Source: an optimization exercise on an open RTL-to-GDS flow (aim: small area, a short achievable clock period and few clock cycles per item). Production flows keep margins and buffers that such runs may drop. RTL that was checked went through simulation tests only; none was proved equivalent to the original. The series may have gaps, and a smaller design here may also do less where the tests do not look. The RTL of runs 7 to 10 was laid out without a check of its function. Power and IR drop assume default switching activity.

--- flow/config.mk ---
export PLATFORM = sky130hd
export DESIGN_NAME = wb_slave_register
export DESIGN_NICKNAME = wb_slave_register
export VERILOG_FILES = /design/flow/design.v
export SDC_FILE = /design/flow/constraint.sdc
export NUM_CORES = 4
export LEC_CHECK = 0
export CAP_MARGIN = 20
export CORE_MARGIN = 2
export CORE_UTILIZATION = 40
export SLEW_MARGIN = 20
--- flow/constraint.sdc ---
create_clock -name core_clock -period 5.0 [get_ports {clk_i}]
set_input_delay 1.0000 -clock core_clock [delete_from_list [all_inputs] [get_ports {clk_i}]]
set_output_delay 1.0000 -clock core_clock [all_outputs]
set_load 0.01 [all_outputs]
--- flow/design.v ---
`default_nettype none
module wb_slave_register #(
    parameter ADDR_WIDTH = 16,
    parameter DATA_WIDTH = 32,
    parameter GRANULE = 8,
    parameter REGISTER_NUM = 16,
    parameter SEL_WIDTH = DATA_WIDTH / GRANULE
) (
    input wire rst_i,
    input wire clk_i,
    input wire [ADDR_WIDTH-1:0] adr_i,
    input wire [DATA_WIDTH-1:0] dat_i,
    output reg [DATA_WIDTH-1:0] dat_o,
    input wire [SEL_WIDTH-1:0] sel_i,
    input wire we_i,
    input wire stb_i,
    output wire ack_o,
    output wire err_o,
    input wire cyc_i
);
    localparam [1:0] STATE_IDLE = 2'd0;
    localparam [1:0] STATE_PROCESS = 2'd1;
    localparam [1:0] STATE_WAIT_FOR_PHASE_END = 2'd2;
    reg [DATA_WIDTH-1:0] register_value [0:REGISTER_NUM-1];
    reg [ADDR_WIDTH-1:0] r_adr_i;
    reg [DATA_WIDTH-1:0] r_dat_i;
    reg [SEL_WIDTH-1:0] r_sel_i;
    reg r_we_i;
    reg ack;
    reg err;
    reg [1:0] state;
    integer i;
    always @(posedge clk_i) begin
        if (rst_i) begin
            state <= STATE_IDLE;
            ack <= 1'h0;
            err <= 1'h0;
            for (i = 0; i < REGISTER_NUM; i = i + 1) begin
                register_value[i] <= {DATA_WIDTH{1'h0}};
            end
        end else begin
            case (state)
                STATE_IDLE: begin
                    if (stb_i) begin
                        state <= STATE_PROCESS;
                        r_sel_i <= sel_i;
                        r_adr_i <= adr_i;
                        r_we_i <= we_i;
                        ack <= 1'h0;
                        err <= 1'h0;
                        if (we_i) begin
                            r_dat_i <= dat_i;
                        end
                    end
                end
                STATE_PROCESS: begin
                    if (r_adr_i >= REGISTER_NUM) begin
                        err <= 1'h1;
                        ack <= 1'h0;
                    end else begin
                        for (i = 0; i < SEL_WIDTH; i = i + 1) begin
                            if (r_sel_i[i]) begin
                                if (r_we_i) begin
                                    register_value[r_adr_i][i*GRANULE+:GRANULE] <= r_dat_i[i*GRANULE+:GRANULE];
                                end else begin
                                    dat_o[i*GRANULE+:GRANULE] <= register_value[r_adr_i][i*GRANULE+:GRANULE];
                                end
                            end
                        end
                        ack <= 1'h1;
                        err <= 1'h0;
                    end
                    state <= STATE_WAIT_FOR_PHASE_END;
                end
                STATE_WAIT_FOR_PHASE_END: begin
                    if (~stb_i) begin
                        state <= STATE_IDLE;
                        ack <= 1'h0;
                        err <= 1'h0;
                    end
                end
                default: ;
            endcase
        end
    end
    assign ack_o = ack;
    assign err_o = err;
endmodule
--- flow/run.sh ---
#!/bin/bash
# synth_recipe.tcl (not shown) runs the flow's synth.tcl, then flattens the netlist and writes it again
# the make line also repeats each setting of config.mk as NAME=value (left out here)
make -C /OpenROAD-flow-scripts/flow DESIGN_CONFIG=/design/flow/config.mk WORK_HOME=/design/flow/orfs CLKGATE_MAP_FILE= SYNTH_SCRIPT=/design/flow/synth_recipe.tcl finish
run_1/routing.png
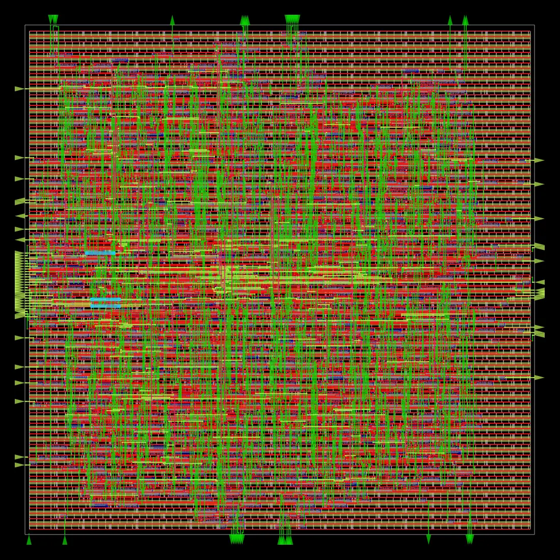
overall via count from detail_route: 13900
mean routed wirelength per cell: 23.7 um
WL met1: 25700 um
Highest Signal Layer: met5
met3 WL: 3660 um

run_1/io_fan.png
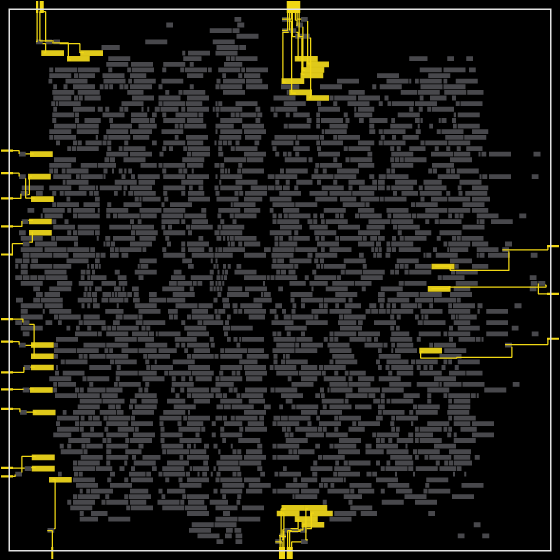
[`dat_i`] yellow | bits: 32 | direction: input | edge: 12 left, 10 top, 7 bottom, 3 right | end cells: 32 | buffers: 32 | wire: 891 um

==> summary.txt, run 1 <==
Logic synthesis
  • Post-synthesis cell area: 26500 sq um
  • Post-Synth Simple-Gate Area: 17.3%
  • Synthesis warning total: 1
  • Mean instance size in the synthesized netlist: 16.3 sq um
  • Arithmetic-cell share of the synthesized area counting full adders, half adders and majority gates: 0.189%
  • Post-synthesis compound-gate area fraction: 1.90%
  • Distinct cell type count after synthesis: 30
  • Largest family of logic cells by synthesized area: simple AND/OR/NAND/NOR gates
  • Share of synthesized area spent on multiplexers: 11.1%
  • Number of nets produced by synthesis: 1692
  • Asr flop ratio synth: 0%
  • Cells after Synth: 1631
  • Ys flop type: edfxtp_1

Die
  • Die X: 262 um
  • FP Rows: 94
  • Starting density of the core: 40.4%
  • Height of the die: 262 um

STA
  • RSZ-0062 raised after global routing: false
  • Worst-case headroom to the max-slew limit: 24.7%
  • Clk_skew: 19.8 ps
  • Final hold slack: 511 ps
  • Worst Tran Pin Value: 1120 ps
  • Share of the cycle needed by the critical path after routing: 70.7%

Routing
  • First-pass iteration count of the detailed router: 7
  • Routed Antenna Nets: 0

Pwr
  • P_sw: 0.00284 W
  • Power share of the combinational group: 10.5%
  • Overall power: 0.0120 W
  • P_int: 0.00917 W
  • Cell leakage power: 10.7 nW
  • Sequential fraction of design power: 50.2%
  • Worst VDD drop: 0.000250 V

CTS
  • H-tree Lvls: 3
  • Hold-fix buffers, CTS: 0
  • Buffer cell driving the clock tree root: clkbuf_16
  • Register clock-pin slew on the reported worst setup and hold paths: 60 ps
  • Max Buffers Root-to-Sink: 3
  • Later-pin clock latency in the skew report: 590 ps
  • Clock sink total: 605

Job
  • Max-capacitance violation count: 0

Final layout
  • Final Net Count: 1787

Critical path
  • Critical path data required time: 5240 ps

Placed design
  • Final weighted congestion in routability-driven placement: 0.767

Status
  • Result of the run: timing/DRC/antenna clean
Testbench counts for the RTL of run 1, summed over its fixed seeds: cycles 19,192, items 4,800.
run_1/worst_path.png
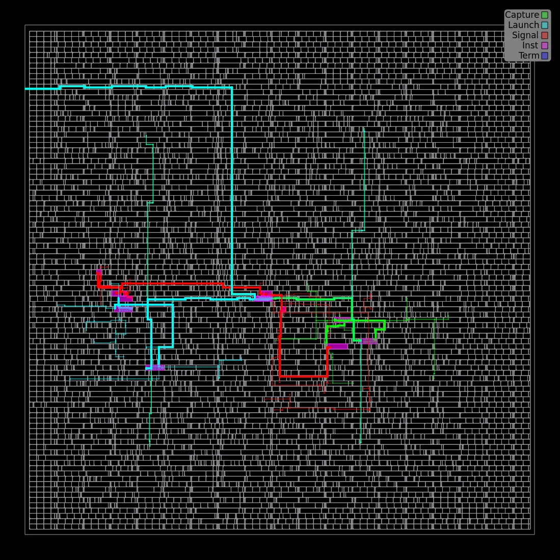
clock period minus worst slack: 3540 ps
final-layout setup total negative slack: 0 ps

run_1/sizes.png
The bar under the picture is 100 um long.
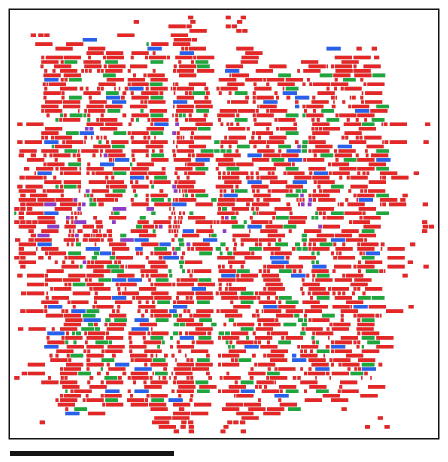
[_2 cells] green | cells: 234 | most used: mux4_2
[_6 and larger] blue | cells: 82 | most used: clkbuf_16
[_0 and _1 cells] red | cells: 1423 | most used: edfxtp_1
[_3 and _4 cells] purple | cells: 33 | most used: buf_4

[run 1: power groups by stage]
| stage | Clock (W) | Sequential, W | Combinational (W) |
|---|---|---|---|
| after floorplan | 0 | 0.00595 | 0.000943 |
| after global placement | 0 | 0.00612 | 0.00126 |
| after detailed placement | 0 | 0.00614 | 0.00129 |
| after CTS | 0.00482 | 0.00603 | 0.00129 |
| after global routing | 0.00501 | 0.00606 | 0.00135 |
| final | 0.00472 | 0.00602 | 0.00126 |
[run 1: routing by layer]
metal | share of wire [%] | vias to the layer above | track usage [%]
met4 | 2.4 | 6 | 5.95
met5 | 0.066 | - | 0
met1 | 41 | 7064 | 24.1
li1 | - | 6306 | -
met3 | 5.9 | 113 | 3.24
met2 | 51 | 372 | 31.8
[run 1: cell type report]
class	instances	area [sq um]
clock buffer	92	1830
clock inverter	22	231
fill	5552	35200
inverter	3	11.3
multi-input combinational	931	8110
sequential	605	18100
tap	864	1080
timing repair buffer	119	1170
[run 1: state kept, by name, summed over array words and instances (netlist names), named ones only]
register        flops
register_value    512
dat_o              32
r_dat_i            32
r_adr_i            16
r_sel_i             4
state               2
ack                 1
err                 1
r_we_i              1
[run 1: worst paths after layout]
| path | start | end | slack [ps] |
|---|---|---|---|
| max | state[1] | register_value[2][6] | 1460 |
| min | err | err | 510 |
| max reg2reg | state[1] | register_value[2][6] | 1460 |
| min reg2reg | err | err | 510 |
[run 1: kinds of logic after synthesis]
logic type | Yosys count
AND/OR/NAND/NOR | 726
flip-flops | 605
multiplexers | 133
buffers and inverters | 95
AO/OA/AOI/OAI | 68
adder cells (fa/ha/maj) | 4
[run 1: through the flow]
step | instance area (sq um) | utilization (%) | cells | setup WS, ps
after CTS | 30500 | 46.4 | 2636 | 1530
after global placement | 28400 | 43.2 | 2521 | 1190
final | 30500 | 46.4 | 2636 | 1460
after floorplan | 26500 | - | 1631 | 1990
after global routing | 30500 | 46.4 | 2636 | 1300
after detailed placement | 28500 | 43.3 | 2522 | 1110
[run 1: cells in the final DEF (no fill, tap or decap), types with 3 or more instances in the layout]
cell type        count
inv_1                3
and2_1             513
nand2_1             45
or2_2               46
clkinv_2             6
buf_12               3
edfxtp_1           597
buf_4               26
dfxtp_1              6
mux4_2             128
clkdlybuf4s50_1     88
a22oi_1             64
clkbuf_1            21
mux2_2               4
ha_1                 4
bufinv_16            5
nand3_1             11
nor2b_1              6
clkbuf_16           69
nor3_1               8
nor3_2              45
nor4_4               3
or2_1               18
clkinv_1             9
nor2_1              18
[run 1: critical path, cell delays in order, from the launching register on]
cell and delay, ps:
dfxtp_1 340, inv_1 90, ha_1 240, nor2b_1 540, nand2_1 760, nor3_2 760
or2_1 460
[run 1: synth_stat cells, types with 3 or more instances]
library cell	n
nand2_1	45
a22oi_1	64
clkbuf_1	70
and2_1	514
dfxtp_1	8
ha_1	4
nor2_1	19
mux4_2	128
nor3_2	43
nor3_1	10
mux2_2	4
buf_2	20
edfxtp_1	597
nand3_1	11
or2_2	46
inv_1	3
nor4_4	3
nor2b_1	8
or2_1	18
run_1/metal_density.png
26 x 26 tiles, from dark blue (low) to red (high), scaled to the fullest tile. Values are wire area over tile area, all layers added.
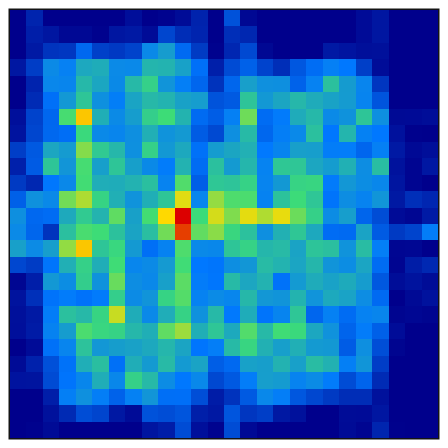

## Run 2: what changed since run 1
==> flow/design.v (replaced) <==
`default_nettype none
module wb_slave_register #(
    parameter ADDR_WIDTH = 16,
    parameter DATA_WIDTH = 32,
    parameter GRANULE = 8,
    parameter REGISTER_NUM = 16,
    parameter SEL_WIDTH = DATA_WIDTH / GRANULE
) (
    input wire rst_i,
    input wire clk_i,
    input wire [ADDR_WIDTH-1:0] adr_i,
    input wire [DATA_WIDTH-1:0] dat_i,
    output reg [DATA_WIDTH-1:0] dat_o,
    input wire [SEL_WIDTH-1:0] sel_i,
    input wire we_i,
    input wire stb_i,
    output wire ack_o,
    output wire err_o,
    input wire cyc_i
);
    reg [DATA_WIDTH-1:0] register_value [0:REGISTER_NUM-1];
    wire in_range = (adr_i < REGISTER_NUM);
    wire [3:0] idx = adr_i[3:0];
    assign ack_o = stb_i & in_range;
    assign err_o = stb_i & ~in_range;
    wire wr = stb_i & we_i & in_range;
    wire [DATA_WIDTH-1:0] wdata = dat_i & {DATA_WIDTH{~rst_i}};
    integer i, b;
    always @(posedge clk_i) begin
        for (i = 0; i < REGISTER_NUM; i = i + 1) begin
            for (b = 0; b < SEL_WIDTH; b = b + 1) begin
                if (rst_i | (wr & (idx == i) & sel_i[b])) begin
                    register_value[i][b*GRANULE+:GRANULE] <= wdata[b*GRANULE+:GRANULE];
                end
            end
        end
    end
    always @(*) begin
        dat_o = register_value[idx];
    end
endmodule
--- a/flow/config.mk
+++ b/flow/config.mk
@@ -7,5 +7,6 @@
 export LEC_CHECK = 0
 export CAP_MARGIN = 20
 export CORE_MARGIN = 2
-export CORE_UTILIZATION = 40
+export CORE_UTILIZATION = 60
+export SETUP_SLACK_MARGIN = 2.0
 export SLEW_MARGIN = 20
run_2/metal_density.png
38 x 38 tiles, from dark blue (low) to red (high), scaled to the fullest tile. Values are wire area over tile area, all layers added.
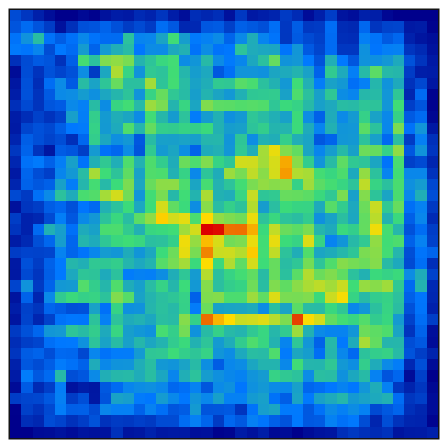
tiles over half the peak: 17%
nearly empty tiles: 1.7%
mean over tiles: 0.37
densest ninth of the die: middle

run_2/sizes.png
The bar under the picture is 50 um long.
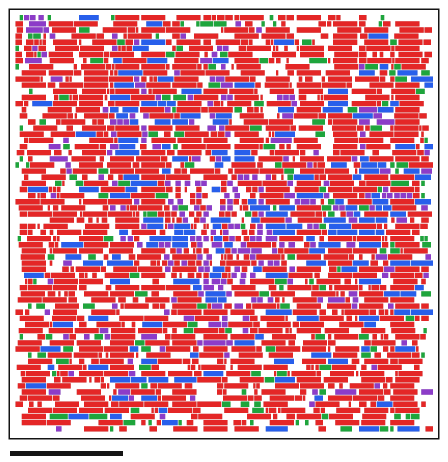
[_6 and larger] blue | cells: 181 | most used: clkbuf_16
[_0 and _1 cells] red | cells: 1083 | most used: edfxtp_1
[_3 and _4 cells] purple | cells: 253 | most used: buf_4
[_2 cells] green | cells: 166 | most used: buf_2

==> summary.txt, run 2 <==
Status
  • Result of the run: timing/DRC/antenna clean (unchanged)

Final layout
  • Register with the highest flop count: register_value (unchanged)
  • Storage cell area: 15400 sq um (was 18100 sq um)
  • Final instance area: 27500 sq um (was 30500 sq um)
  • Most common cell after layout, fill and taps aside: edfxtp_1 (unchanged)
  • Regs by FF count: register_value (512) (was register_value (512), dat_o (32), r_dat_i (32))
  • Most used cells in the layout excluding fill and tap cells: edfxtp_1 (512), buf_4 (193), o21bai_1 (64) (was edfxtp_1 (597), and2_1 (513), mux4_2 (128))
  • Total of fill cells in the finished design: 1812 (was 5552)

Die
  • Height of the die: 190 um (was 262 um)
  • Starting density of the core: 60.4% (was 40.4%)
  • FP Rows: 68 (was 94)
  • Die X: 190 um (was 262 um)

CTS
  • Hold-fix buffers, CTS: 0 (unchanged)
  • H-tree Lvls: 2 (was 3)
  • Max Buffers Root-to-Sink: 3 (unchanged)
  • Register clock-pin slew on the reported worst setup and hold paths: 70 ps (was 60 ps)

Job
  • Max-capacitance violation count: 0 (unchanged)

STA
  • Share of the cycle needed by the critical path after routing: 74.7% (was 70.7%)
  • Worst Tran Pin Value: 1160 ps (was 1120 ps)
  • Final-layout setup total negative slack: 0 ps (unchanged)
  • Final Worst Setup Slack: 1270 ps (was 1460 ps)
  • Clock period minus worst slack: 3730 ps (was 3540 ps)

Routing
  • Routed Antenna Nets: 0 (unchanged)
  • Overall via count from detail_route: 14800 (was 13900)

Placed design
  • Final weighted congestion in routability-driven placement: 0.898 (was 0.767)
  • Total cell area at the placement stage: 23000 sq um (was 28500 sq um)
  • Pre-CTS setup slack: 366 ps (was 1110 ps)

Logic synthesis
  • Largest family of logic cells by synthesized area: compound AO/OA/AOI/OAI gates (was simple AND/OR/NAND/NOR gates)
  • Post-synthesis compound-gate area fraction: 13.8% (was 1.90%)
  • Most used standard cell by instance count after synthesis: edfxtp_1 (unchanged)
  • Post-Synth Simple-Gate Area: 5.18% (was 17.3%)
  • Synthesis warning total: 2 (was 1)

Critical path
  • Count of buffering cells on the critical path with inverters included: 3 (was 1)
  • Slowest library cell on the worst path: a222oi_1 (was nand2_1)
Testbench counts for the RTL of run 2, summed over its fixed seeds: cycles 9,592, items 4,800.
## run 2: changes by cell type in the layout (fill, tap and decap cells not counted), moves of 45 or more
cell	before	now
o21bai_1	0	64
clkdlybuf4s50_1	88	38
edfxtp_1	597	512
mux2i_1	1	46
buf_4	26	193
or2_2	46	0
and2_1	513	0
mux4_2	128	4
## run 2: worst paths after layout
check,startpoint,endpoint,slack (ps),depth (start not counted)
setup / recovery,adr_i[3],dat_o[23],1270,8
hold / removal,rst_i,register_value[1][29],1260,2
## run 2: kinds of logic (layout without fill, tap and decap cells)
family | Yosys count | count (layout)
flops | 512 | 512
compound gates | 387 | 387
simple gates | 220 | 222
buf+inv | 96 | 485
mux | 77 | 77
## run 2: power by group
part	total [W]	internal, W	switching, W
combinational	0.00128	0.000553	0.000729
sequential	0.00521	0.00511	0.000106
clock	0.00362	0.00207	0.00156
## run 2: layout make-up
| class | instances | share of cell area [%] |
|---|---|---|
| clock inverter | 23 | 0.646 |
| sequential | 512 | 55.9 |
| inverter | 6 | 0.136 |
| clock buffer | 63 | 4.96 |
| multi-input combinational | 686 | 21.0 |
| tap | 455 | 2.07 |
| timing repair buffer | 393 | 15.3 |
## run 2: repair_timing
| action | CTS | global route |
|---|---|---|
| gates cloned | 13 | 2 |
| resized for setup | 345 | 103 |
| setup endpoints to repair | 37 | 34 |
| setup buffers | 117 | 36 |
| pin swaps | 83 | 56 |
## run 2: layer usage
layer | routed length (um) | up-vias | share of wire, % | global-route usage [%]
li1 | - | 5961 | - | -
met1 | 25800 | 7332 | 35 | 55.1
met2 | 33400 | 1294 | 45 | 61.2
met3 | 10700 | 238 | 14 | 12.3
met4 | 3910 | 4 | 5.3 | 19.4
met5 | 76 | - | 0.10 | 0
## run 2: stage by stage
step                hold WS [ps]  utilization (%)  instances
floorplan                   1420                -       1292
global placement            1840             67.0       1884
detailed placement          1850             67.0       1884
CTS                         1240             78.2       2100
global route                1280             80.2       2138
finish                      1260             80.2       2138
## Run 3: what changed since run 2
--- a/flow/config.mk
+++ b/flow/config.mk
@@ -5,6 +5,7 @@
 export SDC_FILE = /design/flow/constraint.sdc
 export NUM_CORES = 4
 export LEC_CHECK = 0
+export ABC_CLOCK_PERIOD_IN_PS = 1000
 export CAP_MARGIN = 20
 export CORE_MARGIN = 2
 export CORE_UTILIZATION = 60
run_3/logic_types.png
The bar under the picture is 50 um long.
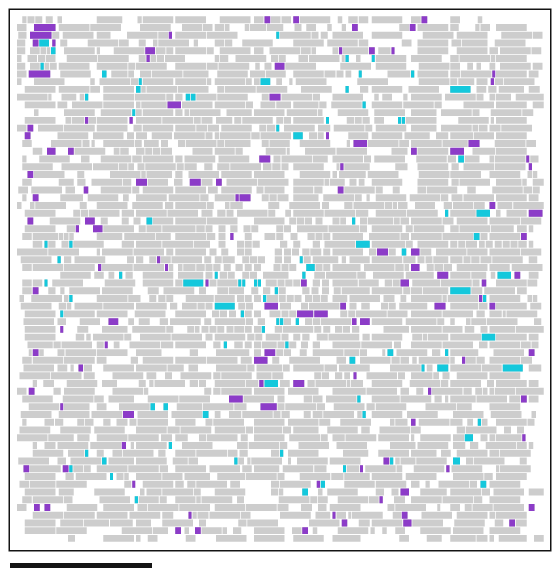
[NOR gates] purple | cells: 118 | where: widely spread
[NAND gates] cyan | cells: 90 | where: widely spread

run_3/routing.png
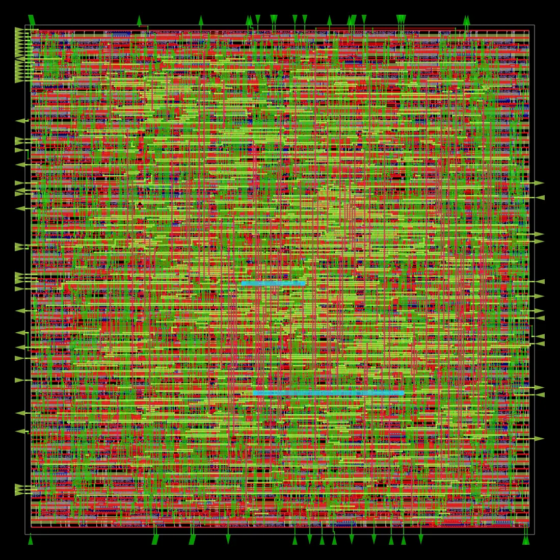
Routed WL: 73800 um
WL met1: 25800 um
mean routed wirelength per cell: 34.5 um
gr usage total: 40.7%

==> summary.txt, run 3 <==
Status
  • Result of the run: timing/DRC/antenna clean (unchanged)

Final layout
  • Flip-flop count of the largest register, all copies and words added: 512 (unchanged)
  • Regs by FF count: register_value (512) (unchanged)
  • Core Util, Final: 80.2% (unchanged)
  • Most used cells in the layout excluding fill and tap cells: edfxtp_1 (512), buf_4 (193), o21bai_1 (64) (unchanged)
  • Final Net Count: 1706 (unchanged)
  • Final instance area: 27500 sq um (unchanged)

Placed design
  • Final weighted congestion in routability-driven placement: 0.898 (unchanged)
  • Number of placed instances, taps included: 1884 (unchanged)

Pwr
  • Overall power: 0.0101 W (unchanged)
  • Cell leakage power: 9.75 nW (unchanged)
  • Worst VDD drop: 0.000332 V (unchanged)

Hold path
  • Hold path cells: 2 (unchanged)
  • Hold Path Origin: rst_i (unchanged)
  • Endpoint of the worst hold-timing path: register_value[1][29] (unchanged)

Logic synthesis
  • Ranking of synthesized cells by instance count: edfxtp_1 (512), a22oi_1 (77), nand2_1 (64), o21bai_1 (64), mux2i_1 (50) (unchanged)
  • Mean instance size in the synthesized netlist: 16.0 sq um (unchanged)
  • Ys flop type: edfxtp_1 (unchanged)

CTS
  • Register clock-pin slew on the reported worst setup and hold paths: 70 ps (about the same)
  • H-tree Lvls: 2 (unchanged)

Routing
  • Routed Antenna Nets: 0 (unchanged)
  • First-pass iteration count of the detailed router: 6 (unchanged)

STA
  • Clock period minus worst slack: 3730 ps (unchanged)
  • Worst-case headroom to the max-slew limit: 22.8% (unchanged)
  • Share of the cycle needed by the critical path after routing: 74.7% (unchanged)
  • Worst Tran Pin Value: 1160 ps (unchanged)
  • RSZ-0062 raised after global routing: true (unchanged)

Die
  • Starting density of the core: 60.4% (unchanged)
run 3: cell counts in the layout (fill, tap and decap cells not counted):
Identical to the previous run, type by type.
run 3: worst max-delay path by stage:
| stage | to | slack (ps) | depth (start not counted) |
|---|---|---|---|
| floorplan | dat_o[23] | 1770 | 7 |
| global placement | dat_o[23] | 370 | 8 |
| detailed placement | dat_o[23] | 370 | 8 |
| CTS | dat_o[23] | 1440 | 8 |
| global route | dat_o[7] | 1300 | 9 |
| finish | dat_o[23] | 1270 | 8 |
run 3: where the power goes:
| part | leakage (nW) | switching, W | internal, W |
|---|---|---|---|
| clock | 0.756 | 0.00156 | 0.00207 |
| combinational | 4.06 | 0.000729 | 0.000553 |
| sequential | 4.93 | 0.000106 | 0.00511 |
| total | 9.75 | 0.00239 | 0.00773 |
run 3: per-stage QoR:
step / setup WS [ps] / hold WS (ps)
2_1_floorplan: 1770 / 1420
3_3_place_gp: 371 / 1840
3_5_place_dp: 366 / 1850
4_1_cts: 1440 / 1240
5_1_grt: 1300 / 1280
6_report: 1270 / 1260
run 3: what timing repair did:
item,CTS,global route
setup buffers,117,36
pin swaps,83,56
setup endpoints to repair,37,34
gates cloned,13,2
resized for setup,345,103
run 3: layout make-up:
| class | count | area, sq um |
|---|---|---|
| clock buffer | 63 | 1360 |
| sequential | 512 | 15400 |
| tap | 455 | 569 |
| inverter | 6 | 37.5 |
| multi-input combinational | 686 | 5780 |
| clock inverter | 23 | 178 |
| fill | 1812 | 6780 |
| timing repair buffer | 393 | 4200 |
run 3: kinds of logic after synthesis:
group,after synthesis,synth area share (%)
flops,512,74.3
compound gates,387,13.8
buf+inv,96,2.67
mux,77,4.10
simple gates,220,5.18
run 3: critical path, stage by stage:
cell and delay, ps:
buf_16 130, nor2b_4 160, buf_12 130, a22o_1 200, a222oi_1 420, o221ai_1 270
o22a_1 250, buf_2 150
run 3: metal layers:
layer  share of wire (%)  global-route usage, %  up-vias
met1                  35                   55.1     7332
met5                0.10                      0        -
li1                    -                      -     5961
met3                  14                   12.3      238
met4                 5.3                   19.4        4
met2                  45                   61.2     1294
run_3/worst_path.png
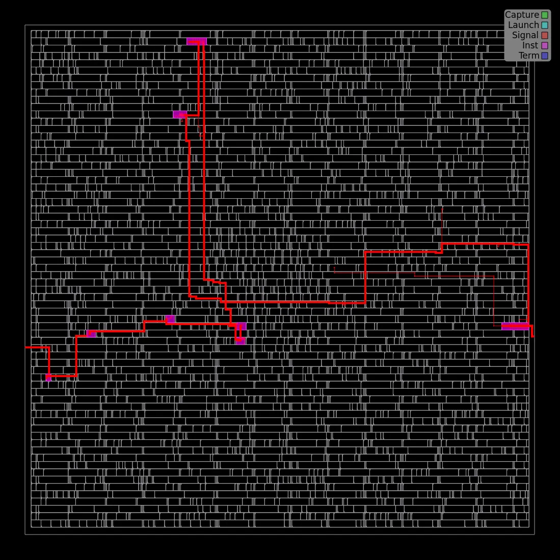

## Run 4: what changed since run 3
==> flow/config.mk (replaced) <==
export PLATFORM = sky130hd
export DESIGN_NAME = wb_slave_register
export DESIGN_NICKNAME = wb_slave_register
export VERILOG_FILES = /design/flow/design.v
export SDC_FILE = /design/flow/constraint.sdc
export NUM_CORES = 4
export LEC_CHECK = 0
export CAP_MARGIN = 20
export CORE_MARGIN = 2
export CORE_UTILIZATION = 40
export SLEW_MARGIN = 20
run_4/worst_path.png
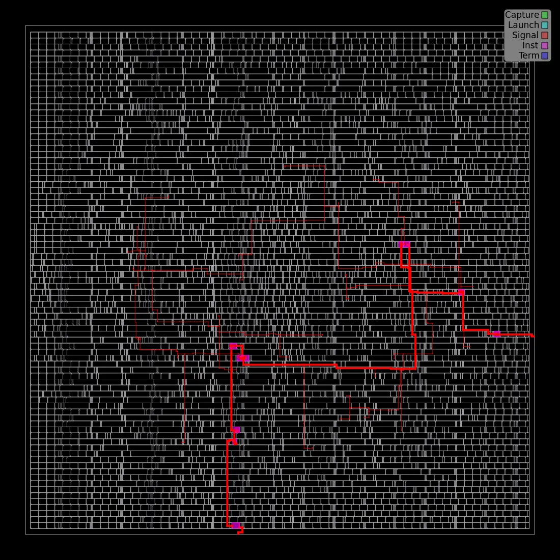
Core Util, Final: 48.2%
Final Worst Setup Slack: 218 ps

==> summary.txt, run 4 <==
Logic synthesis
  • Most used standard cell by instance count after synthesis: edfxtp_1 (unchanged)
  • Number of nets produced by synthesis: 1349 (unchanged)
  • Synthesis warning total: 2 (unchanged)
  • Cells after Synth: 1292 (unchanged)
  • Distinct cell type count after synthesis: 63 (unchanged)
  • Asr flop ratio synth: 0% (unchanged)
  • Post-synthesis cell area: 20700 sq um (unchanged)
  • Mean instance size in the synthesized netlist: 16.0 sq um (unchanged)
  • Ranking of synthesized cells by instance count: edfxtp_1 (512), a22oi_1 (77), nand2_1 (64), o21bai_1 (64), mux2i_1 (50) (unchanged)
  • Ys flop type: edfxtp_1 (unchanged)

Final layout
  • Total of fill cells in the finished design: 4385 (was 1812)
  • Area occupied by multi-input gates: 4810 sq um (was 5780 sq um)
  • Most used cells in the layout excluding fill and tap cells: edfxtp_1 (512), buf_4 (152), clkdlybuf4s50_1 (84) (was edfxtp_1 (512), buf_4 (193), o21bai_1 (64))
  • Most common cell after layout, fill and taps aside: edfxtp_1 (unchanged)
  • Final Net Count: 1553 (was 1706)
  • Regs by FF count: register_value (512) (unchanged)
  • Flip-flop count of the largest register, all copies and words added: 512 (unchanged)
  • Final instance area: 24700 sq um (was 27500 sq um)

CTS
  • Post-CTS setup buffers: 0 (was 117)
  • Clock sink total: 512 (unchanged)
  • Hold-fix buffers, CTS: 0 (unchanged)
  • Max Buffers Root-to-Sink: 3 (unchanged)

Routing
  • WL met1: 26200 um (was 25800 um)
  • Routed WL: 67400 um (was 73800 um)
  • Met2 wirelength from detailed routing: 30700 um (was 33400 um)
  • Routed Antenna Nets: 0 (unchanged)
  • Met3 WL: 7600 um (was 10700 um)
  • Overall via count from detail_route: 13300 (was 14800)
  • Highest Signal Layer: met4 (was met5)

Die
  • Starting density of the core: 40.4% (was 60.4%)
  • FP Rows: 83 (was 68)
  • Die X: 231 um (was 190 um)

Pwr
  • P_sw: 0.00228 W (was 0.00239 W)
  • Cell leakage power: 8.27 nW (was 9.75 nW)
  • Overall power: 0.00980 W (was 0.0101 W)
  • Share of power burned in the clock network: 36.9% (was 35.8%)
  • Power share of the combinational group: 10.1% (was 12.7%)
  • P_int: 0.00752 W (was 0.00773 W)
  • Net switching fraction of the power: 23.3% (was 23.6%)

Status
  • Result of the run: timing/DRC/antenna clean (unchanged)

STA
  • RSZ-0062 raised after global routing: false (was true)
  • Share of the cycle needed by the critical path after routing: 95.6% (was 74.7%)

Job
  • Max-capacitance violation count: 0 (unchanged)

Placed design
  • Number of placed instances, taps included: 2121 (was 1884)
  • Total cell area at the placement stage: 23100 sq um (was 23000 sq um)
run_4/sizes.png
The bar under the picture is 50 um long.
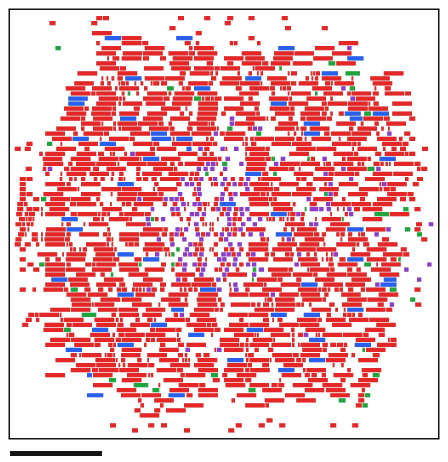
[_3 and _4 cells] purple | cells: 156 | most used: buf_4
[_6 and larger] blue | cells: 60 | most used: clkbuf_16
[_2 cells] green | cells: 53
[_0 and _1 cells] red | cells: 1265 | most used: edfxtp_1

## run 4: cell types whose count changed in the layout (fill, tap and decap cells not counted), sizes merged
cell	before	now
clkbuf	68	67
buf	337	156
clkinvlp	0	1
dlygate4sd2	4	0
clkdlybuf4s50	38	84
diode	0	1
and2	8	6
bufbuf	5	0
clkinv	19	20
clkdlybuf4s15	4	0
bufinv	3	2
inv	7	8
## run 4: worst max-delay path, stage by stage
cell	delay, ps
buf_4	380
buf_4	400
nor2_2	60
buf_4	240
a22oi_1	200
o22ai_1	110
a2111oi_0	570
buf_4	220
a21oi_1	80
clkdlybuf4s50_1	490
## run 4: routing by layer
layer / track usage [%] / vias up
li1: - / 5622
met1: 33.7 / 6695
met2: 38.8 / 852
met3: 5.81 / 165
met4: 10.8 / 0
met5: 0 / -
## run 4: worst paths after layout
| check | startpoint | to | slack, ps | cells after the start |
|---|---|---|---|---|
| setup / recovery | adr_i[0] | dat_o[22] | 220 | 10 |
| hold / removal | dat_i[8] | register_value[4][8] | 1170 | 2 |
## run 4: power by group through the flow
stage / logic (W) / registers (W) / clock network (W)
floorplan: 0.000487 / 0.00525 / 0
global placement: 0.000972 / 0.00526 / 0
detailed placement: 0.000980 / 0.00528 / 0
CTS: 0.000983 / 0.00519 / 0.00365
global route: 0.00104 / 0.00522 / 0.00380
finish: 0.000993 / 0.00519 / 0.00362
## run 4: final cells by class
type | instances | share of cell area, %
multi-input cells | 684 | 19.5
flip-flops and latches | 512 | 62.4
clock buffers | 67 | 5.59
diodes | 1 | 0.0102
clock inverters | 25 | 0.685
inverters | 6 | 0.102
repair buffers | 240 | 8.30
well taps | 680 | 3.45
## run 4: logic make-up after synthesis
family          count (synthesis)  share of synthesized area (%)
simple gates                  220                           5.18
flops                         512                           74.3
compound gates                387                           13.8
mux                            77                           4.10
buf+inv                        96                           2.67
## run 4: metrics by stage
step / hold WS [ps] / worst slack (ps)
after CTS: 1290 / 211
after floorplan: 1420 / 1740
after global routing: 1180 / 112
after detailed placement: 1910 / 223
after global placement: 1910 / 246
final: 1170 / 218
run_4/metal_density.png
23 x 23 tiles, from dark blue (low) to red (high), scaled to the fullest tile. Values are wire area over tile area, all layers added.
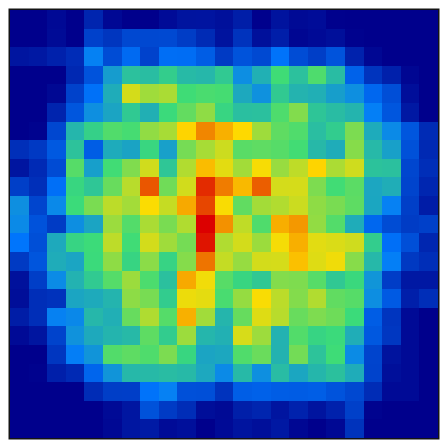

## Run 5: what changed since run 4
--- a/flow/design.v
+++ b/flow/design.v
@@ -19,10 +19,10 @@
     input wire cyc_i
 );
     reg [DATA_WIDTH-1:0] register_value [0:REGISTER_NUM-1];
+    reg ack;
+    reg err;
     wire in_range = (adr_i < REGISTER_NUM);
     wire [3:0] idx = adr_i[3:0];
-    assign ack_o = stb_i & in_range;
-    assign err_o = stb_i & ~in_range;
     wire wr = stb_i & we_i & in_range;
     wire [DATA_WIDTH-1:0] wdata = dat_i & {DATA_WIDTH{~rst_i}};
     integer i, b;
@@ -35,7 +35,18 @@
             end
         end
     end
-    always @(*) begin
-        dat_o = register_value[idx];
+    always @(posedge clk_i) begin
+        if (rst_i) begin
+            ack <= 1'b0;
+            err <= 1'b0;
+        end else begin
+            ack <= stb_i & in_range & ~ack;
+            err <= stb_i & ~in_range & ~err;
+        end
     end
+    always @(posedge clk_i) begin
+        dat_o <= register_value[idx];
+    end
+    assign ack_o = ack;
+    assign err_o = err;
 endmodule
--- a/flow/config.mk
+++ b/flow/config.mk
@@ -7,5 +7,6 @@
 export LEC_CHECK = 0
 export CAP_MARGIN = 20
 export CORE_MARGIN = 2
-export CORE_UTILIZATION = 40
+export CORE_UTILIZATION = 60
+export SETUP_SLACK_MARGIN = 2.5
 export SLEW_MARGIN = 20
run_5/metal_density.png
39 x 39 tiles, from dark blue (low) to red (high), scaled to the fullest tile. Values are wire area over tile area, all layers added.
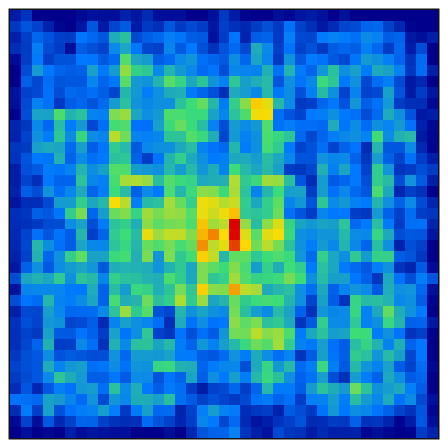
emptiest ninth of the die: top right
nearly empty tiles: 3.9%
mean over tiles: 0.26
densest ninth of the die: middle

run_5/io_fan.png
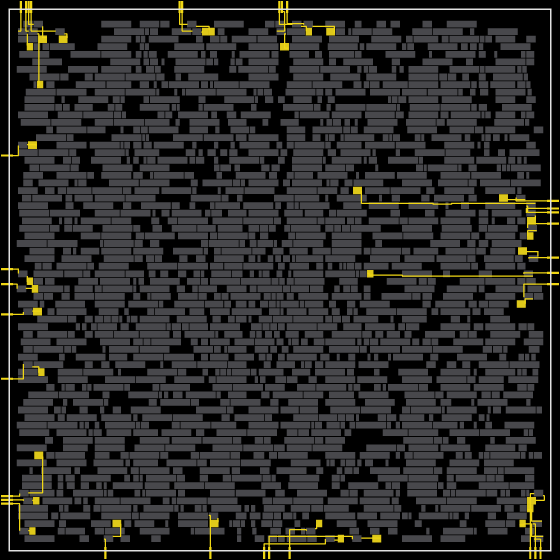
[`dat_i`] yellow | bits: 32 | direction: input | edge: 9 top, 8 left, 8 bottom, 7 right | end cells: 32 | buffers: 32 | wire: 630 um

==> summary.txt, run 5 <==
Pwr
  • P_int: 0.00809 W (was 0.00752 W)
  • Worst VDD drop: 0.000300 V (was 0.000231 V)
  • Net switching fraction of the power: 22.2% (was 23.3%)
  • Cell leakage power: 9.03 nW (was 8.27 nW)

Critical path
  • Largest stage delay on the critical path: 540 ps (was 570 ps)
  • Most numerous cell on the critical path: buf_12 (was buf_4)
  • Setup slack on the worst flop-to-flop path: 3370 ps
  • Largest delay contributor family on the critical path: simple AND/OR/NAND/NOR gates (was buffers and inverters)
  • Count of buffering cells on the critical path with inverters included: 4 (was 5)
  • Timing startpoint of the critical path: adr_i[11] (was adr_i[0])
  • Critical path cell sequence: clkbuf_2 -> or4_4 -> nor4_4 -> buf_12 -> nand2_8 -> buf_12 -> o21bai_1 -> buf_4 (was buf_4 -> buf_4 -> nor2_2 -> buf_4 -> a22oi_1 -> o22ai_1 -> a2111oi_0 -> buf_4 -> a21oi_1 -> clkdlybuf4s50_1)

Logic synthesis
  • Number of nets produced by synthesis: 1453 (was 1349)
  • Post-synthesis cell area: 21700 sq um (was 20700 sq um)
  • Ys flop type: edfxtp_1 (unchanged)
  • Mean instance size in the synthesized netlist: 15.5 sq um (was 16.0 sq um)
  • Asr flop ratio synth: 0% (unchanged)

GRT
  • Gr usage total: 31.2% (was 25.0%)

Die
  • Starting density of the core: 60.9% (was 40.4%)
  • Die X: 194 um (was 231 um)

Final layout
  • Total of fill cells in the finished design: 2260 (was 4385)
  • Most common cell after layout, fill and taps aside: edfxtp_1 (unchanged)
  • Final Net Count: 1605 (was 1553)
  • Register with the highest flop count: register_value (unchanged)
  • Regs by FF count: register_value (512), dat_o (32) (was register_value (512))

STA
  • Clock period minus worst slack: 2560 ps (was 4780 ps)
  • Final hold slack: 409 ps (was 1170 ps)
  • Final-layout setup total negative slack: 0 ps (unchanged)
  • RSZ-0062 raised after global routing: true (was false)

CTS
  • Later-pin clock latency in the skew report: 610 ps
  • Register clock-pin slew on the reported worst setup and hold paths: 60 ps (about the same)
  • Max Buffers Root-to-Sink: 3 (unchanged)
  • Clock sink total: 546 (was 512)
  • Buffer cell driving the clock tree root: clkbuf_16 (unchanged)

Status
  • Result of the run: timing/DRC/antenna clean (unchanged)

Routing
  • Mean routed wirelength per cell: 28.8 um (was 30.4 um)

Hold path
  • Hold Path Origin: err (was dat_i[8])
  • Hold path cells: 1 (was 2)
Testbench counts for the RTL of run 5, summed over its fixed seeds: cycles 14,392, items 4,800.
## run 5: worst reg2reg max path, delay by kind of cell (launching register included)
kind / cells / cell delay, ps
compound gates: 3 / 1060
flops: 1 / 370
## run 5: how the worst max path moves through the flow
| stage | end | slack [ps] | cells after the start |
|---|---|---|---|
| detailed placement | register_value[15][23] | 790 | 5 |
| finish | register_value[13][13] | 2440 | 8 |
| floorplan | register_value[13][0] | 2040 | 4 |
| global placement | register_value[15][21] | 800 | 5 |
| global route | register_value[13][11] | 2420 | 8 |
| CTS | register_value[13][11] | 2480 | 8 |
## run 5: cell families after synthesis
kind of cell,Yosys count,share of synthesized area [%]
and+or+nand+nor,304,8.47
buffers and inverters,124,2.49
AOI/OAI and AO/OA,404,14.1
DFF,546,74.1
muxes,18,0.848
## run 5: area by class of cell
cell class              count  area [sq um]  share of cell area [%]
clock inverters            23           190                   0.720
multi-input cells         728          5840                    22.1
inverters                  13          48.8                   0.185
clock buffers              76          1520                    5.74
repair buffers            206          2180                    8.27
well taps                 461           577                    2.18
flip-flops and latches    546         16100                    60.8
## run 5: power groups by stage
stage               combinational, W  clock [W]  sequential (W)
finish                      0.000971    0.00391         0.00552
detailed placement          0.000878          0         0.00561
global placement            0.000867          0         0.00560
global route                 0.00102    0.00410         0.00555
CTS                         0.000929    0.00394         0.00552
floorplan                   0.000458          0         0.00560
## run 5: metrics by stage
stage               total power [W]  setup slack [ps]  utilization, %  instances  instance area [sq um]
finish                       0.0104              2440            74.3       2053                  26400
global route                 0.0107              2420            74.3       2053                  26400
CTS                          0.0104              2480            73.2       2039                  26000
detailed placement          0.00649               794            66.5       1904                  23600
global placement            0.00646               803            66.4       1904                  23600
floorplan                   0.00606              2040               -       1396                  22100
## run 5: repair_timing
action,4_1_cts,5_1_grt
pin swaps,23,22
endpoints found under the setup margin,544,449
cloned,2,0
setup buffers,34,14
resized for setup,96,26
## run 5: routing by layer
layer  GRT usage [%]  part of all wire [%]  vias to the layer above
met5               0                     0                        -
met1            44.9                    41                     6825
met3            4.56                   8.5                      151
met4            13.6                   4.3                        0
li1                -                     -                     5898
met2            48.3                    47                      690
run_5/logic_types.png
The bar under the picture is 50 um long.
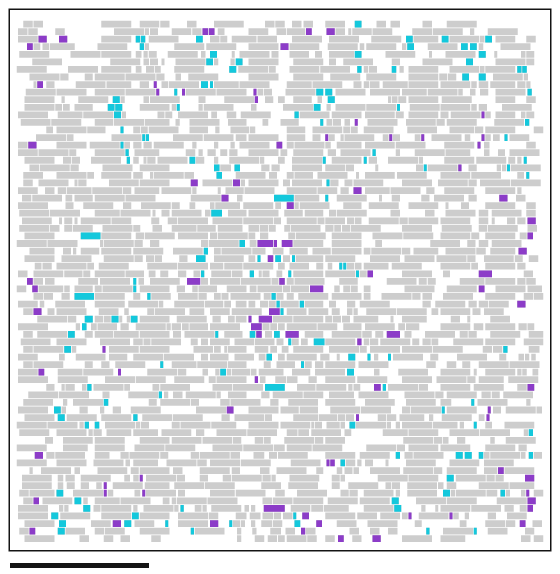

## Run 6: what changed since run 5
--- a/flow/config.mk
+++ b/flow/config.mk
@@ -8,5 +8,5 @@
 export CAP_MARGIN = 20
 export CORE_MARGIN = 2
 export CORE_UTILIZATION = 60
-export SETUP_SLACK_MARGIN = 2.5
+export SETUP_SLACK_MARGIN = 3.0
 export SLEW_MARGIN = 20
run_6/logic_types.png
The bar under the picture is 50 um long.
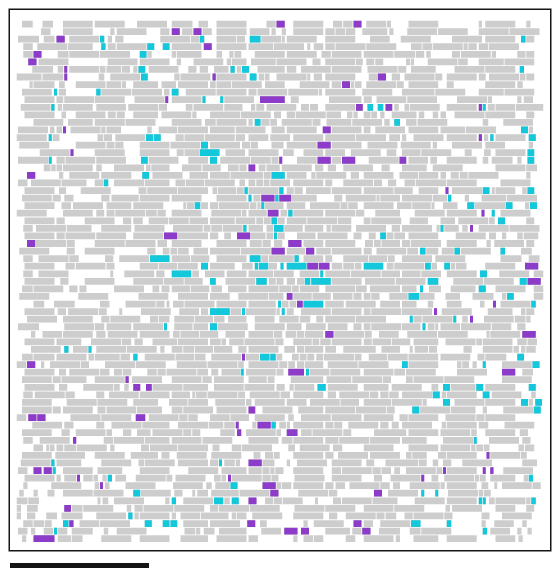
[NOR gates] purple | cells: 91 | where: widely spread
[NAND gates] cyan | cells: 148 | where: widely spread

==> summary.txt, run 6 <==
STA
  • Clk_skew: 19.2 ps (was 15.2 ps)
  • Worst Tran Pin Value: 837 ps (was 1180 ps)
  • Share of the cycle needed by the critical path after routing: 53.1% (was 51.2%)
  • RSZ-0062 raised after global routing: true (unchanged)
  • Final-layout setup total negative slack: 0 ps (unchanged)
  • Worst-case headroom to the max-slew limit: 43.9% (was 21.2%)

Die
  • Die X: 194 um (unchanged)
  • Starting density of the core: 60.9% (unchanged)
  • Height of the die: 194 um (unchanged)
  • FP Rows: 69 (unchanged)

Logic synthesis
  • XOR/XNOR Fraction of Synth Area: 0% (unchanged)
  • Most used standard cell by instance count after synthesis: edfxtp_1 (unchanged)
  • Number of nets produced by synthesis: 1453 (unchanged)
  • Post-synthesis compound-gate area fraction: 14.1% (unchanged)
  • Cells after Synth: 1396 (unchanged)
  • Largest family of logic cells by synthesized area: compound AO/OA/AOI/OAI gates (unchanged)
  • Ys flop type: edfxtp_1 (unchanged)
  • Distinct cell type count after synthesis: 61 (unchanged)
  • Synthesis warning total: 2 (unchanged)
  • Arithmetic-cell share of the synthesized area counting full adders, half adders and majority gates: 0% (unchanged)
  • Asr flop ratio synth: 0% (unchanged)
  • Post-synthesis cell area: 21700 sq um (unchanged)

Job
  • Max-capacitance violation count: 0 (unchanged)

CTS
  • Later-pin clock latency in the skew report: 610 ps (about the same)
  • Clock sink total: 546 (unchanged)
  • Hold-fix buffers, CTS: 0 (unchanged)

Critical path
  • Critical path data required time: 5290 ps (was 5310 ps)
  • Largest stage delay on the critical path: 550 ps (was 540 ps)
  • Most numerous cell on the critical path: buf_6 (was buf_12)
  • Count of buffering cells on the critical path with inverters included: 4 (unchanged)
  • Critical path cell sequence: buf_6 -> or4_4 -> nor4_4 -> buf_6 -> buf_12 -> nand2_8 -> o21bai_1 -> buf_4 (was clkbuf_2 -> or4_4 -> nor4_4 -> buf_12 -> nand2_8 -> buf_12 -> o21bai_1 -> buf_4)
  • Largest delay contributor family on the critical path: simple AND/OR/NAND/NOR gates (unchanged)
  • Slowest library cell on the worst path: or4_4 (unchanged)

Status
  • Result of the run: timing/DRC/antenna clean (unchanged)

Routing
  • Routed WL: 67700 um (was 59000 um)
  • Mean routed wirelength per cell: 32.0 um (was 28.8 um)

Final layout
  • Most common cell after layout, fill and taps aside: edfxtp_1 (unchanged)
  • Register with the highest flop count: register_value (unchanged)
  • Total of fill cells in the finished design: 1869 (was 2260)
  • Most used cells in the layout excluding fill and tap cells: edfxtp_1 (512), a22o_1 (80), o21bai_4 (59), buf_4 (59), clkbuf_16 (58) (was edfxtp_1 (512), a22o_1 (80), buf_4 (75))
  • Flip-flop count of the largest register, all copies and words added: 512 (unchanged)

Pwr
  • Cell leakage power: 9.96 nW (was 9.03 nW)
  • Worst VDD drop: 0.000388 V (was 0.000300 V)
run_6/worst_path.png
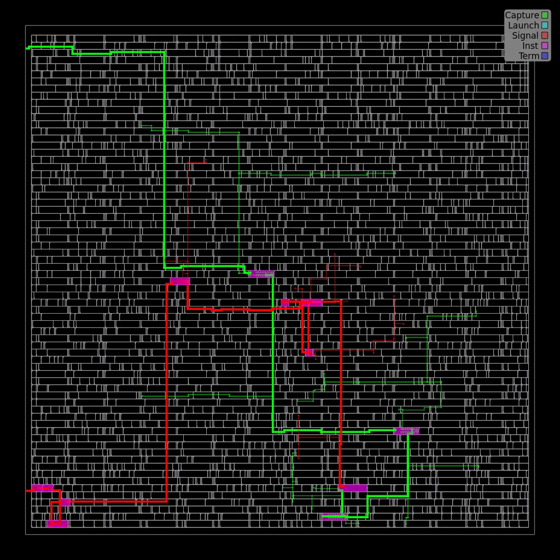
clock period minus worst slack: 2660 ps
Cell Count, Final, Fillers Out: 2115
Final Worst Setup Slack: 2340 ps
Core Util, Final: 79.9%

## run 6: cell count changes in the layout (fill, tap and decap cells not counted), sizes merged, moves of 3 or more
cell | before | now
buf | 129 | 209
bufbuf | 0 | 7
bufinv | 3 | 8
clkdlybuf4s50 | 71 | 38
clkinv | 18 | 21
## run 6: cell families (layout without fill, tap and decap cells)
group	after synthesis	after routing
flip-flops	546	546
buffers and inverters	124	376
AND/OR/NAND/NOR	304	310
multiplexers	18	18
AO/OA/AOI/OAI	404	404
## run 6: layout make-up
type	count	area, sq um	share of cell area [%]
Sequential cell	546	16100	56.5
Multi-Input combinational cell	732	6560	23.1
Timing Repair Buffer	263	3330	11.7
Tap cell	461	577	2.03
Clock buffer	71	1490	5.23
Inverter	13	48.8	0.172
Clock inverter	29	353	1.24
## run 6: power breakdown
| group | internal [W] | leakage (nW) | switching [W] | total, W |
|---|---|---|---|---|
| Sequential | 0.00542 | 5.22 | 0.000113 | 0.00554 |
| Clock | 0.00250 | 0.909 | 0.00171 | 0.00421 |
| Combinational | 0.000519 | 3.83 | 0.000646 | 0.00116 |
## run 6: stage by stage
step / std cells / setup slack, ps / instance area, sq um / hold slack (ps)
floorplan: 1396 / 2040 / 22700 / 429
global placement: 1889 / 861 / 23800 / 408
detailed placement: 1889 / 808 / 23800 / 410
CTS: 2094 / 2490 / 27800 / 412
global route: 2115 / 2340 / 28400 / 432
finish: 2115 / 2340 / 28400 / 411
## run 6: final timing paths
| check | start | endpoint | slack [ps] | cells after the start |
|---|---|---|---|---|
| max reg2reg | register_value[14][5] | dat_o[5] | 3460 | 3 |
| min | err | err | 410 | 1 |
| min reg2reg | err | err | 410 | 1 |
| max | adr_i[5] | register_value[13][2] | 2340 | 8 |
## run 6: layer usage
metal | share of wire (%) | GRT usage, % | vias to the layer above
met5 | 0 | 0 | -
met4 | 5.2 | 16.3 | 0
met3 | 10 | 6.66 | 228
met2 | 48 | 56.5 | 1016
met1 | 36 | 45.6 | 7215
li1 | - | - | 6031
## run 6: timing repair
item	4_1_cts	5_1_grt
cloned	14	3
resized for setup	367	83
buffers inserted	91	18
setup endpoints to repair	959	766
pin swaps	90	59
run_6/sizes.png
The bar under the picture is 50 um long.
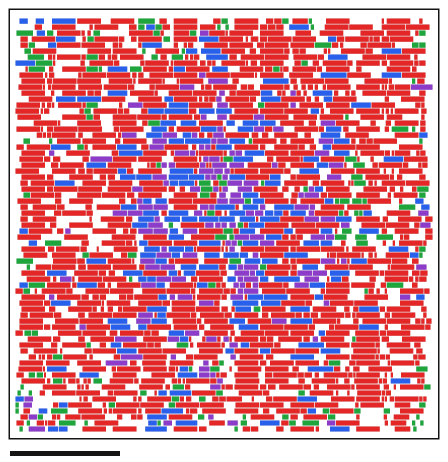

## Run 7: what changed since run 6
--- a/flow/design.v
+++ b/flow/design.v
@@ -23,7 +23,7 @@
     reg err;
     wire in_range = (adr_i < REGISTER_NUM);
     wire [3:0] idx = adr_i[3:0];
-    wire wr = stb_i & we_i & in_range;
+    wire wr = ack & we_i;
     wire [DATA_WIDTH-1:0] wdata = dat_i & {DATA_WIDTH{~rst_i}};
     integer i, b;
     always @(posedge clk_i) begin
--- a/flow/config.mk
+++ b/flow/config.mk
@@ -5,8 +5,9 @@
 export SDC_FILE = /design/flow/constraint.sdc
 export NUM_CORES = 4
 export LEC_CHECK = 0
+export ABC_CLOCK_PERIOD_IN_PS = 1000
 export CAP_MARGIN = 20
 export CORE_MARGIN = 2
 export CORE_UTILIZATION = 60
-export SETUP_SLACK_MARGIN = 3.0
+export SETUP_SLACK_MARGIN = 2.5
 export SLEW_MARGIN = 20
run_7/sizes.png
The bar under the picture is 50 um long.
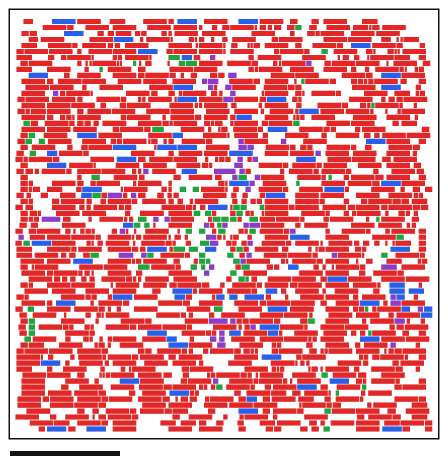
[_3 and _4 cells] purple | cells: 61 | most used: buf_4
[_2 cells] green | cells: 78 | most used: a21o_2
[_6 and larger] blue | cells: 80 | most used: clkbuf_16
[_0 and _1 cells] red | cells: 1272 | most used: edfxtp_1

==> summary.txt, run 7 <==
Status
  • Result of the run: timing/DRC/antenna clean (unchanged)

Critical path
  • Critical path data required time: 5210 ps (was 5290 ps)
  • Beginning of the worst register-to-register path: ack (was register_value[14][5])
  • Critical path cell sequence: clkdlybuf4s50_1 -> and3_1 -> a21o_1 (was buf_6 -> or4_4 -> nor4_4 -> buf_6 -> buf_12 -> nand2_8 -> o21bai_1 -> buf_4)
  • Count of buffering cells on the critical path with inverters included: 1 (was 4)
  • Slowest library cell on the worst path: clkdlybuf4s50_1 (was or4_4)

CTS
  • Hold-fix buffers, CTS: 0 (unchanged)
  • Buffer cell driving the clock tree root: clkbuf_16 (unchanged)
  • Max Buffers Root-to-Sink: 3 (unchanged)
  • Register clock-pin slew on the reported worst setup and hold paths: 60 ps (about the same)

Final layout
  • Register with the highest flop count: register_value (unchanged)
  • Most used cells in the layout excluding fill and tap cells: edfxtp_1 (512), a22oi_1 (85), clkdlybuf4s50_1 (79) (was edfxtp_1 (512), a22o_1 (80), o21bai_4 (59), buf_4 (59), clkbuf_16 (58))
  • Total of fill cells in the finished design: 2400 (was 1869)
  • Diodes inserted: 0 (unchanged)
  • Area occupied by multi-input gates: 5230 sq um (was 6560 sq um)
  • Most common cell after layout, fill and taps aside: edfxtp_1 (unchanged)
  • Regs by FF count: register_value (512), dat_o (32) (unchanged)
  • Storage cell area: 16100 sq um (about the same)

STA
  • Worst-case headroom to the max-slew limit: 25.0% (was 43.9%)
  • RSZ-0062 raised after global routing: true (unchanged)
  • Final Worst Setup Slack: 2510 ps (was 2340 ps)
  • Clock period minus worst slack: 2490 ps (was 2660 ps)
  • Final-layout setup total negative slack: 0 ps (unchanged)
  • Clk_skew: 12.1 ps (was 19.2 ps)
  • Share of the cycle needed by the critical path after routing: 49.8% (was 53.1%)
  • Worst Tran Pin Value: 1120 ps (was 837 ps)

Die
  • FP Rows: 69 (unchanged)

Pwr
  • Worst VDD drop: 0.000297 V (was 0.000388 V)
  • Cell leakage power: 8.62 nW (was 9.96 nW)

Logic synthesis
  • Number of nets produced by synthesis: 1422 (was 1453)
  • Synthesis warning total: 2 (unchanged)
  • Cells after Synth: 1365 (was 1396)
  • Ys flop type: edfxtp_1 (unchanged)
  • Ranking of synthesized cells by instance count: edfxtp_1 (512), a22oi_1 (85), a22o_1 (54), buf_2 (54), a21oi_1 (51) (was edfxtp_1 (512), a22o_1 (80), clkbuf_1 (66))
  • Distinct cell type count after synthesis: 67 (was 61)
  • Post-synthesis cell area: 21700 sq um (about the same)
  • Asr flop ratio synth: 0% (unchanged)
  • Most used standard cell by instance count after synthesis: edfxtp_1 (unchanged)

Job
  • Max-capacitance violation count: 0 (unchanged)

Placed design
  • Pre-CTS setup slack: 1160 ps (was 808 ps)
  • Total cell area at the placement stage: 22900 sq um (was 23800 sq um)

Hold path
  • Hold Path Origin: err (unchanged)

Routing
  • Overall via count from detail_route: 13000 (was 14500)
  • Routed Antenna Nets: 0 (unchanged)
run_7/routing.png
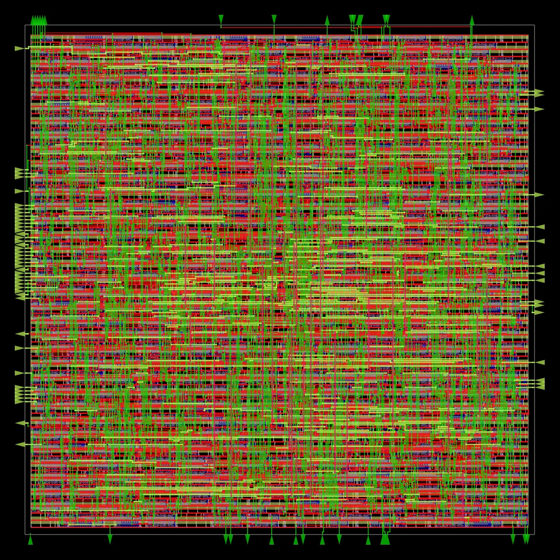
met2 wirelength from detailed routing: 26300 um
met3 WL: 5810 um
WL met1: 23000 um
Routed WL: 56800 um
mean routed wirelength per cell: 29.1 um

[run 7: area by class of cell]
type,instances,share of cell area [%]
flip-flops and latches,546,64.3
multi-input cells,692,20.9
clock buffers,76,6.01
repair buffers,140,5.54
well taps,461,2.31
clock inverters,19,0.656
inverters,18,0.270
[run 7: metrics by stage]
stage,instances,util (%),hold slack [ps],power [W]
detailed placement,1844,64.4,428,0.00646
floorplan,1365,-,439,0.00606
global placement,1844,64.4,404,0.00643
finish,1952,70.2,445,0.0102
global route,1952,70.2,450,0.0105
CTS,1952,69.9,441,0.0102
[run 7: timing repair]
item,4_1_cts,5_1_grt
gates resized for setup,61,27
setup buffers,11,0
pin swaps,2,0
endpoints found under the setup margin,490,194
gates cloned,2,0
[run 7: per-layer routing]
metal  wire [um]  track usage (%)  vias up
met5           0                0        -
met4        1650             9.99        0
met3        5810             6.58      100
met2       26300             46.5      686
met1       23000             42.8     6519
li1            -                -     5681
[run 7: logic make-up (layout without fill, tap and decap cells)]
| kind of cell | count (synthesis) | count (layout) | share of synthesized area, % |
|---|---|---|---|
| simple gates | 260 | 262 | 7.58 |
| compound gates | 395 | 395 | 13.6 |
| mux | 35 | 35 | 1.66 |
| flops | 546 | 546 | 73.9 |
| buf+inv | 129 | 253 | 3.24 |
[run 7: worst reg2reg max path, stage by stage, from the launching register on]
cell     delay (ps)
dfxtp_4         430
and3_1          440
a21o_1          480
[run 7: path summary, 6_finish.rpt]
path / end / cells after the start / slack, ps
max reg2reg: register_value[7][16] / 2 / 3290
min reg2reg: err / 1 / 450
max: register_value[7][16] / 3 / 2510
min: err / 1 / 450
[run 7: power breakdown]
| group | switching, W | total (W) | internal (W) |
|---|---|---|---|
| clock | 0.00160 | 0.00383 | 0.00223 |
| sequential | 0.000101 | 0.00552 | 0.00542 |
| combinational | 0.000548 | 0.000889 | 0.000341 |
run_7/logic_types.png
The bar under the picture is 50 um long.
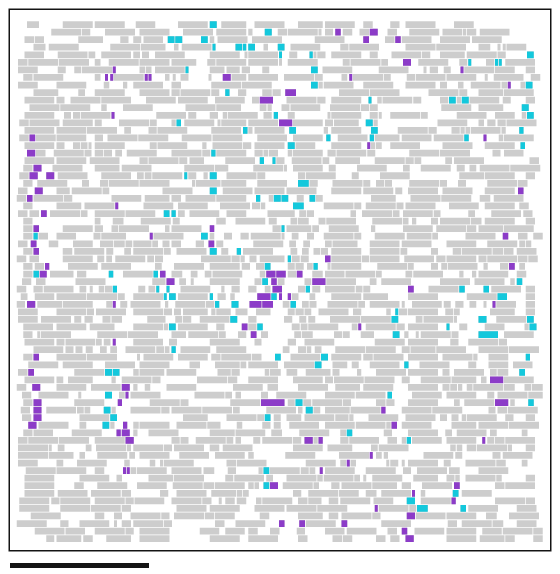

## Run 8: what changed since run 7
--- a/flow/config.mk
+++ b/flow/config.mk
@@ -9,5 +9,5 @@
 export CAP_MARGIN = 20
 export CORE_MARGIN = 2
 export CORE_UTILIZATION = 60
-export SETUP_SLACK_MARGIN = 2.5
+export SETUP_SLACK_MARGIN = 2.8
 export SLEW_MARGIN = 20
run_8/logic_types.png
The bar under the picture is 50 um long.
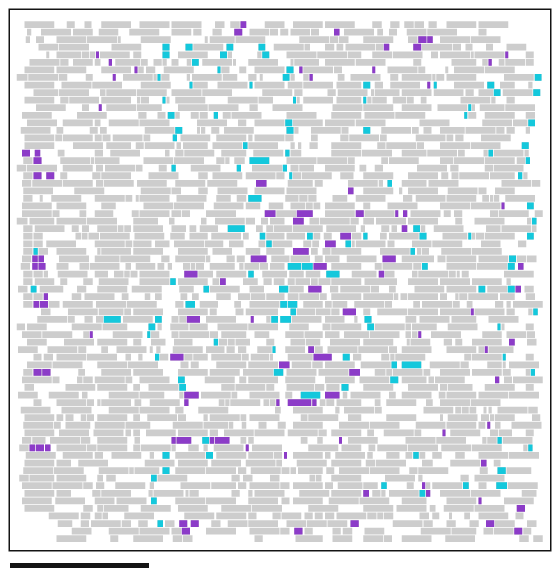
[NAND gates] cyan | cells: 116 | where: widely spread
[NOR gates] purple | cells: 99 | where: widely spread

run_8/sizes.png
The bar under the picture is 50 um long.
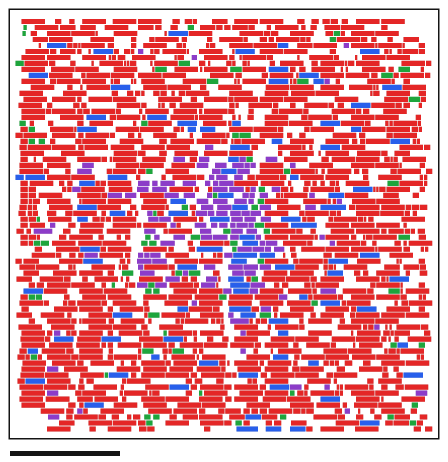
[_6 and larger] blue | cells: 96 | most used: clkbuf_16
[_3 and _4 cells] purple | cells: 136 | most used: buf_4
[_0 and _1 cells] red | cells: 1191 | most used: edfxtp_1
[_2 cells] green | cells: 77 | most used: nor2b_2

==> summary.txt, run 8 <==
Placed design
  • Final weighted congestion in routability-driven placement: 0.824 (was 0.822)
  • Pre-CTS setup slack: 1290 ps (was 1160 ps)

Final layout
  • Register with the highest flop count: register_value (unchanged)
  • Final instance area: 25900 sq um (was 25000 sq um)
  • Flip-flop count of the largest register, all copies and words added: 512 (unchanged)

Routing
  • Routed WL: 58400 um (was 56800 um)

Pwr
  • Overall power: 0.0102 W (about the same)
  • Power share of the combinational group: 9.3% (was 8.7%)

Logic synthesis
  • Post-synthesis compound-gate area fraction: 13.6% (unchanged)
  • Distinct cell type count after synthesis: 67 (unchanged)
  • Arithmetic-cell share of the synthesized area counting full adders, half adders and majority gates: 0% (unchanged)
  • Cells after Synth: 1365 (unchanged)
  • Post-synthesis cell area: 21700 sq um (unchanged)
  • Most used standard cell by instance count after synthesis: edfxtp_1 (unchanged)

STA
  • Final-layout setup total negative slack: 0 ps (unchanged)
  • Worst Tran Pin Value: 1120 ps (about the same)
  • RSZ-0062 raised after global routing: true (unchanged)

Hold path
  • Hold Path Origin: err (unchanged)

Die
  • Die X: 194 um (unchanged)

Critical path
  • Endpoint of the worst-slack reg-to-reg timing path: register_value[15][9] (was register_value[7][16])
  • Count of buffering cells on the critical path with inverters included: 2 (was 1)

CTS
  • H-tree Lvls: 2 (unchanged)
  • Max Buffers Root-to-Sink: 3 (unchanged)

Status
  • Result of the run: timing/DRC/antenna clean (unchanged)

GRT
  • Gr usage total: 31.0% (was 30.0%)
## run 8: cell counts after synthesis
No cell type changed its count.
## run 8: how the worst max path moves through the flow
stage	slack, ps	to	startpoint
6_report	2780	dat_o[15]	adr_i[1]
5_1_grt	2770	dat_o[8]	adr_i[1]
4_1_cts	2550	register_value[10][0]	we_i
3_5_place_dp	1290	register_value[0][16]	adr_i[2]
3_3_place_gp	1340	register_value[0][16]	adr_i[2]
2_1_floorplan	2700	register_value[0][16]	adr_i[0]
## run 8: metal layers
| metal | global-route usage (%) | part of all wire [%] |
|---|---|---|
| met2 | 48.3 | 47 |
| met3 | 6.24 | 9.3 |
| met5 | 0 | 0 |
| met1 | 44.1 | 41 |
| met4 | 11.2 | 3.0 |
## run 8: power by group through the flow
| stage | Clock (W) | Sequential, W | Combinational [W] |
|---|---|---|---|
| detailed placement | 0 | 0.00561 | 0.000887 |
| global route | 0.00397 | 0.00555 | 0.00100 |
| floorplan | 0 | 0.00560 | 0.000526 |
| global placement | 0 | 0.00559 | 0.000875 |
| CTS | 0.00380 | 0.00552 | 0.000924 |
| finish | 0.00378 | 0.00552 | 0.000949 |
## run 8: stage by stage
| step | utilization (%) | hold slack (ps) |
|---|---|---|
| after floorplan | - | 439 |
| after global routing | 72.9 | 452 |
| after CTS | 72.2 | 426 |
| after global placement | 65.9 | 410 |
| final | 72.9 | 423 |
| after detailed placement | 65.9 | 418 |
## run 8: timing repair
item | CTS | global route
gates cloned | 4 | 0
resized for setup | 109 | 34
setup endpoints to repair | 722 | 452
pin swaps | 9 | 7
buffers inserted | 30 | 7
## run 8: logic make-up after synthesis
group                  count (synthesis)
DFF                                  546
AOI/OAI and AO/OA                    395
and+or+nand+nor                      260
buffers and inverters                129
muxes                                 35
## run 8: worst reg2reg max path, cell delays in order (launching register included)
cell and delay, ps:
dfxtp_4 340, buf_4 200, nand3_2 280, o21bai_4 470
## run 8: area by class of cell
cell class / count / area (sq um)
timing repair buffer: 151 / 1670
clock inverter: 14 / 93.8
multi-input combinational: 691 / 5910
sequential: 546 / 16100
tap: 461 / 577
fill: 2248 / 9660
clock buffer: 80 / 1540
inverter: 18 / 67.6
run_8/io_fan.png
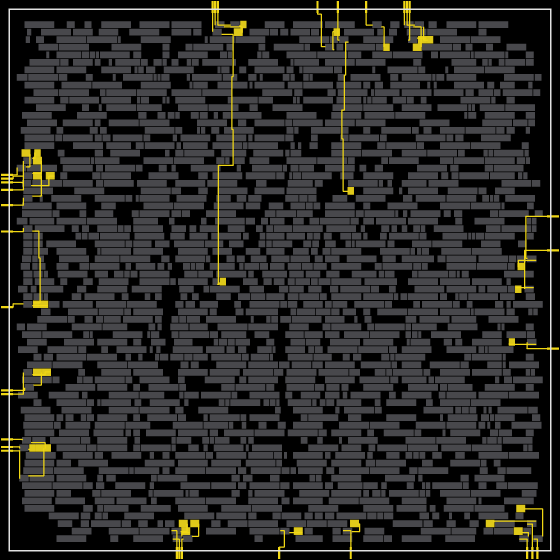

## Run 9: what changed since run 8
--- a/flow/config.mk
+++ b/flow/config.mk
@@ -5,9 +5,8 @@
 export SDC_FILE = /design/flow/constraint.sdc
 export NUM_CORES = 4
 export LEC_CHECK = 0
-export ABC_CLOCK_PERIOD_IN_PS = 1000
 export CAP_MARGIN = 20
 export CORE_MARGIN = 2
 export CORE_UTILIZATION = 60
-export SETUP_SLACK_MARGIN = 2.8
+export SETUP_SLACK_MARGIN = 3.2
 export SLEW_MARGIN = 20
run_9/io_fan.png
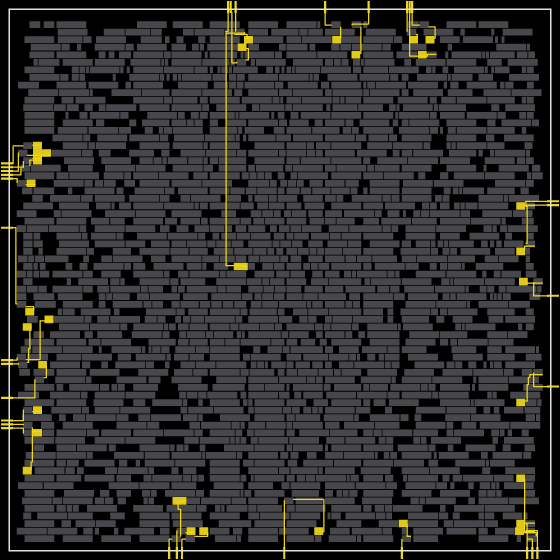
[`dat_i`] yellow | bits: 32 | direction: input | edge: 12 left, 8 bottom, 8 top, 4 right | end cells: 32 | buffers: 32 | wire: 666 um

==> summary.txt, run 9 <==
Status
  • Result of the run: timing/DRC/antenna clean (unchanged)

Logic synthesis
  • Mean instance size in the synthesized netlist: 15.9 sq um (unchanged)
  • Number of nets produced by synthesis: 1422 (unchanged)
  • Synthesis warning total: 2 (unchanged)
  • Distinct cell type count after synthesis: 67 (unchanged)
  • Most used standard cell by instance count after synthesis: edfxtp_1 (unchanged)
  • Ys flop type: edfxtp_1 (unchanged)
  • Post-synthesis cell area: 21700 sq um (unchanged)

Final layout
  • Most common cell after layout, fill and taps aside: edfxtp_1 (unchanged)
  • Final instance area: 29400 sq um (was 25900 sq um)
  • Regs by FF count: register_value (512), dat_o (32) (unchanged)
  • Diodes inserted: 0 (unchanged)
  • Final Net Count: 1685 (was 1518)

STA
  • Worst Tran Pin Value: 792 ps (was 1120 ps)
  • Final-layout setup total negative slack: 0 ps (unchanged)
  • RSZ-0062 raised after global routing: true (unchanged)
  • Share of the cycle needed by the critical path after routing: 41.9% (was 44.5%)
  • Final hold slack: 421 ps (was 423 ps)
  • Worst-case headroom to the max-slew limit: 47.0% (was 25.4%)
  • Clock period minus worst slack: 2100 ps (was 2220 ps)

Routing
  • Routed WL: 76000 um (was 58400 um)
  • Mean routed wirelength per cell: 35.7 um (was 29.8 um)
  • Overall via count from detail_route: 15400 (was 13200)
  • First-pass iteration count of the detailed router: 6 (was 5)

Die
  • Die X: 194 um (unchanged)
  • Starting density of the core: 61.1% (unchanged)

Pwr
  • Cell leakage power: 10.4 nW (was 8.92 nW)
  • Worst VDD drop: 0.000344 V (was 0.000362 V)

Critical path
  • Crit path depth: 1 (was 6)
  • Timing startpoint of the critical path: dat_o[15] (was adr_i[1])
  • Worst Setup EP: dat_o[15] (unchanged)
  • Largest stage delay on the critical path: 360 ps (was 460 ps)
  • Endpoint of the worst-slack reg-to-reg timing path: dat_o[1] (was register_value[15][9])
  • Critical path cell sequence: buf_6 (was buf_16 -> nor2_4 -> buf_4 -> a22o_1 -> a2111oi_2 -> a31oi_2)
  • Reg2Reg Depth: 4 (was 3)
  • Setup slack on the worst flop-to-flop path: 3370 ps (was 3360 ps)
  • Largest delay contributor family on the critical path: flip-flops (was compound AO/OA/AOI/OAI gates)
  • Beginning of the worst register-to-register path: register_value[15][1] (was ack)

CTS
  • H-tree Lvls: 2 (unchanged)
  • Later-pin clock latency in the skew report: 620 ps (was 590 ps)
  • Max Buffers Root-to-Sink: 3 (unchanged)
  • Hold-fix buffers, CTS: 0 (unchanged)
  • Buffer cell driving the clock tree root: clkbuf_16 (unchanged)
  • Clock sink total: 546 (unchanged)

Placed design
  • Total cell area at the placement stage: 23700 sq um (was 23400 sq um)

GRT
  • Gr usage total: 38.1% (was 31.0%)

Job
  • Max-capacitance violation count: 0 (unchanged)

Hold path
  • Hold path cells: 1 (unchanged)
run_9/worst_path.png
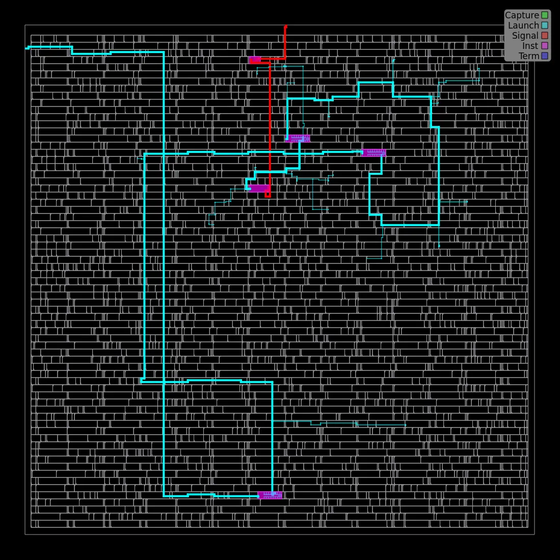
Core Util, Final: 82.8%
Cell Count, Final, Fillers Out: 2132
Final Worst Setup Slack: 2900 ps

==> run 9: cell families after synthesis <==
| kind of cell | count (synthesis) | share of synthesized area (%) |
|---|---|---|
| buf+inv | 129 | 3.24 |
| simple gates | 260 | 7.58 |
| mux | 35 | 1.66 |
| compound gates | 395 | 13.6 |
| flops | 546 | 73.9 |
==> run 9: what timing repair did <==
item / CTS / global route
cloned: 33 / 6
buffers inserted: 134 / 32
pin swaps: 106 / 87
resized for setup: 392 / 110
endpoints found under the setup margin: 878 / 590
==> run 9: worst min path at each step <==
stage | from | to | slack [ps]
3_5_place_dp | err | err | 420
2_1_floorplan | register_value[0][28] | dat_o[28] | 440
5_1_grt | err | err | 430
6_report | err | err | 420
4_1_cts | err | err | 420
3_3_place_gp | err | err | 410
==> run 9: metrics by stage <==
| step | power [W] | setup slack (ps) | std cells |
|---|---|---|---|
| final | 0.0109 | 2900 | 2132 |
| after global placement | 0.00648 | 1400 | 1828 |
| after detailed placement | 0.00651 | 1370 | 1828 |
| after floorplan | 0.00615 | 2700 | 1365 |
| after global routing | 0.0111 | 2890 | 2132 |
| after CTS | 0.0106 | 2920 | 2094 |
==> run 9: final cells by class <==
cell class	count	area share (%)
Inverter	18	0.230
Clock buffer	74	5.16
Sequential cell	546	54.6
Clock inverter	25	0.621
Multi-Input combinational cell	701	23.3
Tap cell	461	1.96
Timing Repair Buffer	307	14.1
==> run 9: power by group <==
part / switching, W / leakage (nW) / internal (W) / total [W]
Combinational: 0.000742 / 4.38 / 0.000609 / 0.00135
Clock: 0.00174 / 0.847 / 0.00223 / 0.00396
Sequential: 0.000127 / 5.22 / 0.00542 / 0.00555
==> run 9: routing by layer <==
layer  vias up  GRT usage, %  wire [um]  part of all wire, %
met5         -             0         13                0.017
met4         2          20.7       4800                  6.3
met3       324          10.3      10500                   14
met2      1346          59.0      34800                   46
met1      7597          49.3      26000                   34
li1       6082             -          -                    -
run_9/routing.png
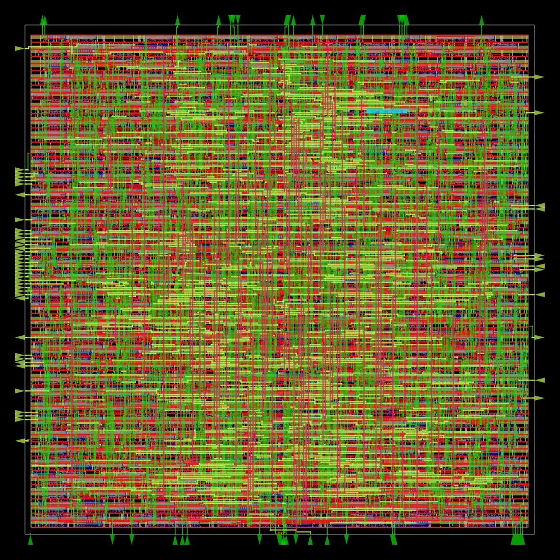

## Run 10: what changed since run 9
--- a/flow/config.mk
+++ b/flow/config.mk
@@ -8,5 +8,5 @@
 export CAP_MARGIN = 20
 export CORE_MARGIN = 2
 export CORE_UTILIZATION = 60
-export SETUP_SLACK_MARGIN = 3.2
+export SETUP_SLACK_MARGIN = 3.0
 export SLEW_MARGIN = 20
run_10/routing.png
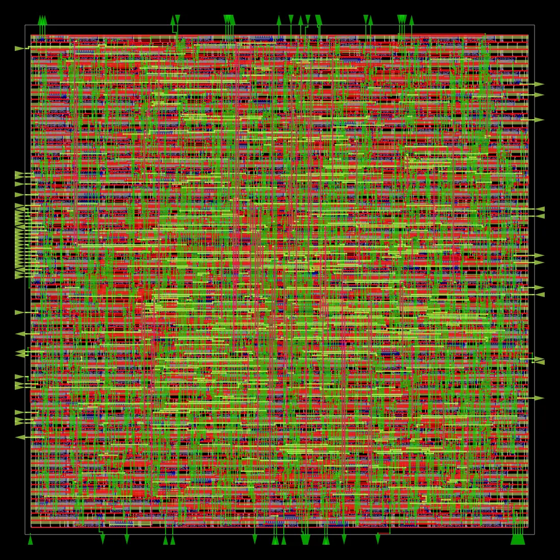
gr usage total: 32.5%
Routed WL: 61900 um
met2 wirelength from detailed routing: 29200 um

run_10/sizes.png
The bar under the picture is 50 um long.
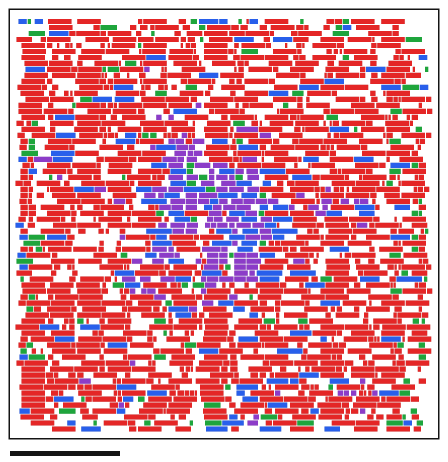
[_2 cells] green | cells: 115 | most used: nor2b_2
[_6 and larger] blue | cells: 139 | most used: clkbuf_16
[_3 and _4 cells] purple | cells: 147 | most used: a21o_4
[_0 and _1 cells] red | cells: 1137 | most used: edfxtp_1

==> summary.txt, run 10 <==
Status
  • Result of the run: timing/DRC/antenna clean (unchanged)

Critical path
  • Beginning of the worst register-to-register path: ack (was register_value[15][1])
  • Largest delay contributor family on the critical path: flip-flops (unchanged)
  • Slowest library cell on the worst path: dfxtp_4 (was dfxtp_2)
  • Timing startpoint of the critical path: dat_o[15] (unchanged)
  • Largest stage delay on the critical path: 390 ps (was 360 ps)

STA
  • Clk_skew: 21.3 ps (was 22.8 ps)
  • Worst Tran Pin Value: 998 ps (was 792 ps)
  • Final Worst Setup Slack: 2900 ps (about the same)
  • Clock period minus worst slack: 2100 ps (about the same)
  • RSZ-0062 raised after global routing: true (unchanged)

Logic synthesis
  • Number of nets produced by synthesis: 1422 (unchanged)
  • Ranking of synthesized cells by instance count: edfxtp_1 (512), a22oi_1 (85), a22o_1 (54), buf_2 (54), a21oi_1 (51) (unchanged)
  • Most used standard cell by instance count after synthesis: edfxtp_1 (unchanged)
  • Cells after Synth: 1365 (unchanged)
  • Synthesis warning total: 2 (unchanged)
  • Ys flop type: edfxtp_1 (unchanged)

Final layout
  • Final Net Count: 1550 (was 1685)
  • Most common cell after layout, fill and taps aside: edfxtp_1 (unchanged)
  • Final instance area: 26700 sq um (was 29400 sq um)

Pwr
  • P_int: 0.00804 W (was 0.00826 W)
  • Power share of the combinational group: 10.0% (was 12.4%)
  • Share of power burned in the clock network: 36.7% (was 36.5%)
  • Cell leakage power: 9.26 nW (was 10.4 nW)

Die
  • FP Rows: 69 (unchanged)

Routing
  • Routed Antenna Nets: 0 (unchanged)
  • First-pass iteration count of the detailed router: 5 (was 6)
  • Overall via count from detail_route: 13600 (was 15400)

Job
  • Max-capacitance violation count: 0 (unchanged)
==> run 10: worst paths after layout <==
check	endpoint	slack (ps)	depth (start not counted)
setup reg to reg	register_value[10][18]	3410	3
hold reg to reg	err	410	1
setup / recovery	dat_o[15]	2900	1
hold / removal	err	410	1
==> run 10: power by group through the flow <==
stage	Sequential (W)	Clock (W)	Combinational, W
after detailed placement	0.00561	0	0.000889
after CTS	0.00552	0.00382	0.000988
final	0.00553	0.00381	0.00104
after floorplan	0.00560	0	0.000535
after global placement	0.00560	0	0.000874
after global routing	0.00556	0.00402	0.00109
==> run 10: what timing repair did <==
action,in CTS,in global routing
resized for setup,261,43
pin swaps,22,16
endpoints found under the setup margin,796,406
setup buffers,43,13
cloned,10,4
==> run 10: final cells by class <==
class | count | area [sq um] | area share, %
sequential | 546 | 16100 | 60.2
multi-input combinational | 694 | 6070 | 22.7
timing repair buffer | 180 | 2290 | 8.57
clock buffer | 79 | 1500 | 5.60
tap | 461 | 577 | 2.16
clock inverter | 21 | 150 | 0.562
inverter | 18 | 67.6 | 0.253
==> run 10: routing by layer <==
| layer | track usage (%) | part of all wire (%) |
|---|---|---|
| met5 | 0 | 0 |
| met4 | 13.4 | 4.0 |
| met3 | 5.71 | 9.4 |
| met2 | 50.9 | 47 |
| met1 | 45.9 | 39 |
==> run 10: logic make-up after synthesis <==
kind of cell           synth area share [%]
flip-flops                             73.9
AO/OA/AOI/OAI                          13.6
AND/OR/NAND/NOR                        7.58
buffers and inverters                  3.24
multiplexers                           1.66
==> run 10: metrics by stage <==
step                instances  total power, W
floorplan                1365         0.00614
global placement         1829         0.00647
detailed placement       1829         0.00650
CTS                      1982          0.0103
global route             1999          0.0107
finish                   1999          0.0104
run_10/metal_density.png
39 x 39 tiles, from dark blue (low) to red (high), scaled to the fullest tile. Values are wire area over tile area, all layers added.
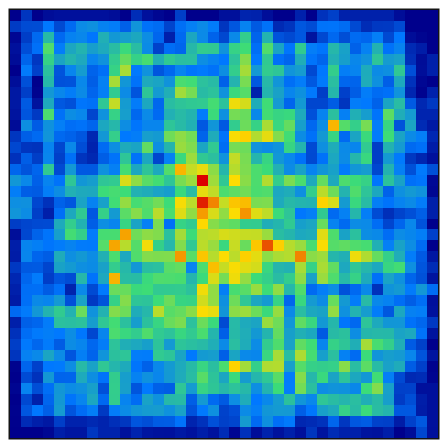

## Run 11: what changed since run 10
--- a/flow/design.v
+++ b/flow/design.v
@@ -23,7 +23,7 @@
     reg err;
     wire in_range = (adr_i < REGISTER_NUM);
     wire [3:0] idx = adr_i[3:0];
-    wire wr = ack & we_i;
+    wire wr = stb_i & we_i & in_range;
     wire [DATA_WIDTH-1:0] wdata = dat_i & {DATA_WIDTH{~rst_i}};
     integer i, b;
     always @(posedge clk_i) begin
--- a/flow/config.mk
+++ b/flow/config.mk
@@ -7,6 +7,5 @@
 export LEC_CHECK = 0
 export CAP_MARGIN = 20
 export CORE_MARGIN = 2
-export CORE_UTILIZATION = 60
-export SETUP_SLACK_MARGIN = 3.0
+export CORE_UTILIZATION = 40
 export SLEW_MARGIN = 20
run_11/metal_density.png
24 x 24 tiles, from dark blue (low) to red (high), scaled to the fullest tile. Values are wire area over tile area, all layers added.
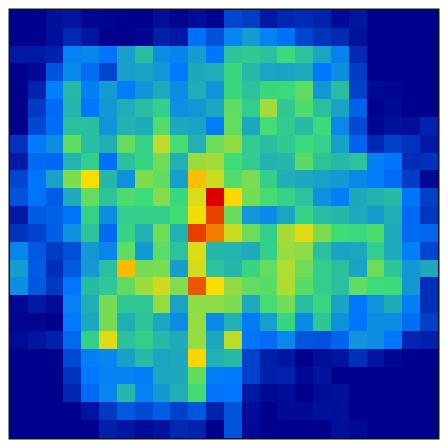
nearly empty tiles: 17%
emptiest ninth of the die: bottom right
densest ninth of the die: middle
mean over tiles: 0.18

run_11/io_fan.png
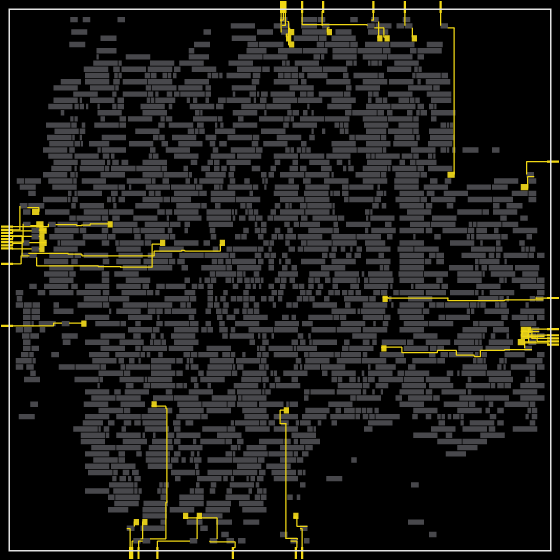
[`dat_i`] yellow | bits: 32 | direction: input | edge: 10 left, 8 top, 7 right, 7 bottom | end cells: 32 | buffers: 32 | wire: 1060 um

==> summary.txt, run 11 <==
Die
  • Starting density of the core: 40.4% (was 61.1%)
  • Die footprint: 56100 sq um (was 37700 sq um)
  • Die X: 237 um (was 194 um)
  • Height of the die: 237 um (was 194 um)
  • FP Rows: 85 (was 69)

Logic synthesis
  • Ranking of synthesized cells by instance count: edfxtp_1 (512), a22o_1 (80), clkbuf_1 (66) (was edfxtp_1 (512), a22oi_1 (85), a22o_1 (54), buf_2 (54), a21oi_1 (51))
  • Number of nets produced by synthesis: 1453 (was 1422)
  • Cells after Synth: 1396 (was 1365)
  • Post-synthesis cell area: 21700 sq um (about the same)
  • Synthesis warning total: 2 (unchanged)
  • Post-synthesis sequential element count: 546 (unchanged)
  • Asr flop ratio synth: 0% (unchanged)
  • Most used standard cell by instance count after synthesis: edfxtp_1 (unchanged)
  • Distinct cell type count after synthesis: 61 (was 67)
  • Ys flop type: edfxtp_1 (unchanged)
  • Mean instance size in the synthesized netlist: 15.5 sq um (was 15.9 sq um)

Critical path
  • Critical path cell sequence: clkdlybuf4s50_1 -> or4_4 -> nor4_4 -> nand2_2 -> o21bai_2 (was buf_6)
  • Critical path data required time: 5230 ps (was 4000 ps)
  • Count of buffering cells on the critical path with inverters included: 1 (unchanged)
  • Largest stage delay on the critical path: 670 ps (was 390 ps)
  • Largest delay contributor family on the critical path: simple AND/OR/NAND/NOR gates (was flip-flops)

Final layout
  • Flip-flop count of the largest register, all copies and words added: 512 (unchanged)
  • Most common cell after layout, fill and taps aside: edfxtp_1 (unchanged)
  • Register with the highest flop count: register_value (unchanged)
  • Cell Count, Final, Fillers Out: 2279 (was 1999)
  • Final instance area: 25700 sq um (was 26700 sq um)
  • Total of fill cells in the finished design: 4573 (was 2139)
  • Final Net Count: 1591 (was 1550)
  • Regs by FF count: register_value (512), dat_o (32) (unchanged)
  • Most used cells in the layout excluding fill and tap cells: edfxtp_1 (512), buf_4 (102), clkdlybuf4s50_1 (84) (was edfxtp_1 (512), a22oi_1 (84), clkbuf_16 (56))

CTS
  • Number of gates resized after cts: 0 (was 261)
  • Register clock-pin slew on the reported worst setup and hold paths: 60 ps (about the same)
  • H-tree Lvls: 2 (unchanged)
  • Max Buffers Root-to-Sink: 3 (unchanged)
  • Post-CTS setup buffers: 0 (was 43)
  • Later-pin clock latency in the skew report: 610 ps (about the same)
  • Clock sink total: 546 (unchanged)
  • Hold-fix buffers, CTS: 0 (unchanged)

Pwr
  • Cell leakage power: 8.69 nW (was 9.26 nW)
  • Overall power: 0.0108 W (was 0.0104 W)

Placed design
  • Total cell area at the placement stage: 23700 sq um (was 23600 sq um)
  • Number of placed instances, taps included: 2170 (was 1829)
  • Final weighted congestion in routability-driven placement: 0.806 (was 0.799)

STA
  • Final-layout setup total negative slack: 0 ps (unchanged)
  • Worst Tran Pin Value: 1160 ps (was 998 ps)
  • Worst-case headroom to the max-slew limit: 22.5% (was 33.4%)
  • Share of the cycle needed by the critical path after routing: 66.4% (was 42.1%)
  • Clock period minus worst slack: 3320 ps (was 2100 ps)
  • Clk_skew: 15.0 ps (was 21.3 ps)
  • Final hold slack: 429 ps (was 413 ps)
  • RSZ-0062 raised after global routing: false (was true)

Routing
  • Routed WL: 62700 um (was 61900 um)
  • Routed Antenna Nets: 0 (unchanged)
  • Mean routed wirelength per cell: 27.5 um (was 31.0 um)

Status
  • Result of the run: timing/DRC/antenna clean (unchanged)

GRT
  • Gr usage total: 22.2% (was 32.5%)

Job
  • Max-capacitance violation count: 0 (unchanged)
Testbench counts for the RTL of run 11, summed over its fixed seeds: cycles 14,392, items 4,800.
[run 11: changes by cell type in the layout (fill, tap and decap cells not counted), moves of 26 or more]
cell | previous run | this run
buf_6 | 26 | 0
nand2_1 | 16 | 53
buf_4 | 39 | 102
a22o_1 | 54 | 80
a21o_4 | 41 | 0
clkdlybuf4s50_1 | 49 | 84
o21ai_0 | 5 | 33
buf_12 | 29 | 2
a22oi_1 | 84 | 30
o21bai_1 | 0 | 57
[run 11: path summary, 6_finish.rpt]
check / start / cells past startpoint / slack [ps] / end
min: err / 1 / 430 / err
max: adr_i[7] / 5 / 1680 / register_value[0][28]
max reg2reg: register_value[9][29] / 4 / 3390 / dat_o[29]
min reg2reg: err / 1 / 430 / err
[run 11: final cells by class]
type                    instances  area, sq um  share of cell area, %
well taps                     696          871                   3.38
clock buffers                  82         1640                   6.38
repair buffers                189         1650                   6.41
inverters                      13         48.8                  0.190
flip-flops and latches        546        16100                   62.4
clock inverters                26          335                   1.30
multi-input cells             726         5140                   20.0
diodes                          1         2.50                0.00972
[run 11: kinds of logic (layout without fill, tap and decap cells)]
kind of cell           Yosys count  in the layout  share of synthesized area (%)
other                            0              1                              0
buffers and inverters          124            310                           2.49
AND/OR/NAND/NOR                304            304                           8.47
flip-flops                     546            546                           74.1
multiplexers                    18             18                          0.848
AO/OA/AOI/OAI                  404            404                           14.1
[run 11: worst reg2reg max path, stage by stage (launching register included)]
cell and delay (ps):
edfxtp_1 350, or3b_2 190, a21oi_1 50, a2111oi_0 650
a31oi_1 220
[run 11: where the power goes]
part	switching (W)	internal, W
combinational	0.000557	0.000347
sequential	0.0000974	0.00542
clock	0.00177	0.00265
total	0.00242	0.00841
[run 11: metrics by stage]
| step | util (%) | setup WS [ps] |
|---|---|---|
| 5_1_grt | 47.9 | 1640 |
| 2_1_floorplan | - | 1910 |
| 6_report | 47.9 | 1680 |
| 3_3_place_gp | 44.2 | 1070 |
| 4_1_cts | 47.9 | 1720 |
| 3_5_place_dp | 44.2 | 1090 |
[run 11: metal layers]
metal | part of all wire [%] | up-vias | wire [um] | track usage [%]
met2 | 47 | 631 | 29200 | 36.0
met4 | 4.2 | 0 | 2660 | 9.47
met3 | 7.5 | 142 | 4680 | 3.39
li1 | - | 5851 | - | -
met5 | 0 | - | 0 | 0
met1 | 42 | 6755 | 26100 | 29.8
run_11/logic_types.png
The bar under the picture is 50 um long.
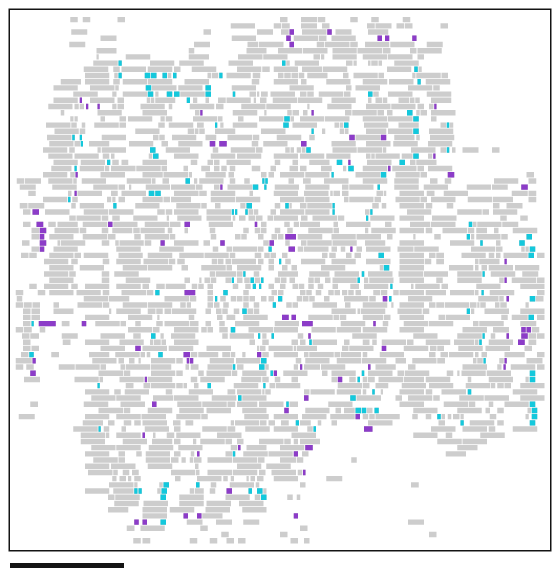

## Run 12: what changed since run 11
--- a/flow/design.v
+++ b/flow/design.v
@@ -23,7 +23,7 @@
     reg err;
     wire in_range = (adr_i < REGISTER_NUM);
     wire [3:0] idx = adr_i[3:0];
-    wire wr = stb_i & we_i & in_range;
+    wire wr = ack & we_i;
     wire [DATA_WIDTH-1:0] wdata = dat_i & {DATA_WIDTH{~rst_i}};
     integer i, b;
     always @(posedge clk_i) begin
@@ -44,8 +44,19 @@
             err <= stb_i & ~in_range & ~err;
         end
     end
+    wire [REGISTER_NUM-1:0] rsel;
+    reg [DATA_WIDTH-1:0] rdata;
+    genvar g;
+    generate for (g = 0; g < REGISTER_NUM; g = g + 1) begin : dec
+        assign rsel[g] = (idx == g);
+    end endgenerate
+    always @(*) begin
+        rdata = {DATA_WIDTH{1'b0}};
+        for (i = 0; i < REGISTER_NUM; i = i + 1)
+            rdata = rdata | (register_value[i] & {DATA_WIDTH{rsel[i]}});
+    end
     always @(posedge clk_i) begin
-        dat_o <= register_value[idx];
+        dat_o <= rdata;
     end
     assign ack_o = ack;
     assign err_o = err;
--- a/flow/config.mk
+++ b/flow/config.mk
@@ -7,5 +7,6 @@
 export LEC_CHECK = 0
 export CAP_MARGIN = 20
 export CORE_MARGIN = 2
-export CORE_UTILIZATION = 40
+export CORE_UTILIZATION = 60
+export SETUP_SLACK_MARGIN = 2.9
 export SLEW_MARGIN = 20
run_12/logic_types.png
The bar under the picture is 50 um long.
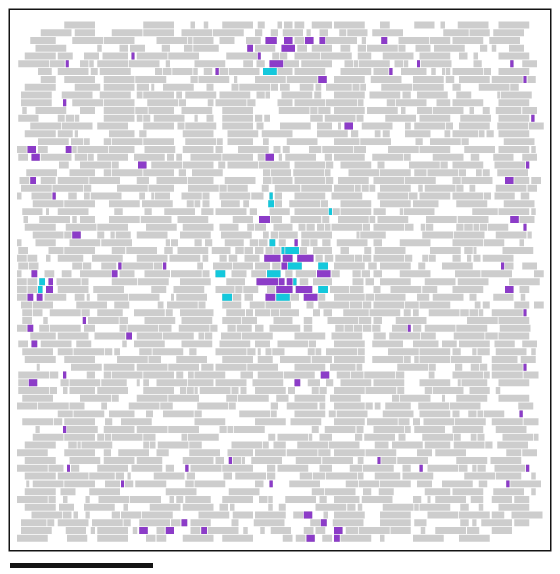
[NOR gates] purple | cells: 87 | where: widely spread
[NAND gates] cyan | cells: 17 | where: middle

run_12/routing.png
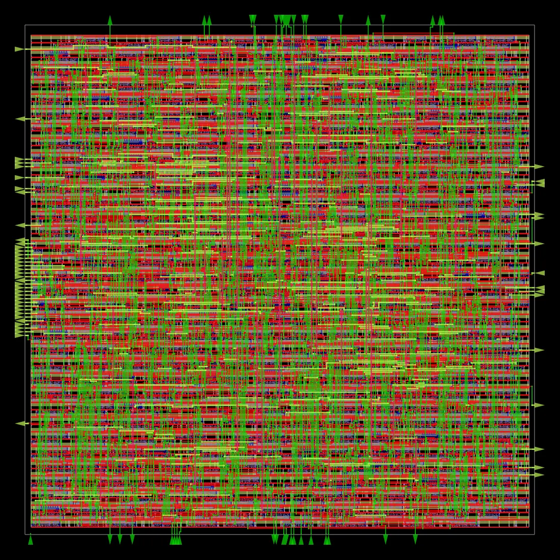
met2 wirelength from detailed routing: 25700 um
overall via count from detail_route: 12200

==> summary.txt, run 12 <==
Critical path
  • Largest stage delay on the critical path: 420 ps (was 670 ps)
  • Count of buffering cells on the critical path with inverters included: 3 (was 1)
  • Largest delay contributor family on the critical path: buffers and inverters (was simple AND/OR/NAND/NOR gates)
  • Slowest library cell on the worst path: a21o_2 (was o21bai_2)

GRT
  • Gr usage total: 30.5% (was 22.2%)

Pwr
  • Overall power: 0.0101 W (was 0.0108 W)
  • Sequential fraction of design power: 55.0% (was 50.9%)
  • Power share of the combinational group: 8.6% (was 8.3%)
  • Cell leakage power: 8.41 nW (was 8.69 nW)
  • P_sw: 0.00225 W (was 0.00242 W)
  • Net switching fraction of the power: 22.3% (about the same)
  • Share of power burned in the clock network: 36.5% (was 40.7%)
  • Worst VDD drop: 0.000352 V (was 0.000273 V)
  • P_int: 0.00783 W (was 0.00841 W)

STA
  • Final-layout setup total negative slack: 0 ps (unchanged)
  • Clk_skew: 9.03 ps (was 15.0 ps)
  • RSZ-0062 raised after global routing: true (was false)
  • Clock period minus worst slack: 2120 ps (was 3320 ps)
  • Final hold slack: 410 ps (was 429 ps)
  • Share of the cycle needed by the critical path after routing: 42.4% (was 66.4%)
  • Worst Tran Pin Value: 1030 ps (was 1160 ps)

Die
  • Height of the die: 189 um (was 237 um)
  • Die footprint: 35700 sq um (was 56100 sq um)
  • Die X: 189 um (was 237 um)

Status
  • Result of the run: timing/DRC/antenna clean (unchanged)

Final layout
  • Total of fill cells in the finished design: 2059 (was 4573)
  • Diodes inserted: 0 (was 1)
  • Most common cell after layout, fill and taps aside: edfxtp_1 (unchanged)
  • Final instance area: 24800 sq um (was 25700 sq um)
  • Regs by FF count: register_value (512), dat_o (32) (unchanged)
  • Register with the highest flop count: register_value (unchanged)
  • Flip-flop count of the largest register, all copies and words added: 512 (unchanged)

CTS
  • Clock sink total: 546 (unchanged)
  • Hold-fix buffers, CTS: 0 (unchanged)
  • Later-pin clock latency in the skew report: 590 ps (was 610 ps)
  • H-tree Lvls: 2 (unchanged)
  • Register clock-pin slew on the reported worst setup and hold paths: 60 ps (about the same)

Logic synthesis
  • Post-synthesis sequential element count: 546 (unchanged)
  • Ranking of synthesized cells by instance count: edfxtp_1 (512), a22oi_1 (160), a221oi_1 (96) (was edfxtp_1 (512), a22o_1 (80), clkbuf_1 (66))
  • Mean instance size in the synthesized netlist: 16.9 sq um (was 15.5 sq um)
  • Number of nets produced by synthesis: 1269 (was 1453)
  • Distinct cell type count after synthesis: 28 (was 61)
  • Post-synthesis cell area: 20500 sq um (was 21700 sq um)
  • Most used standard cell by instance count after synthesis: edfxtp_1 (unchanged)

Placed design
  • Total cell area at the placement stage: 22600 sq um (was 23700 sq um)
  • Final weighted congestion in routability-driven placement: 0.766 (was 0.806)

Routing
  • Mean routed wirelength per cell: 29.6 um (was 27.5 um)
  • Routed Antenna Nets: 0 (unchanged)
Testbench counts for the RTL of run 12, summed over its fixed seeds: cycles 14,392, items 4,800.
run 12: final timing paths:
| kind | depth (start not counted) | endpoint | start | slack, ps |
|---|---|---|---|---|
| hold / removal | 1 | err | err | 410 |
| hold reg to reg | 1 | err | err | 410 |
| setup / recovery | 5 | register_value[0][23] | adr_i[2] | 2880 |
| setup reg to reg | 3 | register_value[12][11] | ack | 3360 |
run 12: logic make-up after synthesis:
group	synth area share, %
buf+inv	2.31
simple gates	2.94
compound gates	16.4
flops	78.3
run 12: through the flow:
| stage | std cells | utilization (%) | worst slack (ps) |
|---|---|---|---|
| 2_1_floorplan | 1212 | - | 2760 |
| 3_3_place_gp | 1678 | 67.1 | 1210 |
| 3_5_place_dp | 1678 | 67.1 | 1220 |
| 4_1_cts | 1808 | 73.6 | 2840 |
| 5_1_grt | 1808 | 73.8 | 2870 |
| 6_report | 1808 | 73.8 | 2880 |
run 12: area by class of cell:
cell class | count | area, sq um | share of cell area, %
flip-flops and latches | 546 | 16100 | 64.7
multi-input cells | 568 | 5150 | 20.7
clock buffers | 86 | 1540 | 6.20
repair buffers | 151 | 1470 | 5.91
well taps | 448 | 561 | 2.26
clock inverters | 9 | 45.0 | 0.181
run 12: power groups by stage:
stage	Clock, W	Sequential (W)	Combinational [W]
floorplan	0	0.00562	0.000465
global placement	0	0.00561	0.000808
detailed placement	0	0.00563	0.000819
CTS	0.00371	0.00554	0.000855
global route	0.00390	0.00557	0.000917
finish	0.00368	0.00554	0.000864
run 12: layer usage:
| layer | track usage [%] | routed length [um] | vias to the layer above |
|---|---|---|---|
| li1 | - | - | 5289 |
| met1 | 43.9 | 22100 | 6281 |
| met2 | 48.5 | 25700 | 568 |
| met3 | 5.18 | 4210 | 101 |
| met4 | 9.53 | 1510 | 0 |
| met5 | 0 | 0 | - |
run 12: what timing repair did:
item,4_1_cts,5_1_grt
pin swaps,11,2
cloned,7,0
endpoints found under the setup margin,866,357
gates resized for setup,272,27
hold endpoints to repair,0,0
buffers inserted,28,0
run_12/io_fan.png
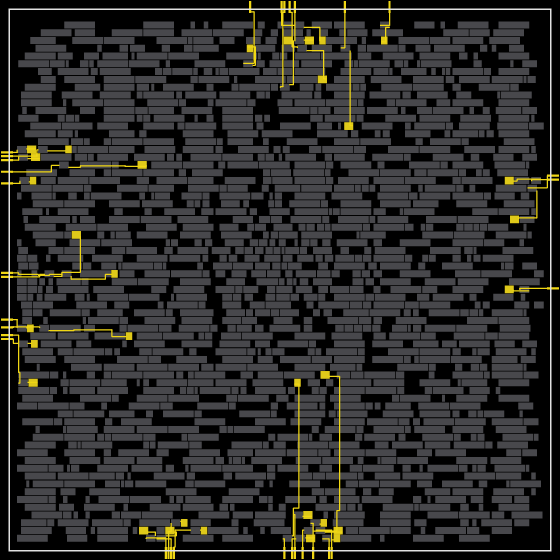

## Run 13: what changed since run 12
--- a/flow/config.mk
+++ b/flow/config.mk
@@ -8,5 +8,8 @@
 export CAP_MARGIN = 20
 export CORE_MARGIN = 2
 export CORE_UTILIZATION = 60
+export CTS_BUF_LIST = sky130_fd_sc_hd__clkbuf_8
+export CTS_CLUSTER_DIAMETER = 60
+export CTS_CLUSTER_SIZE = 16
 export SETUP_SLACK_MARGIN = 2.9
 export SLEW_MARGIN = 20
run_13/io_fan.png
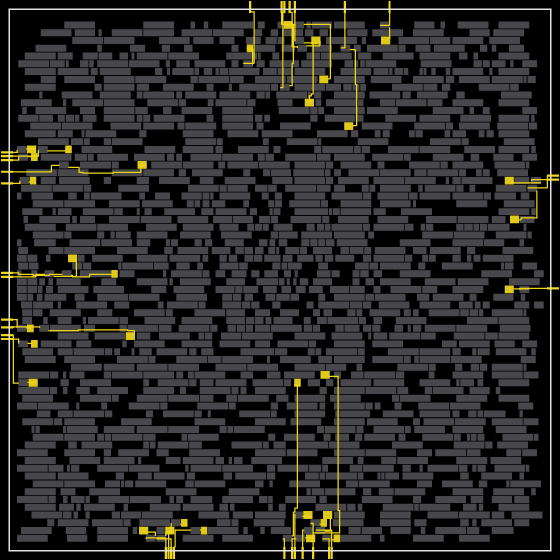
[`dat_i`] yellow | bits: 32 | direction: input | edge: 11 left, 11 bottom, 7 top, 3 right | end cells: 32 | buffers: 32 | wire: 767 um

run_13/metal_density.png
38 x 38 tiles, from dark blue (low) to red (high), scaled to the fullest tile. Values are wire area over tile area, all layers added.
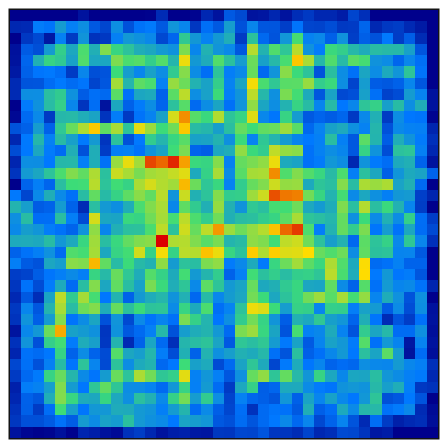
fullest tile: 0.70
nearly empty tiles: 3.3%
densest ninth of the die: middle
tiles over half the peak: 19%

==> summary.txt, run 13 <==
STA
  • Clk_skew: 17.5 ps (was 9.03 ps)
  • RSZ-0062 raised after global routing: true (unchanged)
  • Worst Tran Pin Value: 1110 ps (was 1030 ps)
  • Share of the cycle needed by the critical path after routing: 43.0% (was 42.4%)
  • Final hold slack: 415 ps (was 410 ps)
  • Clock period minus worst slack: 2150 ps (was 2120 ps)
  • Worst-case headroom to the max-slew limit: 26.0% (was 30.9%)

Die
  • Die footprint: 35700 sq um (unchanged)
  • Die X: 189 um (unchanged)
  • FP Rows: 67 (unchanged)
  • Height of the die: 189 um (unchanged)

Logic synthesis
  • Asr flop ratio synth: 0% (unchanged)
  • Mean instance size in the synthesized netlist: 16.9 sq um (unchanged)
  • Post-synthesis sequential element count: 546 (unchanged)
  • Cells after Synth: 1212 (unchanged)
  • Number of nets produced by synthesis: 1269 (unchanged)
  • Ys flop type: edfxtp_1 (unchanged)
  • Post-synthesis cell area: 20500 sq um (unchanged)
  • Ranking of synthesized cells by instance count: edfxtp_1 (512), a22oi_1 (160), a221oi_1 (96) (unchanged)
  • Distinct cell type count after synthesis: 28 (unchanged)

CTS
  • Later-pin clock latency in the skew report: 580 ps (was 590 ps)
  • H-tree Lvls: 2 (unchanged)
  • Buffer cell driving the clock tree root: clkbuf_8 (was clkbuf_16)
  • Clock sink total: 546 (unchanged)

Critical path
  • Beginning of the worst register-to-register path: ack (unchanged)
  • Setup slack on the worst flop-to-flop path: 3370 ps (was 3360 ps)
  • Critical path data required time: 5240 ps (was 5250 ps)
  • Reg2Reg Depth: 3 (unchanged)
  • Endpoint of the worst-slack reg-to-reg timing path: register_value[0][17] (was register_value[12][11])

GRT
  • Gr usage total: 29.9% (was 30.5%)

Pwr
  • P_int: 0.00651 W (was 0.00783 W)
  • P_sw: 0.00201 W (was 0.00225 W)
  • Share of power burned in the clock network: 25.2% (was 36.5%)
  • Power share of the combinational group: 10.0% (was 8.6%)
  • Net switching fraction of the power: 23.6% (was 22.3%)
  • Worst VDD drop: 0.000342 V (was 0.000352 V)

Routing
  • Routed WL: 52800 um (was 53500 um)
  • Overall via count from detail_route: 12000 (was 12200)
  • Mean routed wirelength per cell: 29.6 um (about the same)
  • Routed Antenna Nets: 0 (unchanged)

Final layout
  • Register with the highest flop count: register_value (unchanged)
  • Flip-flop count of the largest register, all copies and words added: 512 (unchanged)
  • Diodes inserted: 0 (unchanged)
  • Most common cell after layout, fill and taps aside: edfxtp_1 (unchanged)
  • Regs by FF count: register_value (512), dat_o (32) (unchanged)
  • Most used cells in the layout excluding fill and tap cells: edfxtp_1 (512), a22oi_1 (126), o22ai_1 (64) (was edfxtp_1 (512), a22oi_1 (118), o22ai_1 (60))
  • Cell Count, Final, Fillers Out: 1781 (was 1808)

Hold path
  • Hold Path Origin: err (unchanged)
  • Endpoint of the worst hold-timing path: err (unchanged)
  • Hold path cells: 1 (unchanged)

Placed design
  • Number of placed instances, taps included: 1678 (unchanged)
  • Final weighted congestion in routability-driven placement: 0.766 (unchanged)

Status
  • Result of the run: timing/DRC/antenna clean (unchanged)

Job
  • Max-capacitance violation count: 0 (unchanged)
[run 13: cell counts after synthesis]
No cell type changed its count.
[run 13: cell type report]
| type | count | area (sq um) |
|---|---|---|
| clock buffer | 42 | 578 |
| multi-input combinational | 568 | 5060 |
| sequential | 546 | 16100 |
| fill | 2202 | 9850 |
| clock inverter | 29 | 113 |
| timing repair buffer | 148 | 1390 |
| tap | 448 | 561 |
[run 13: critical path, stage by stage]
cell and delay (ps):
dlygate4sd2_1 260, buf_12 150, nand2b_4 160, nor2_1 370, a21o_2 430
[run 13: metrics by stage]
| step | power (W) | setup slack, ps | cell area, sq um |
|---|---|---|---|
| CTS | 0.00853 | 2840 | 23700 |
| finish | 0.00852 | 2850 | 23800 |
| global placement | 0.00642 | 1210 | 22600 |
| detailed placement | 0.00645 | 1220 | 22600 |
| global route | 0.00879 | 2870 | 23800 |
| floorplan | 0.00609 | 2760 | 21400 |
[run 13: worst max path at each step]
stage              start                endpoint  slack (ps)
5_1_grt            rst_i    register_value[9][1]        2870
4_1_cts        dat_i[17]   register_value[3][17]        2840
3_3_place_gp    adr_i[3]               dat_o[18]        1210
3_5_place_dp    adr_i[3]               dat_o[18]        1220
6_report        adr_i[2]    register_value[9][7]        2850
2_1_floorplan   sel_i[2]  register_value[15][16]        2760
[run 13: cell families (layout without fill, tap and decap cells)]
kind of cell	Yosys count	after routing	synth area share, %
compound gates	448	448	16.4
buf+inv	103	219	2.31
flops	546	546	78.3
simple gates	115	120	2.94
[run 13: what timing repair did]
| item | 4_1_cts | 5_1_grt |
|---|---|---|
| setup buffers | 25 | 0 |
| cloned | 7 | 0 |
| endpoints found under the setup margin | 858 | 255 |
| resized for setup | 257 | 25 |
| pin swaps | 10 | 1 |
[run 13: per-layer routing]
| metal | GRT usage [%] | part of all wire [%] | vias up |
|---|---|---|---|
| met3 | 5.18 | 8.5 | 64 |
| met1 | 42.3 | 41 | 6154 |
| met4 | 7.63 | 2.4 | 0 |
| li1 | - | - | 5221 |
| met2 | 48.9 | 49 | 586 |
| met5 | 0 | 0 | - |
[run 13: power by group through the flow]
stage	registers [W]	clock network (W)	logic [W]
2_1_floorplan	0.00562	0	0.000465
3_3_place_gp	0.00561	0	0.000808
3_5_place_dp	0.00563	0	0.000819
4_1_cts	0.00553	0.00216	0.000840
5_1_grt	0.00556	0.00232	0.000903
6_report	0.00553	0.00214	0.000850
run_13/sizes.png
The bar under the picture is 50 um long.
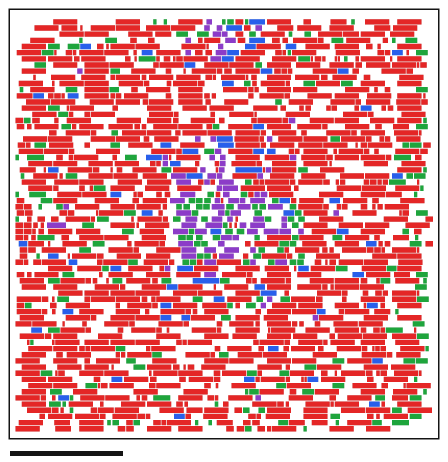

## Run 14: what changed since run 13
--- a/flow/config.mk
+++ b/flow/config.mk
@@ -11,5 +11,5 @@
 export CTS_BUF_LIST = sky130_fd_sc_hd__clkbuf_8
 export CTS_CLUSTER_DIAMETER = 60
 export CTS_CLUSTER_SIZE = 16
-export SETUP_SLACK_MARGIN = 2.9
+export SETUP_SLACK_MARGIN = 3.05
 export SLEW_MARGIN = 20
run_14/sizes.png
The bar under the picture is 50 um long.
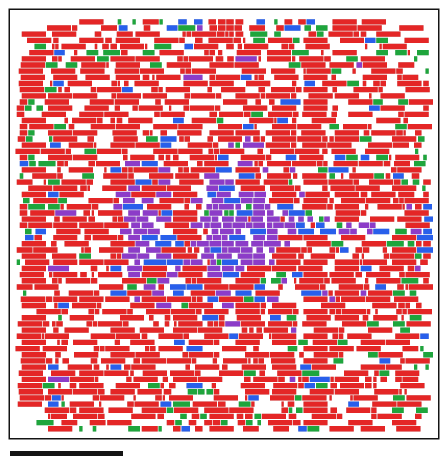
[_0 and _1 cells] red | cells: 963 | most used: edfxtp_1
[_3 and _4 cells] purple | cells: 148 | most used: a21o_4
[_2 cells] green | cells: 147 | most used: a221oi_2
[_6 and larger] blue | cells: 101 | most used: clkbuf_8

==> summary.txt, run 14 <==
Pwr
  • Net switching fraction of the power: 23.5% (was 23.6%)
  • Cell leakage power: 8.33 nW (was 8.04 nW)
  • Worst VDD drop: 0.000252 V (was 0.000342 V)

Final layout
  • Most used cells in the layout excluding fill and tap cells: edfxtp_1 (512), a22oi_1 (139), o22ai_1 (64) (was edfxtp_1 (512), a22oi_1 (126), o22ai_1 (64))
  • Register with the highest flop count: register_value (unchanged)
  • Regs by FF count: register_value (512), dat_o (32) (unchanged)
  • Most common cell after layout, fill and taps aside: edfxtp_1 (unchanged)
  • Cell Count, Final, Fillers Out: 1808 (was 1781)
  • Core Util, Final: 73.5% (was 70.7%)

CTS
  • Clock sink total: 546 (unchanged)
  • Register clock-pin slew on the reported worst setup and hold paths: 90 ps (about the same)
  • Later-pin clock latency in the skew report: 590 ps (was 580 ps)
  • H-tree Lvls: 2 (unchanged)

Hold path
  • Hold Path Origin: err (unchanged)
  • Endpoint of the worst hold-timing path: err (unchanged)

Die
  • Die footprint: 35700 sq um (unchanged)
  • Die X: 189 um (unchanged)
  • Starting density of the core: 61.0% (unchanged)
  • FP Rows: 67 (unchanged)

Logic synthesis
  • Mean instance size in the synthesized netlist: 16.9 sq um (unchanged)
  • Ys flop type: edfxtp_1 (unchanged)
  • Post-synthesis cell area: 20500 sq um (unchanged)
  • Distinct cell type count after synthesis: 28 (unchanged)
  • Number of nets produced by synthesis: 1269 (unchanged)
  • Most used standard cell by instance count after synthesis: edfxtp_1 (unchanged)

STA
  • Final-layout setup total negative slack: 0 ps (unchanged)
  • RSZ-0062 raised after global routing: true (unchanged)
  • Clk_skew: 22.7 ps (was 17.5 ps)

Job
  • Max-capacitance violation count: 0 (unchanged)

GRT
  • Gr usage total: 29.4% (was 29.9%)

Critical path
  • Setup slack on the worst flop-to-flop path: 3420 ps (was 3370 ps)
  • Beginning of the worst register-to-register path: ack (unchanged)
  • Critical path data required time: 4000 ps (was 5240 ps)
  • Count of buffering cells on the critical path with inverters included: 1 (was 2)

Placed design
  • Number of placed instances, taps included: 1675 (was 1678)
  • Final weighted congestion in routability-driven placement: 0.800 (was 0.766)

Routing
  • Routed Antenna Nets: 0 (unchanged)
  • Routed WL: 54000 um (was 52800 um)

Status
  • Result of the run: timing/DRC/antenna clean (unchanged)
run_14/io_fan.png
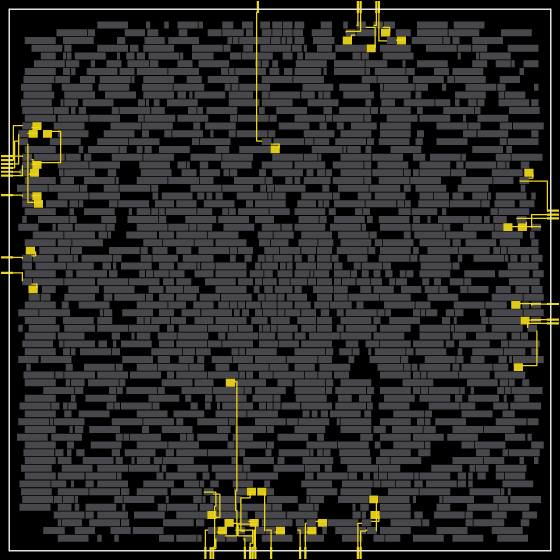
[`dat_i`] yellow | bits: 32 | direction: input | edge: 12 bottom, 9 left, 6 right, 5 top | end cells: 32 | buffers: 32 | wire: 633 um

-- run 14: worst max-delay path by stage --
stage              from  depth (start not counted)  slack [ps]                      to
5_1_grt             ack                          1        2930                   ack_o
6_report            ack                          1        2960                   ack_o
3_3_place_gp   adr_i[2]                          5        1100                dat_o[5]
3_5_place_dp   adr_i[2]                          5        1040                dat_o[7]
2_1_floorplan  adr_i[2]                          4        2860  register_value[11][16]
4_1_cts             ack                          1        2940                   ack_o
-- run 14: what timing repair did --
action,CTS,global route
setup endpoints to repair,989,378
buffers inserted,29,18
pin swaps,15,8
resized for setup,306,63
gates cloned,6,8
-- run 14: layout make-up --
| class | count | share of cell area [%] |
|---|---|---|
| Antenna cell | 1 | 0.0101 |
| Sequential cell | 546 | 65.1 |
| Multi-Input combinational cell | 571 | 22.0 |
| Clock inverter | 29 | 0.456 |
| Timing Repair Buffer | 171 | 7.79 |
| Clock buffer | 42 | 2.34 |
| Tap cell | 448 | 2.27 |
-- run 14: logic make-up (layout without fill, tap and decap cells) --
family                 count (synthesis)  in the layout  synth area share [%]
other                                  0              1                     0
buffers and inverters                103            242                  2.31
AND/OR/NAND/NOR                      115            123                  2.94
flip-flops                           546            546                  78.3
AO/OA/AOI/OAI                        448            448                  16.4
-- run 14: layer usage --
metal  wire (um)  track usage (%)  up-vias
li1            -                -     5291
met1       21900             41.6     6268
met2       26200             47.1      555
met3        4320             5.42       98
met4        1640             8.77        0
met5           0                0        -
-- run 14: stage by stage --
stage | worst slack [ps] | area (sq um)
after global routing | 2930 | 24700
after CTS | 2940 | 24000
after floorplan | 2860 | 21400
after global placement | 1100 | 22500
after detailed placement | 1040 | 22500
final | 2960 | 24700
-- run 14: power groups by stage --
stage / sequential (W) / combinational [W] / clock (W)
final: 0.00553 / 0.000932 / 0.00213
after global routing: 0.00557 / 0.000987 / 0.00232
after CTS: 0.00552 / 0.000863 / 0.00215
after detailed placement: 0.00562 / 0.000811 / 0
after global placement: 0.00560 / 0.000798 / 0
after floorplan: 0.00561 / 0.000461 / 0
run_14/worst_path.png
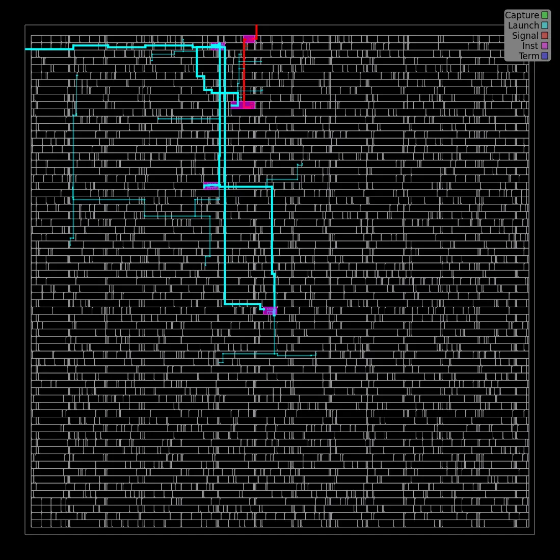

## Run 15: what changed since run 14
--- a/flow/config.mk
+++ b/flow/config.mk
@@ -7,7 +7,7 @@
 export LEC_CHECK = 0
 export CAP_MARGIN = 20
 export CORE_MARGIN = 2
-export CORE_UTILIZATION = 60
+export CORE_UTILIZATION = 75
 export CTS_BUF_LIST = sky130_fd_sc_hd__clkbuf_8
 export CTS_CLUSTER_DIAMETER = 60
 export CTS_CLUSTER_SIZE = 16
run_15/worst_path.png
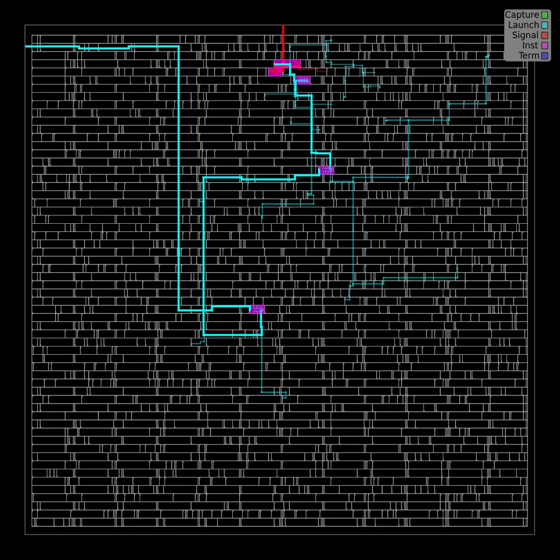
clock period minus worst slack: 2080 ps
Cell Count, Final, Fillers Out: 1681

run_15/metal_density.png
34 x 34 tiles, from dark blue (low) to red (high), scaled to the fullest tile. Values are wire area over tile area, all layers added.
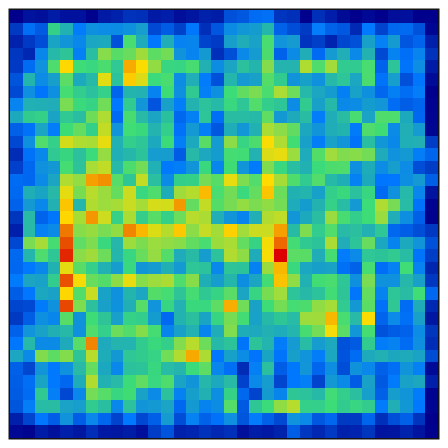
mean over tiles: 0.33
nearly empty tiles: 1.8%
fullest tile: 0.86

==> summary.txt, run 15 <==
Routing
  • Routed Antenna Nets: 0 (unchanged)
  • Routed WL: 54800 um (was 54000 um)
  • Overall via count from detail_route: 13000 (was 12200)

Placed design
  • Final weighted congestion in routability-driven placement: 0.826 (was 0.800)
  • Number of placed instances, taps included: 1570 (was 1675)

CTS
  • Max Buffers Root-to-Sink: 3 (unchanged)
  • H-tree Lvls: 2 (unchanged)
  • Later-pin clock latency in the skew report: 600 ps (was 590 ps)
  • Clock sink total: 546 (unchanged)
  • Register clock-pin slew on the reported worst setup and hold paths: 110 ps (was 90 ps)

Critical path
  • Largest stage delay on the critical path: 360 ps (about the same)
  • Count of buffering cells on the critical path with inverters included: 1 (unchanged)
  • Slowest library cell on the worst path: dfxtp_4 (unchanged)
  • Critical path data required time: 4000 ps (about the same)

Die
  • Die X: 169 um (was 189 um)
  • Die footprint: 28700 sq um (was 35700 sq um)
  • Starting density of the core: 76.3% (was 61.0%)

STA
  • Final hold slack: 424 ps (was 423 ps)
  • Worst Tran Pin Value: 784 ps (was 758 ps)
  • Clk_skew: 38.6 ps (was 22.7 ps)
  • Worst-case headroom to the max-slew limit: 47.5% (was 49.2%)
  • RSZ-0062 raised after global routing: true (unchanged)

Pwr
  • P_sw: 0.00212 W (was 0.00202 W)
  • Power share of the combinational group: 10.4% (was 10.8%)
  • Share of power burned in the clock network: 25.3% (was 24.8%)
  • Cell leakage power: 8.17 nW (was 8.33 nW)
  • P_int: 0.00655 W (was 0.00658 W)
  • Sequential fraction of design power: 64.3% (about the same)
  • Net switching fraction of the power: 24.4% (was 23.5%)

Final layout
  • Final instance area: 24200 sq um (was 24700 sq um)
  • Register with the highest flop count: register_value (unchanged)
  • Final Net Count: 1367 (was 1387)
  • Diodes inserted: 0 (was 1)
  • Most used cells in the layout excluding fill and tap cells: edfxtp_1 (512), a22oi_1 (129), o22ai_1 (58) (was edfxtp_1 (512), a22oi_1 (139), o22ai_1 (64))
  • Flip-flop count of the largest register, all copies and words added: 512 (unchanged)

Logic synthesis
  • Cells after Synth: 1212 (unchanged)
  • Ranking of synthesized cells by instance count: edfxtp_1 (512), a22oi_1 (160), a221oi_1 (96) (unchanged)
  • Post-synthesis cell area: 20500 sq um (unchanged)
  • Post-synthesis sequential element count: 546 (unchanged)

Job
  • Max-capacitance violation count: 0 (unchanged)

Status
  • Result of the run: timing/DRC/antenna clean (unchanged)
[run 15: cell counts after synthesis]
Identical to the previous run, type by type.
[run 15: metal layers]
metal | global-route usage, % | part of all wire (%) | vias up
met5 | 0 | 0 | -
met4 | 10.0 | 3.7 | 0
met3 | 5.88 | 11 | 191
met2 | 56.1 | 50 | 1108
met1 | 47.5 | 35 | 6416
li1 | - | - | 5242
[run 15: logic make-up (layout without fill, tap and decap cells)]
kind of cell | count (synthesis) | in the layout | share of synthesized area, %
compound gates | 448 | 448 | 16.4
flops | 546 | 546 | 78.3
simple gates | 115 | 119 | 2.94
buf+inv | 103 | 227 | 2.31
[run 15: layout make-up]
| cell class | count | area, sq um |
|---|---|---|
| well taps | 341 | 427 |
| multi-input cells | 567 | 5400 |
| fillers | 938 | 2670 |
| repair buffers | 155 | 1600 |
| clock inverters | 31 | 136 |
| clock buffers | 41 | 564 |
| flip-flops and latches | 546 | 16100 |
[run 15: worst paths after layout]
path	depth (start not counted)	slack, ps	from	end
worst min-delay path	1	420	err	err
worst max register to register	3	3310	ack	register_value[6][31]
worst min register to register	1	420	err	err
worst max-delay path	1	2920	ack	ack_o
[run 15: power groups by stage]
stage / registers, W / clock network (W) / logic, W
6_report: 0.00558 / 0.00219 / 0.000902
5_1_grt: 0.00559 / 0.00232 / 0.000940
4_1_cts: 0.00554 / 0.00213 / 0.000791
3_5_place_dp: 0.00563 / 0 / 0.000781
3_3_place_gp: 0.00560 / 0 / 0.000755
2_1_floorplan: 0.00561 / 0 / 0.000461
[run 15: what timing repair did]
item	CTS	global route
gates cloned	3	7
endpoints found under the setup margin	1074	812
hold buffers	0	0
pin swaps	5	11
resized for setup	271	104
hold endpoints to repair	0	0
buffers inserted	9	19
[run 15: through the flow]
step / total power [W] / worst slack (ps)
6_report: 0.00867 / 2920
5_1_grt: 0.00886 / 2900
4_1_cts: 0.00846 / 2840
3_5_place_dp: 0.00641 / 1180
3_3_place_gp: 0.00636 / 1290
2_1_floorplan: 0.00607 / 2860

==> screenshots <==
Gate-type map.
image #1
The bar under the picture is 50 um long.
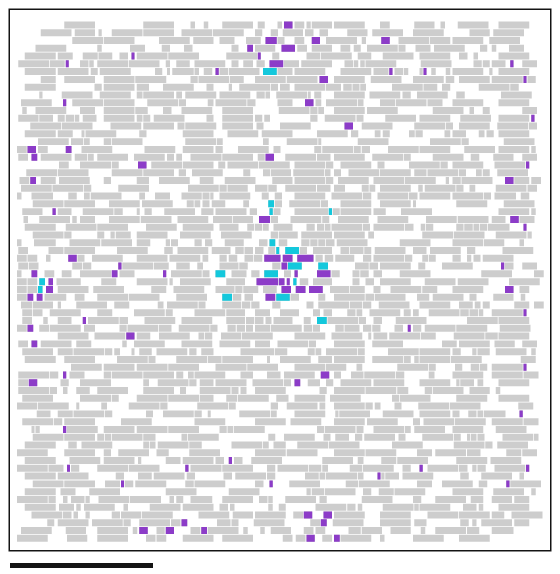
image #2
The bar under the picture is 100 um long.
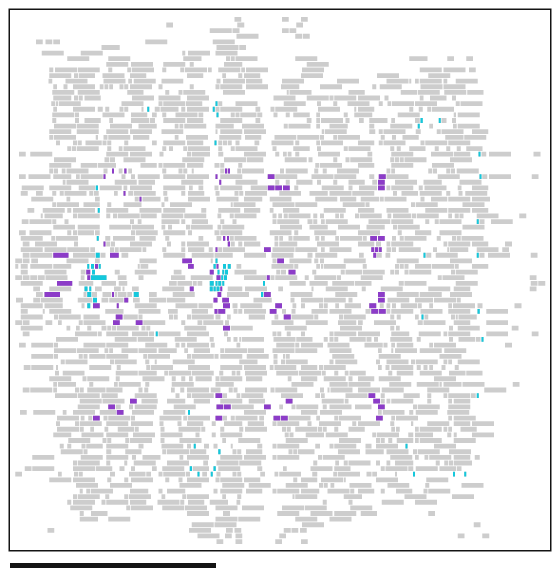
image #3
The bar under the picture is 50 um long.
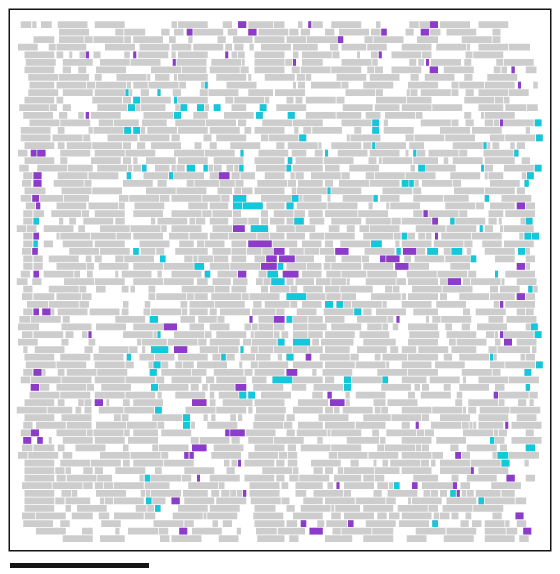
image #4
The bar under the picture is 50 um long.
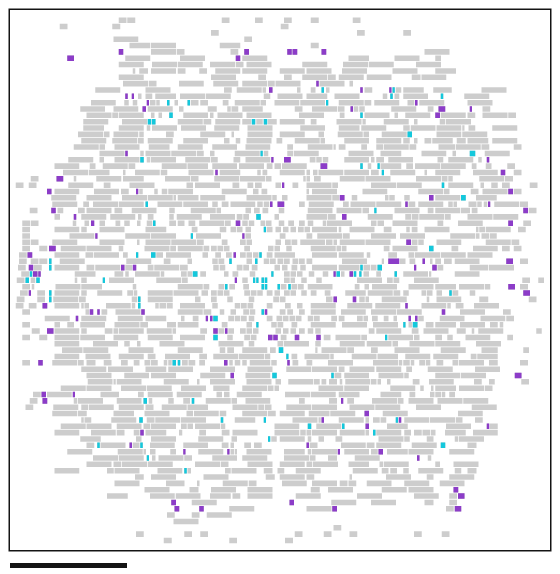
image #5
The bar under the picture is 50 um long.
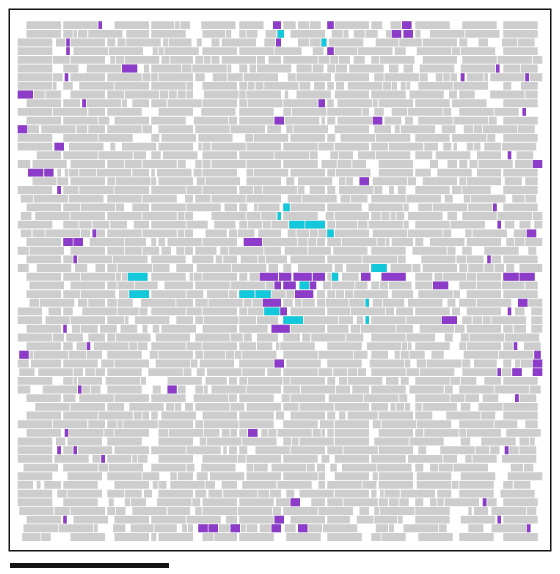
- run 13 = image #1
- run 1 = image #2
- run 15 = image #5
- run 4 = image #4
- run 10 = image #3
- most cells: image #2
- largest die: image #2

Key to image #3:
[NOR gates] purple | cells: 98 | where: widely spread
[NAND gates] cyan | cells: 117


==> notes/layouts.md <==
Pictures saved along the way, in no particular order.

Nets reached from selected ports.
picture 1
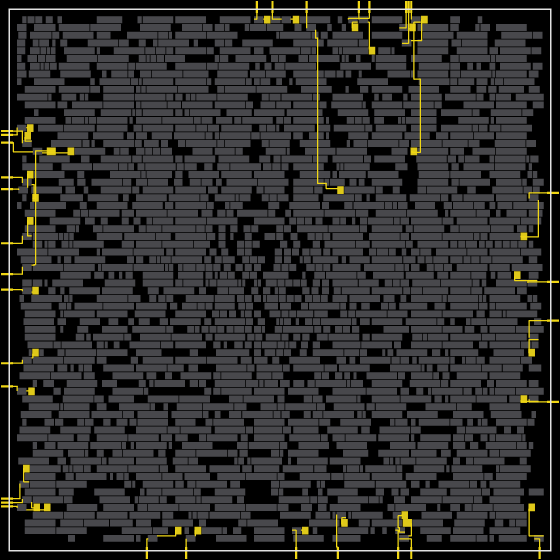
picture 2
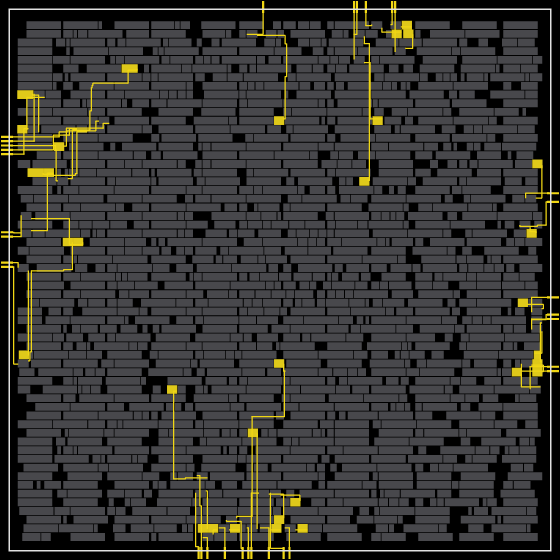
picture 3
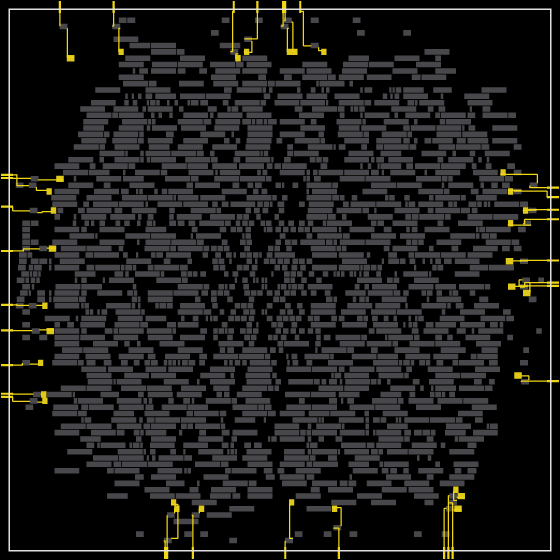
picture 4
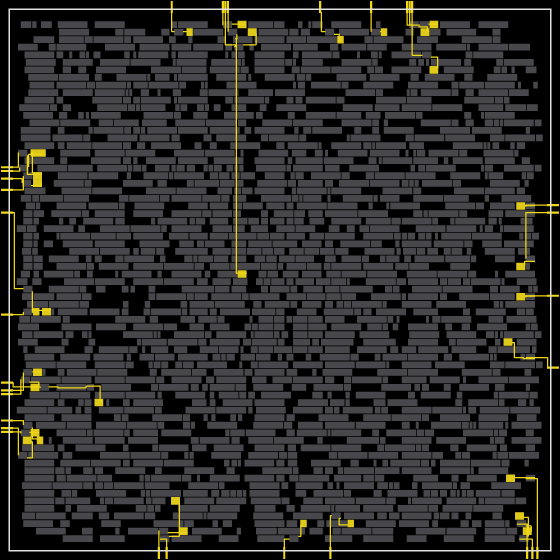
picture 5
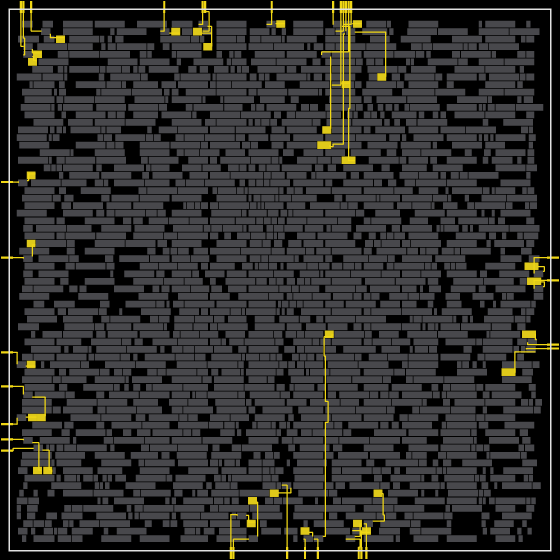
For run 3, see picture 1.
For run 4, see picture 3.
For run 10, see picture 4.
For run 15, see picture 2.
For run 6, see picture 5.
- fewest cells: picture 2

Key to picture 4:
[`dat_i`] yellow | bits: 32 | direction: input | edge: 12 left, 9 top, 7 bottom, 4 right | end cells: 32 | buffers: 32 | wire: 646 um

Re-timed with assumed drivers on the ports (clkbuf_16 on the clock, buf_2 on other inputs), run 15 has 2.865 ns of setup slack against 2.916 ns with ideal ports, and 2.358 ns once port delays also move by the mid clock arrival of 0.639 ns.
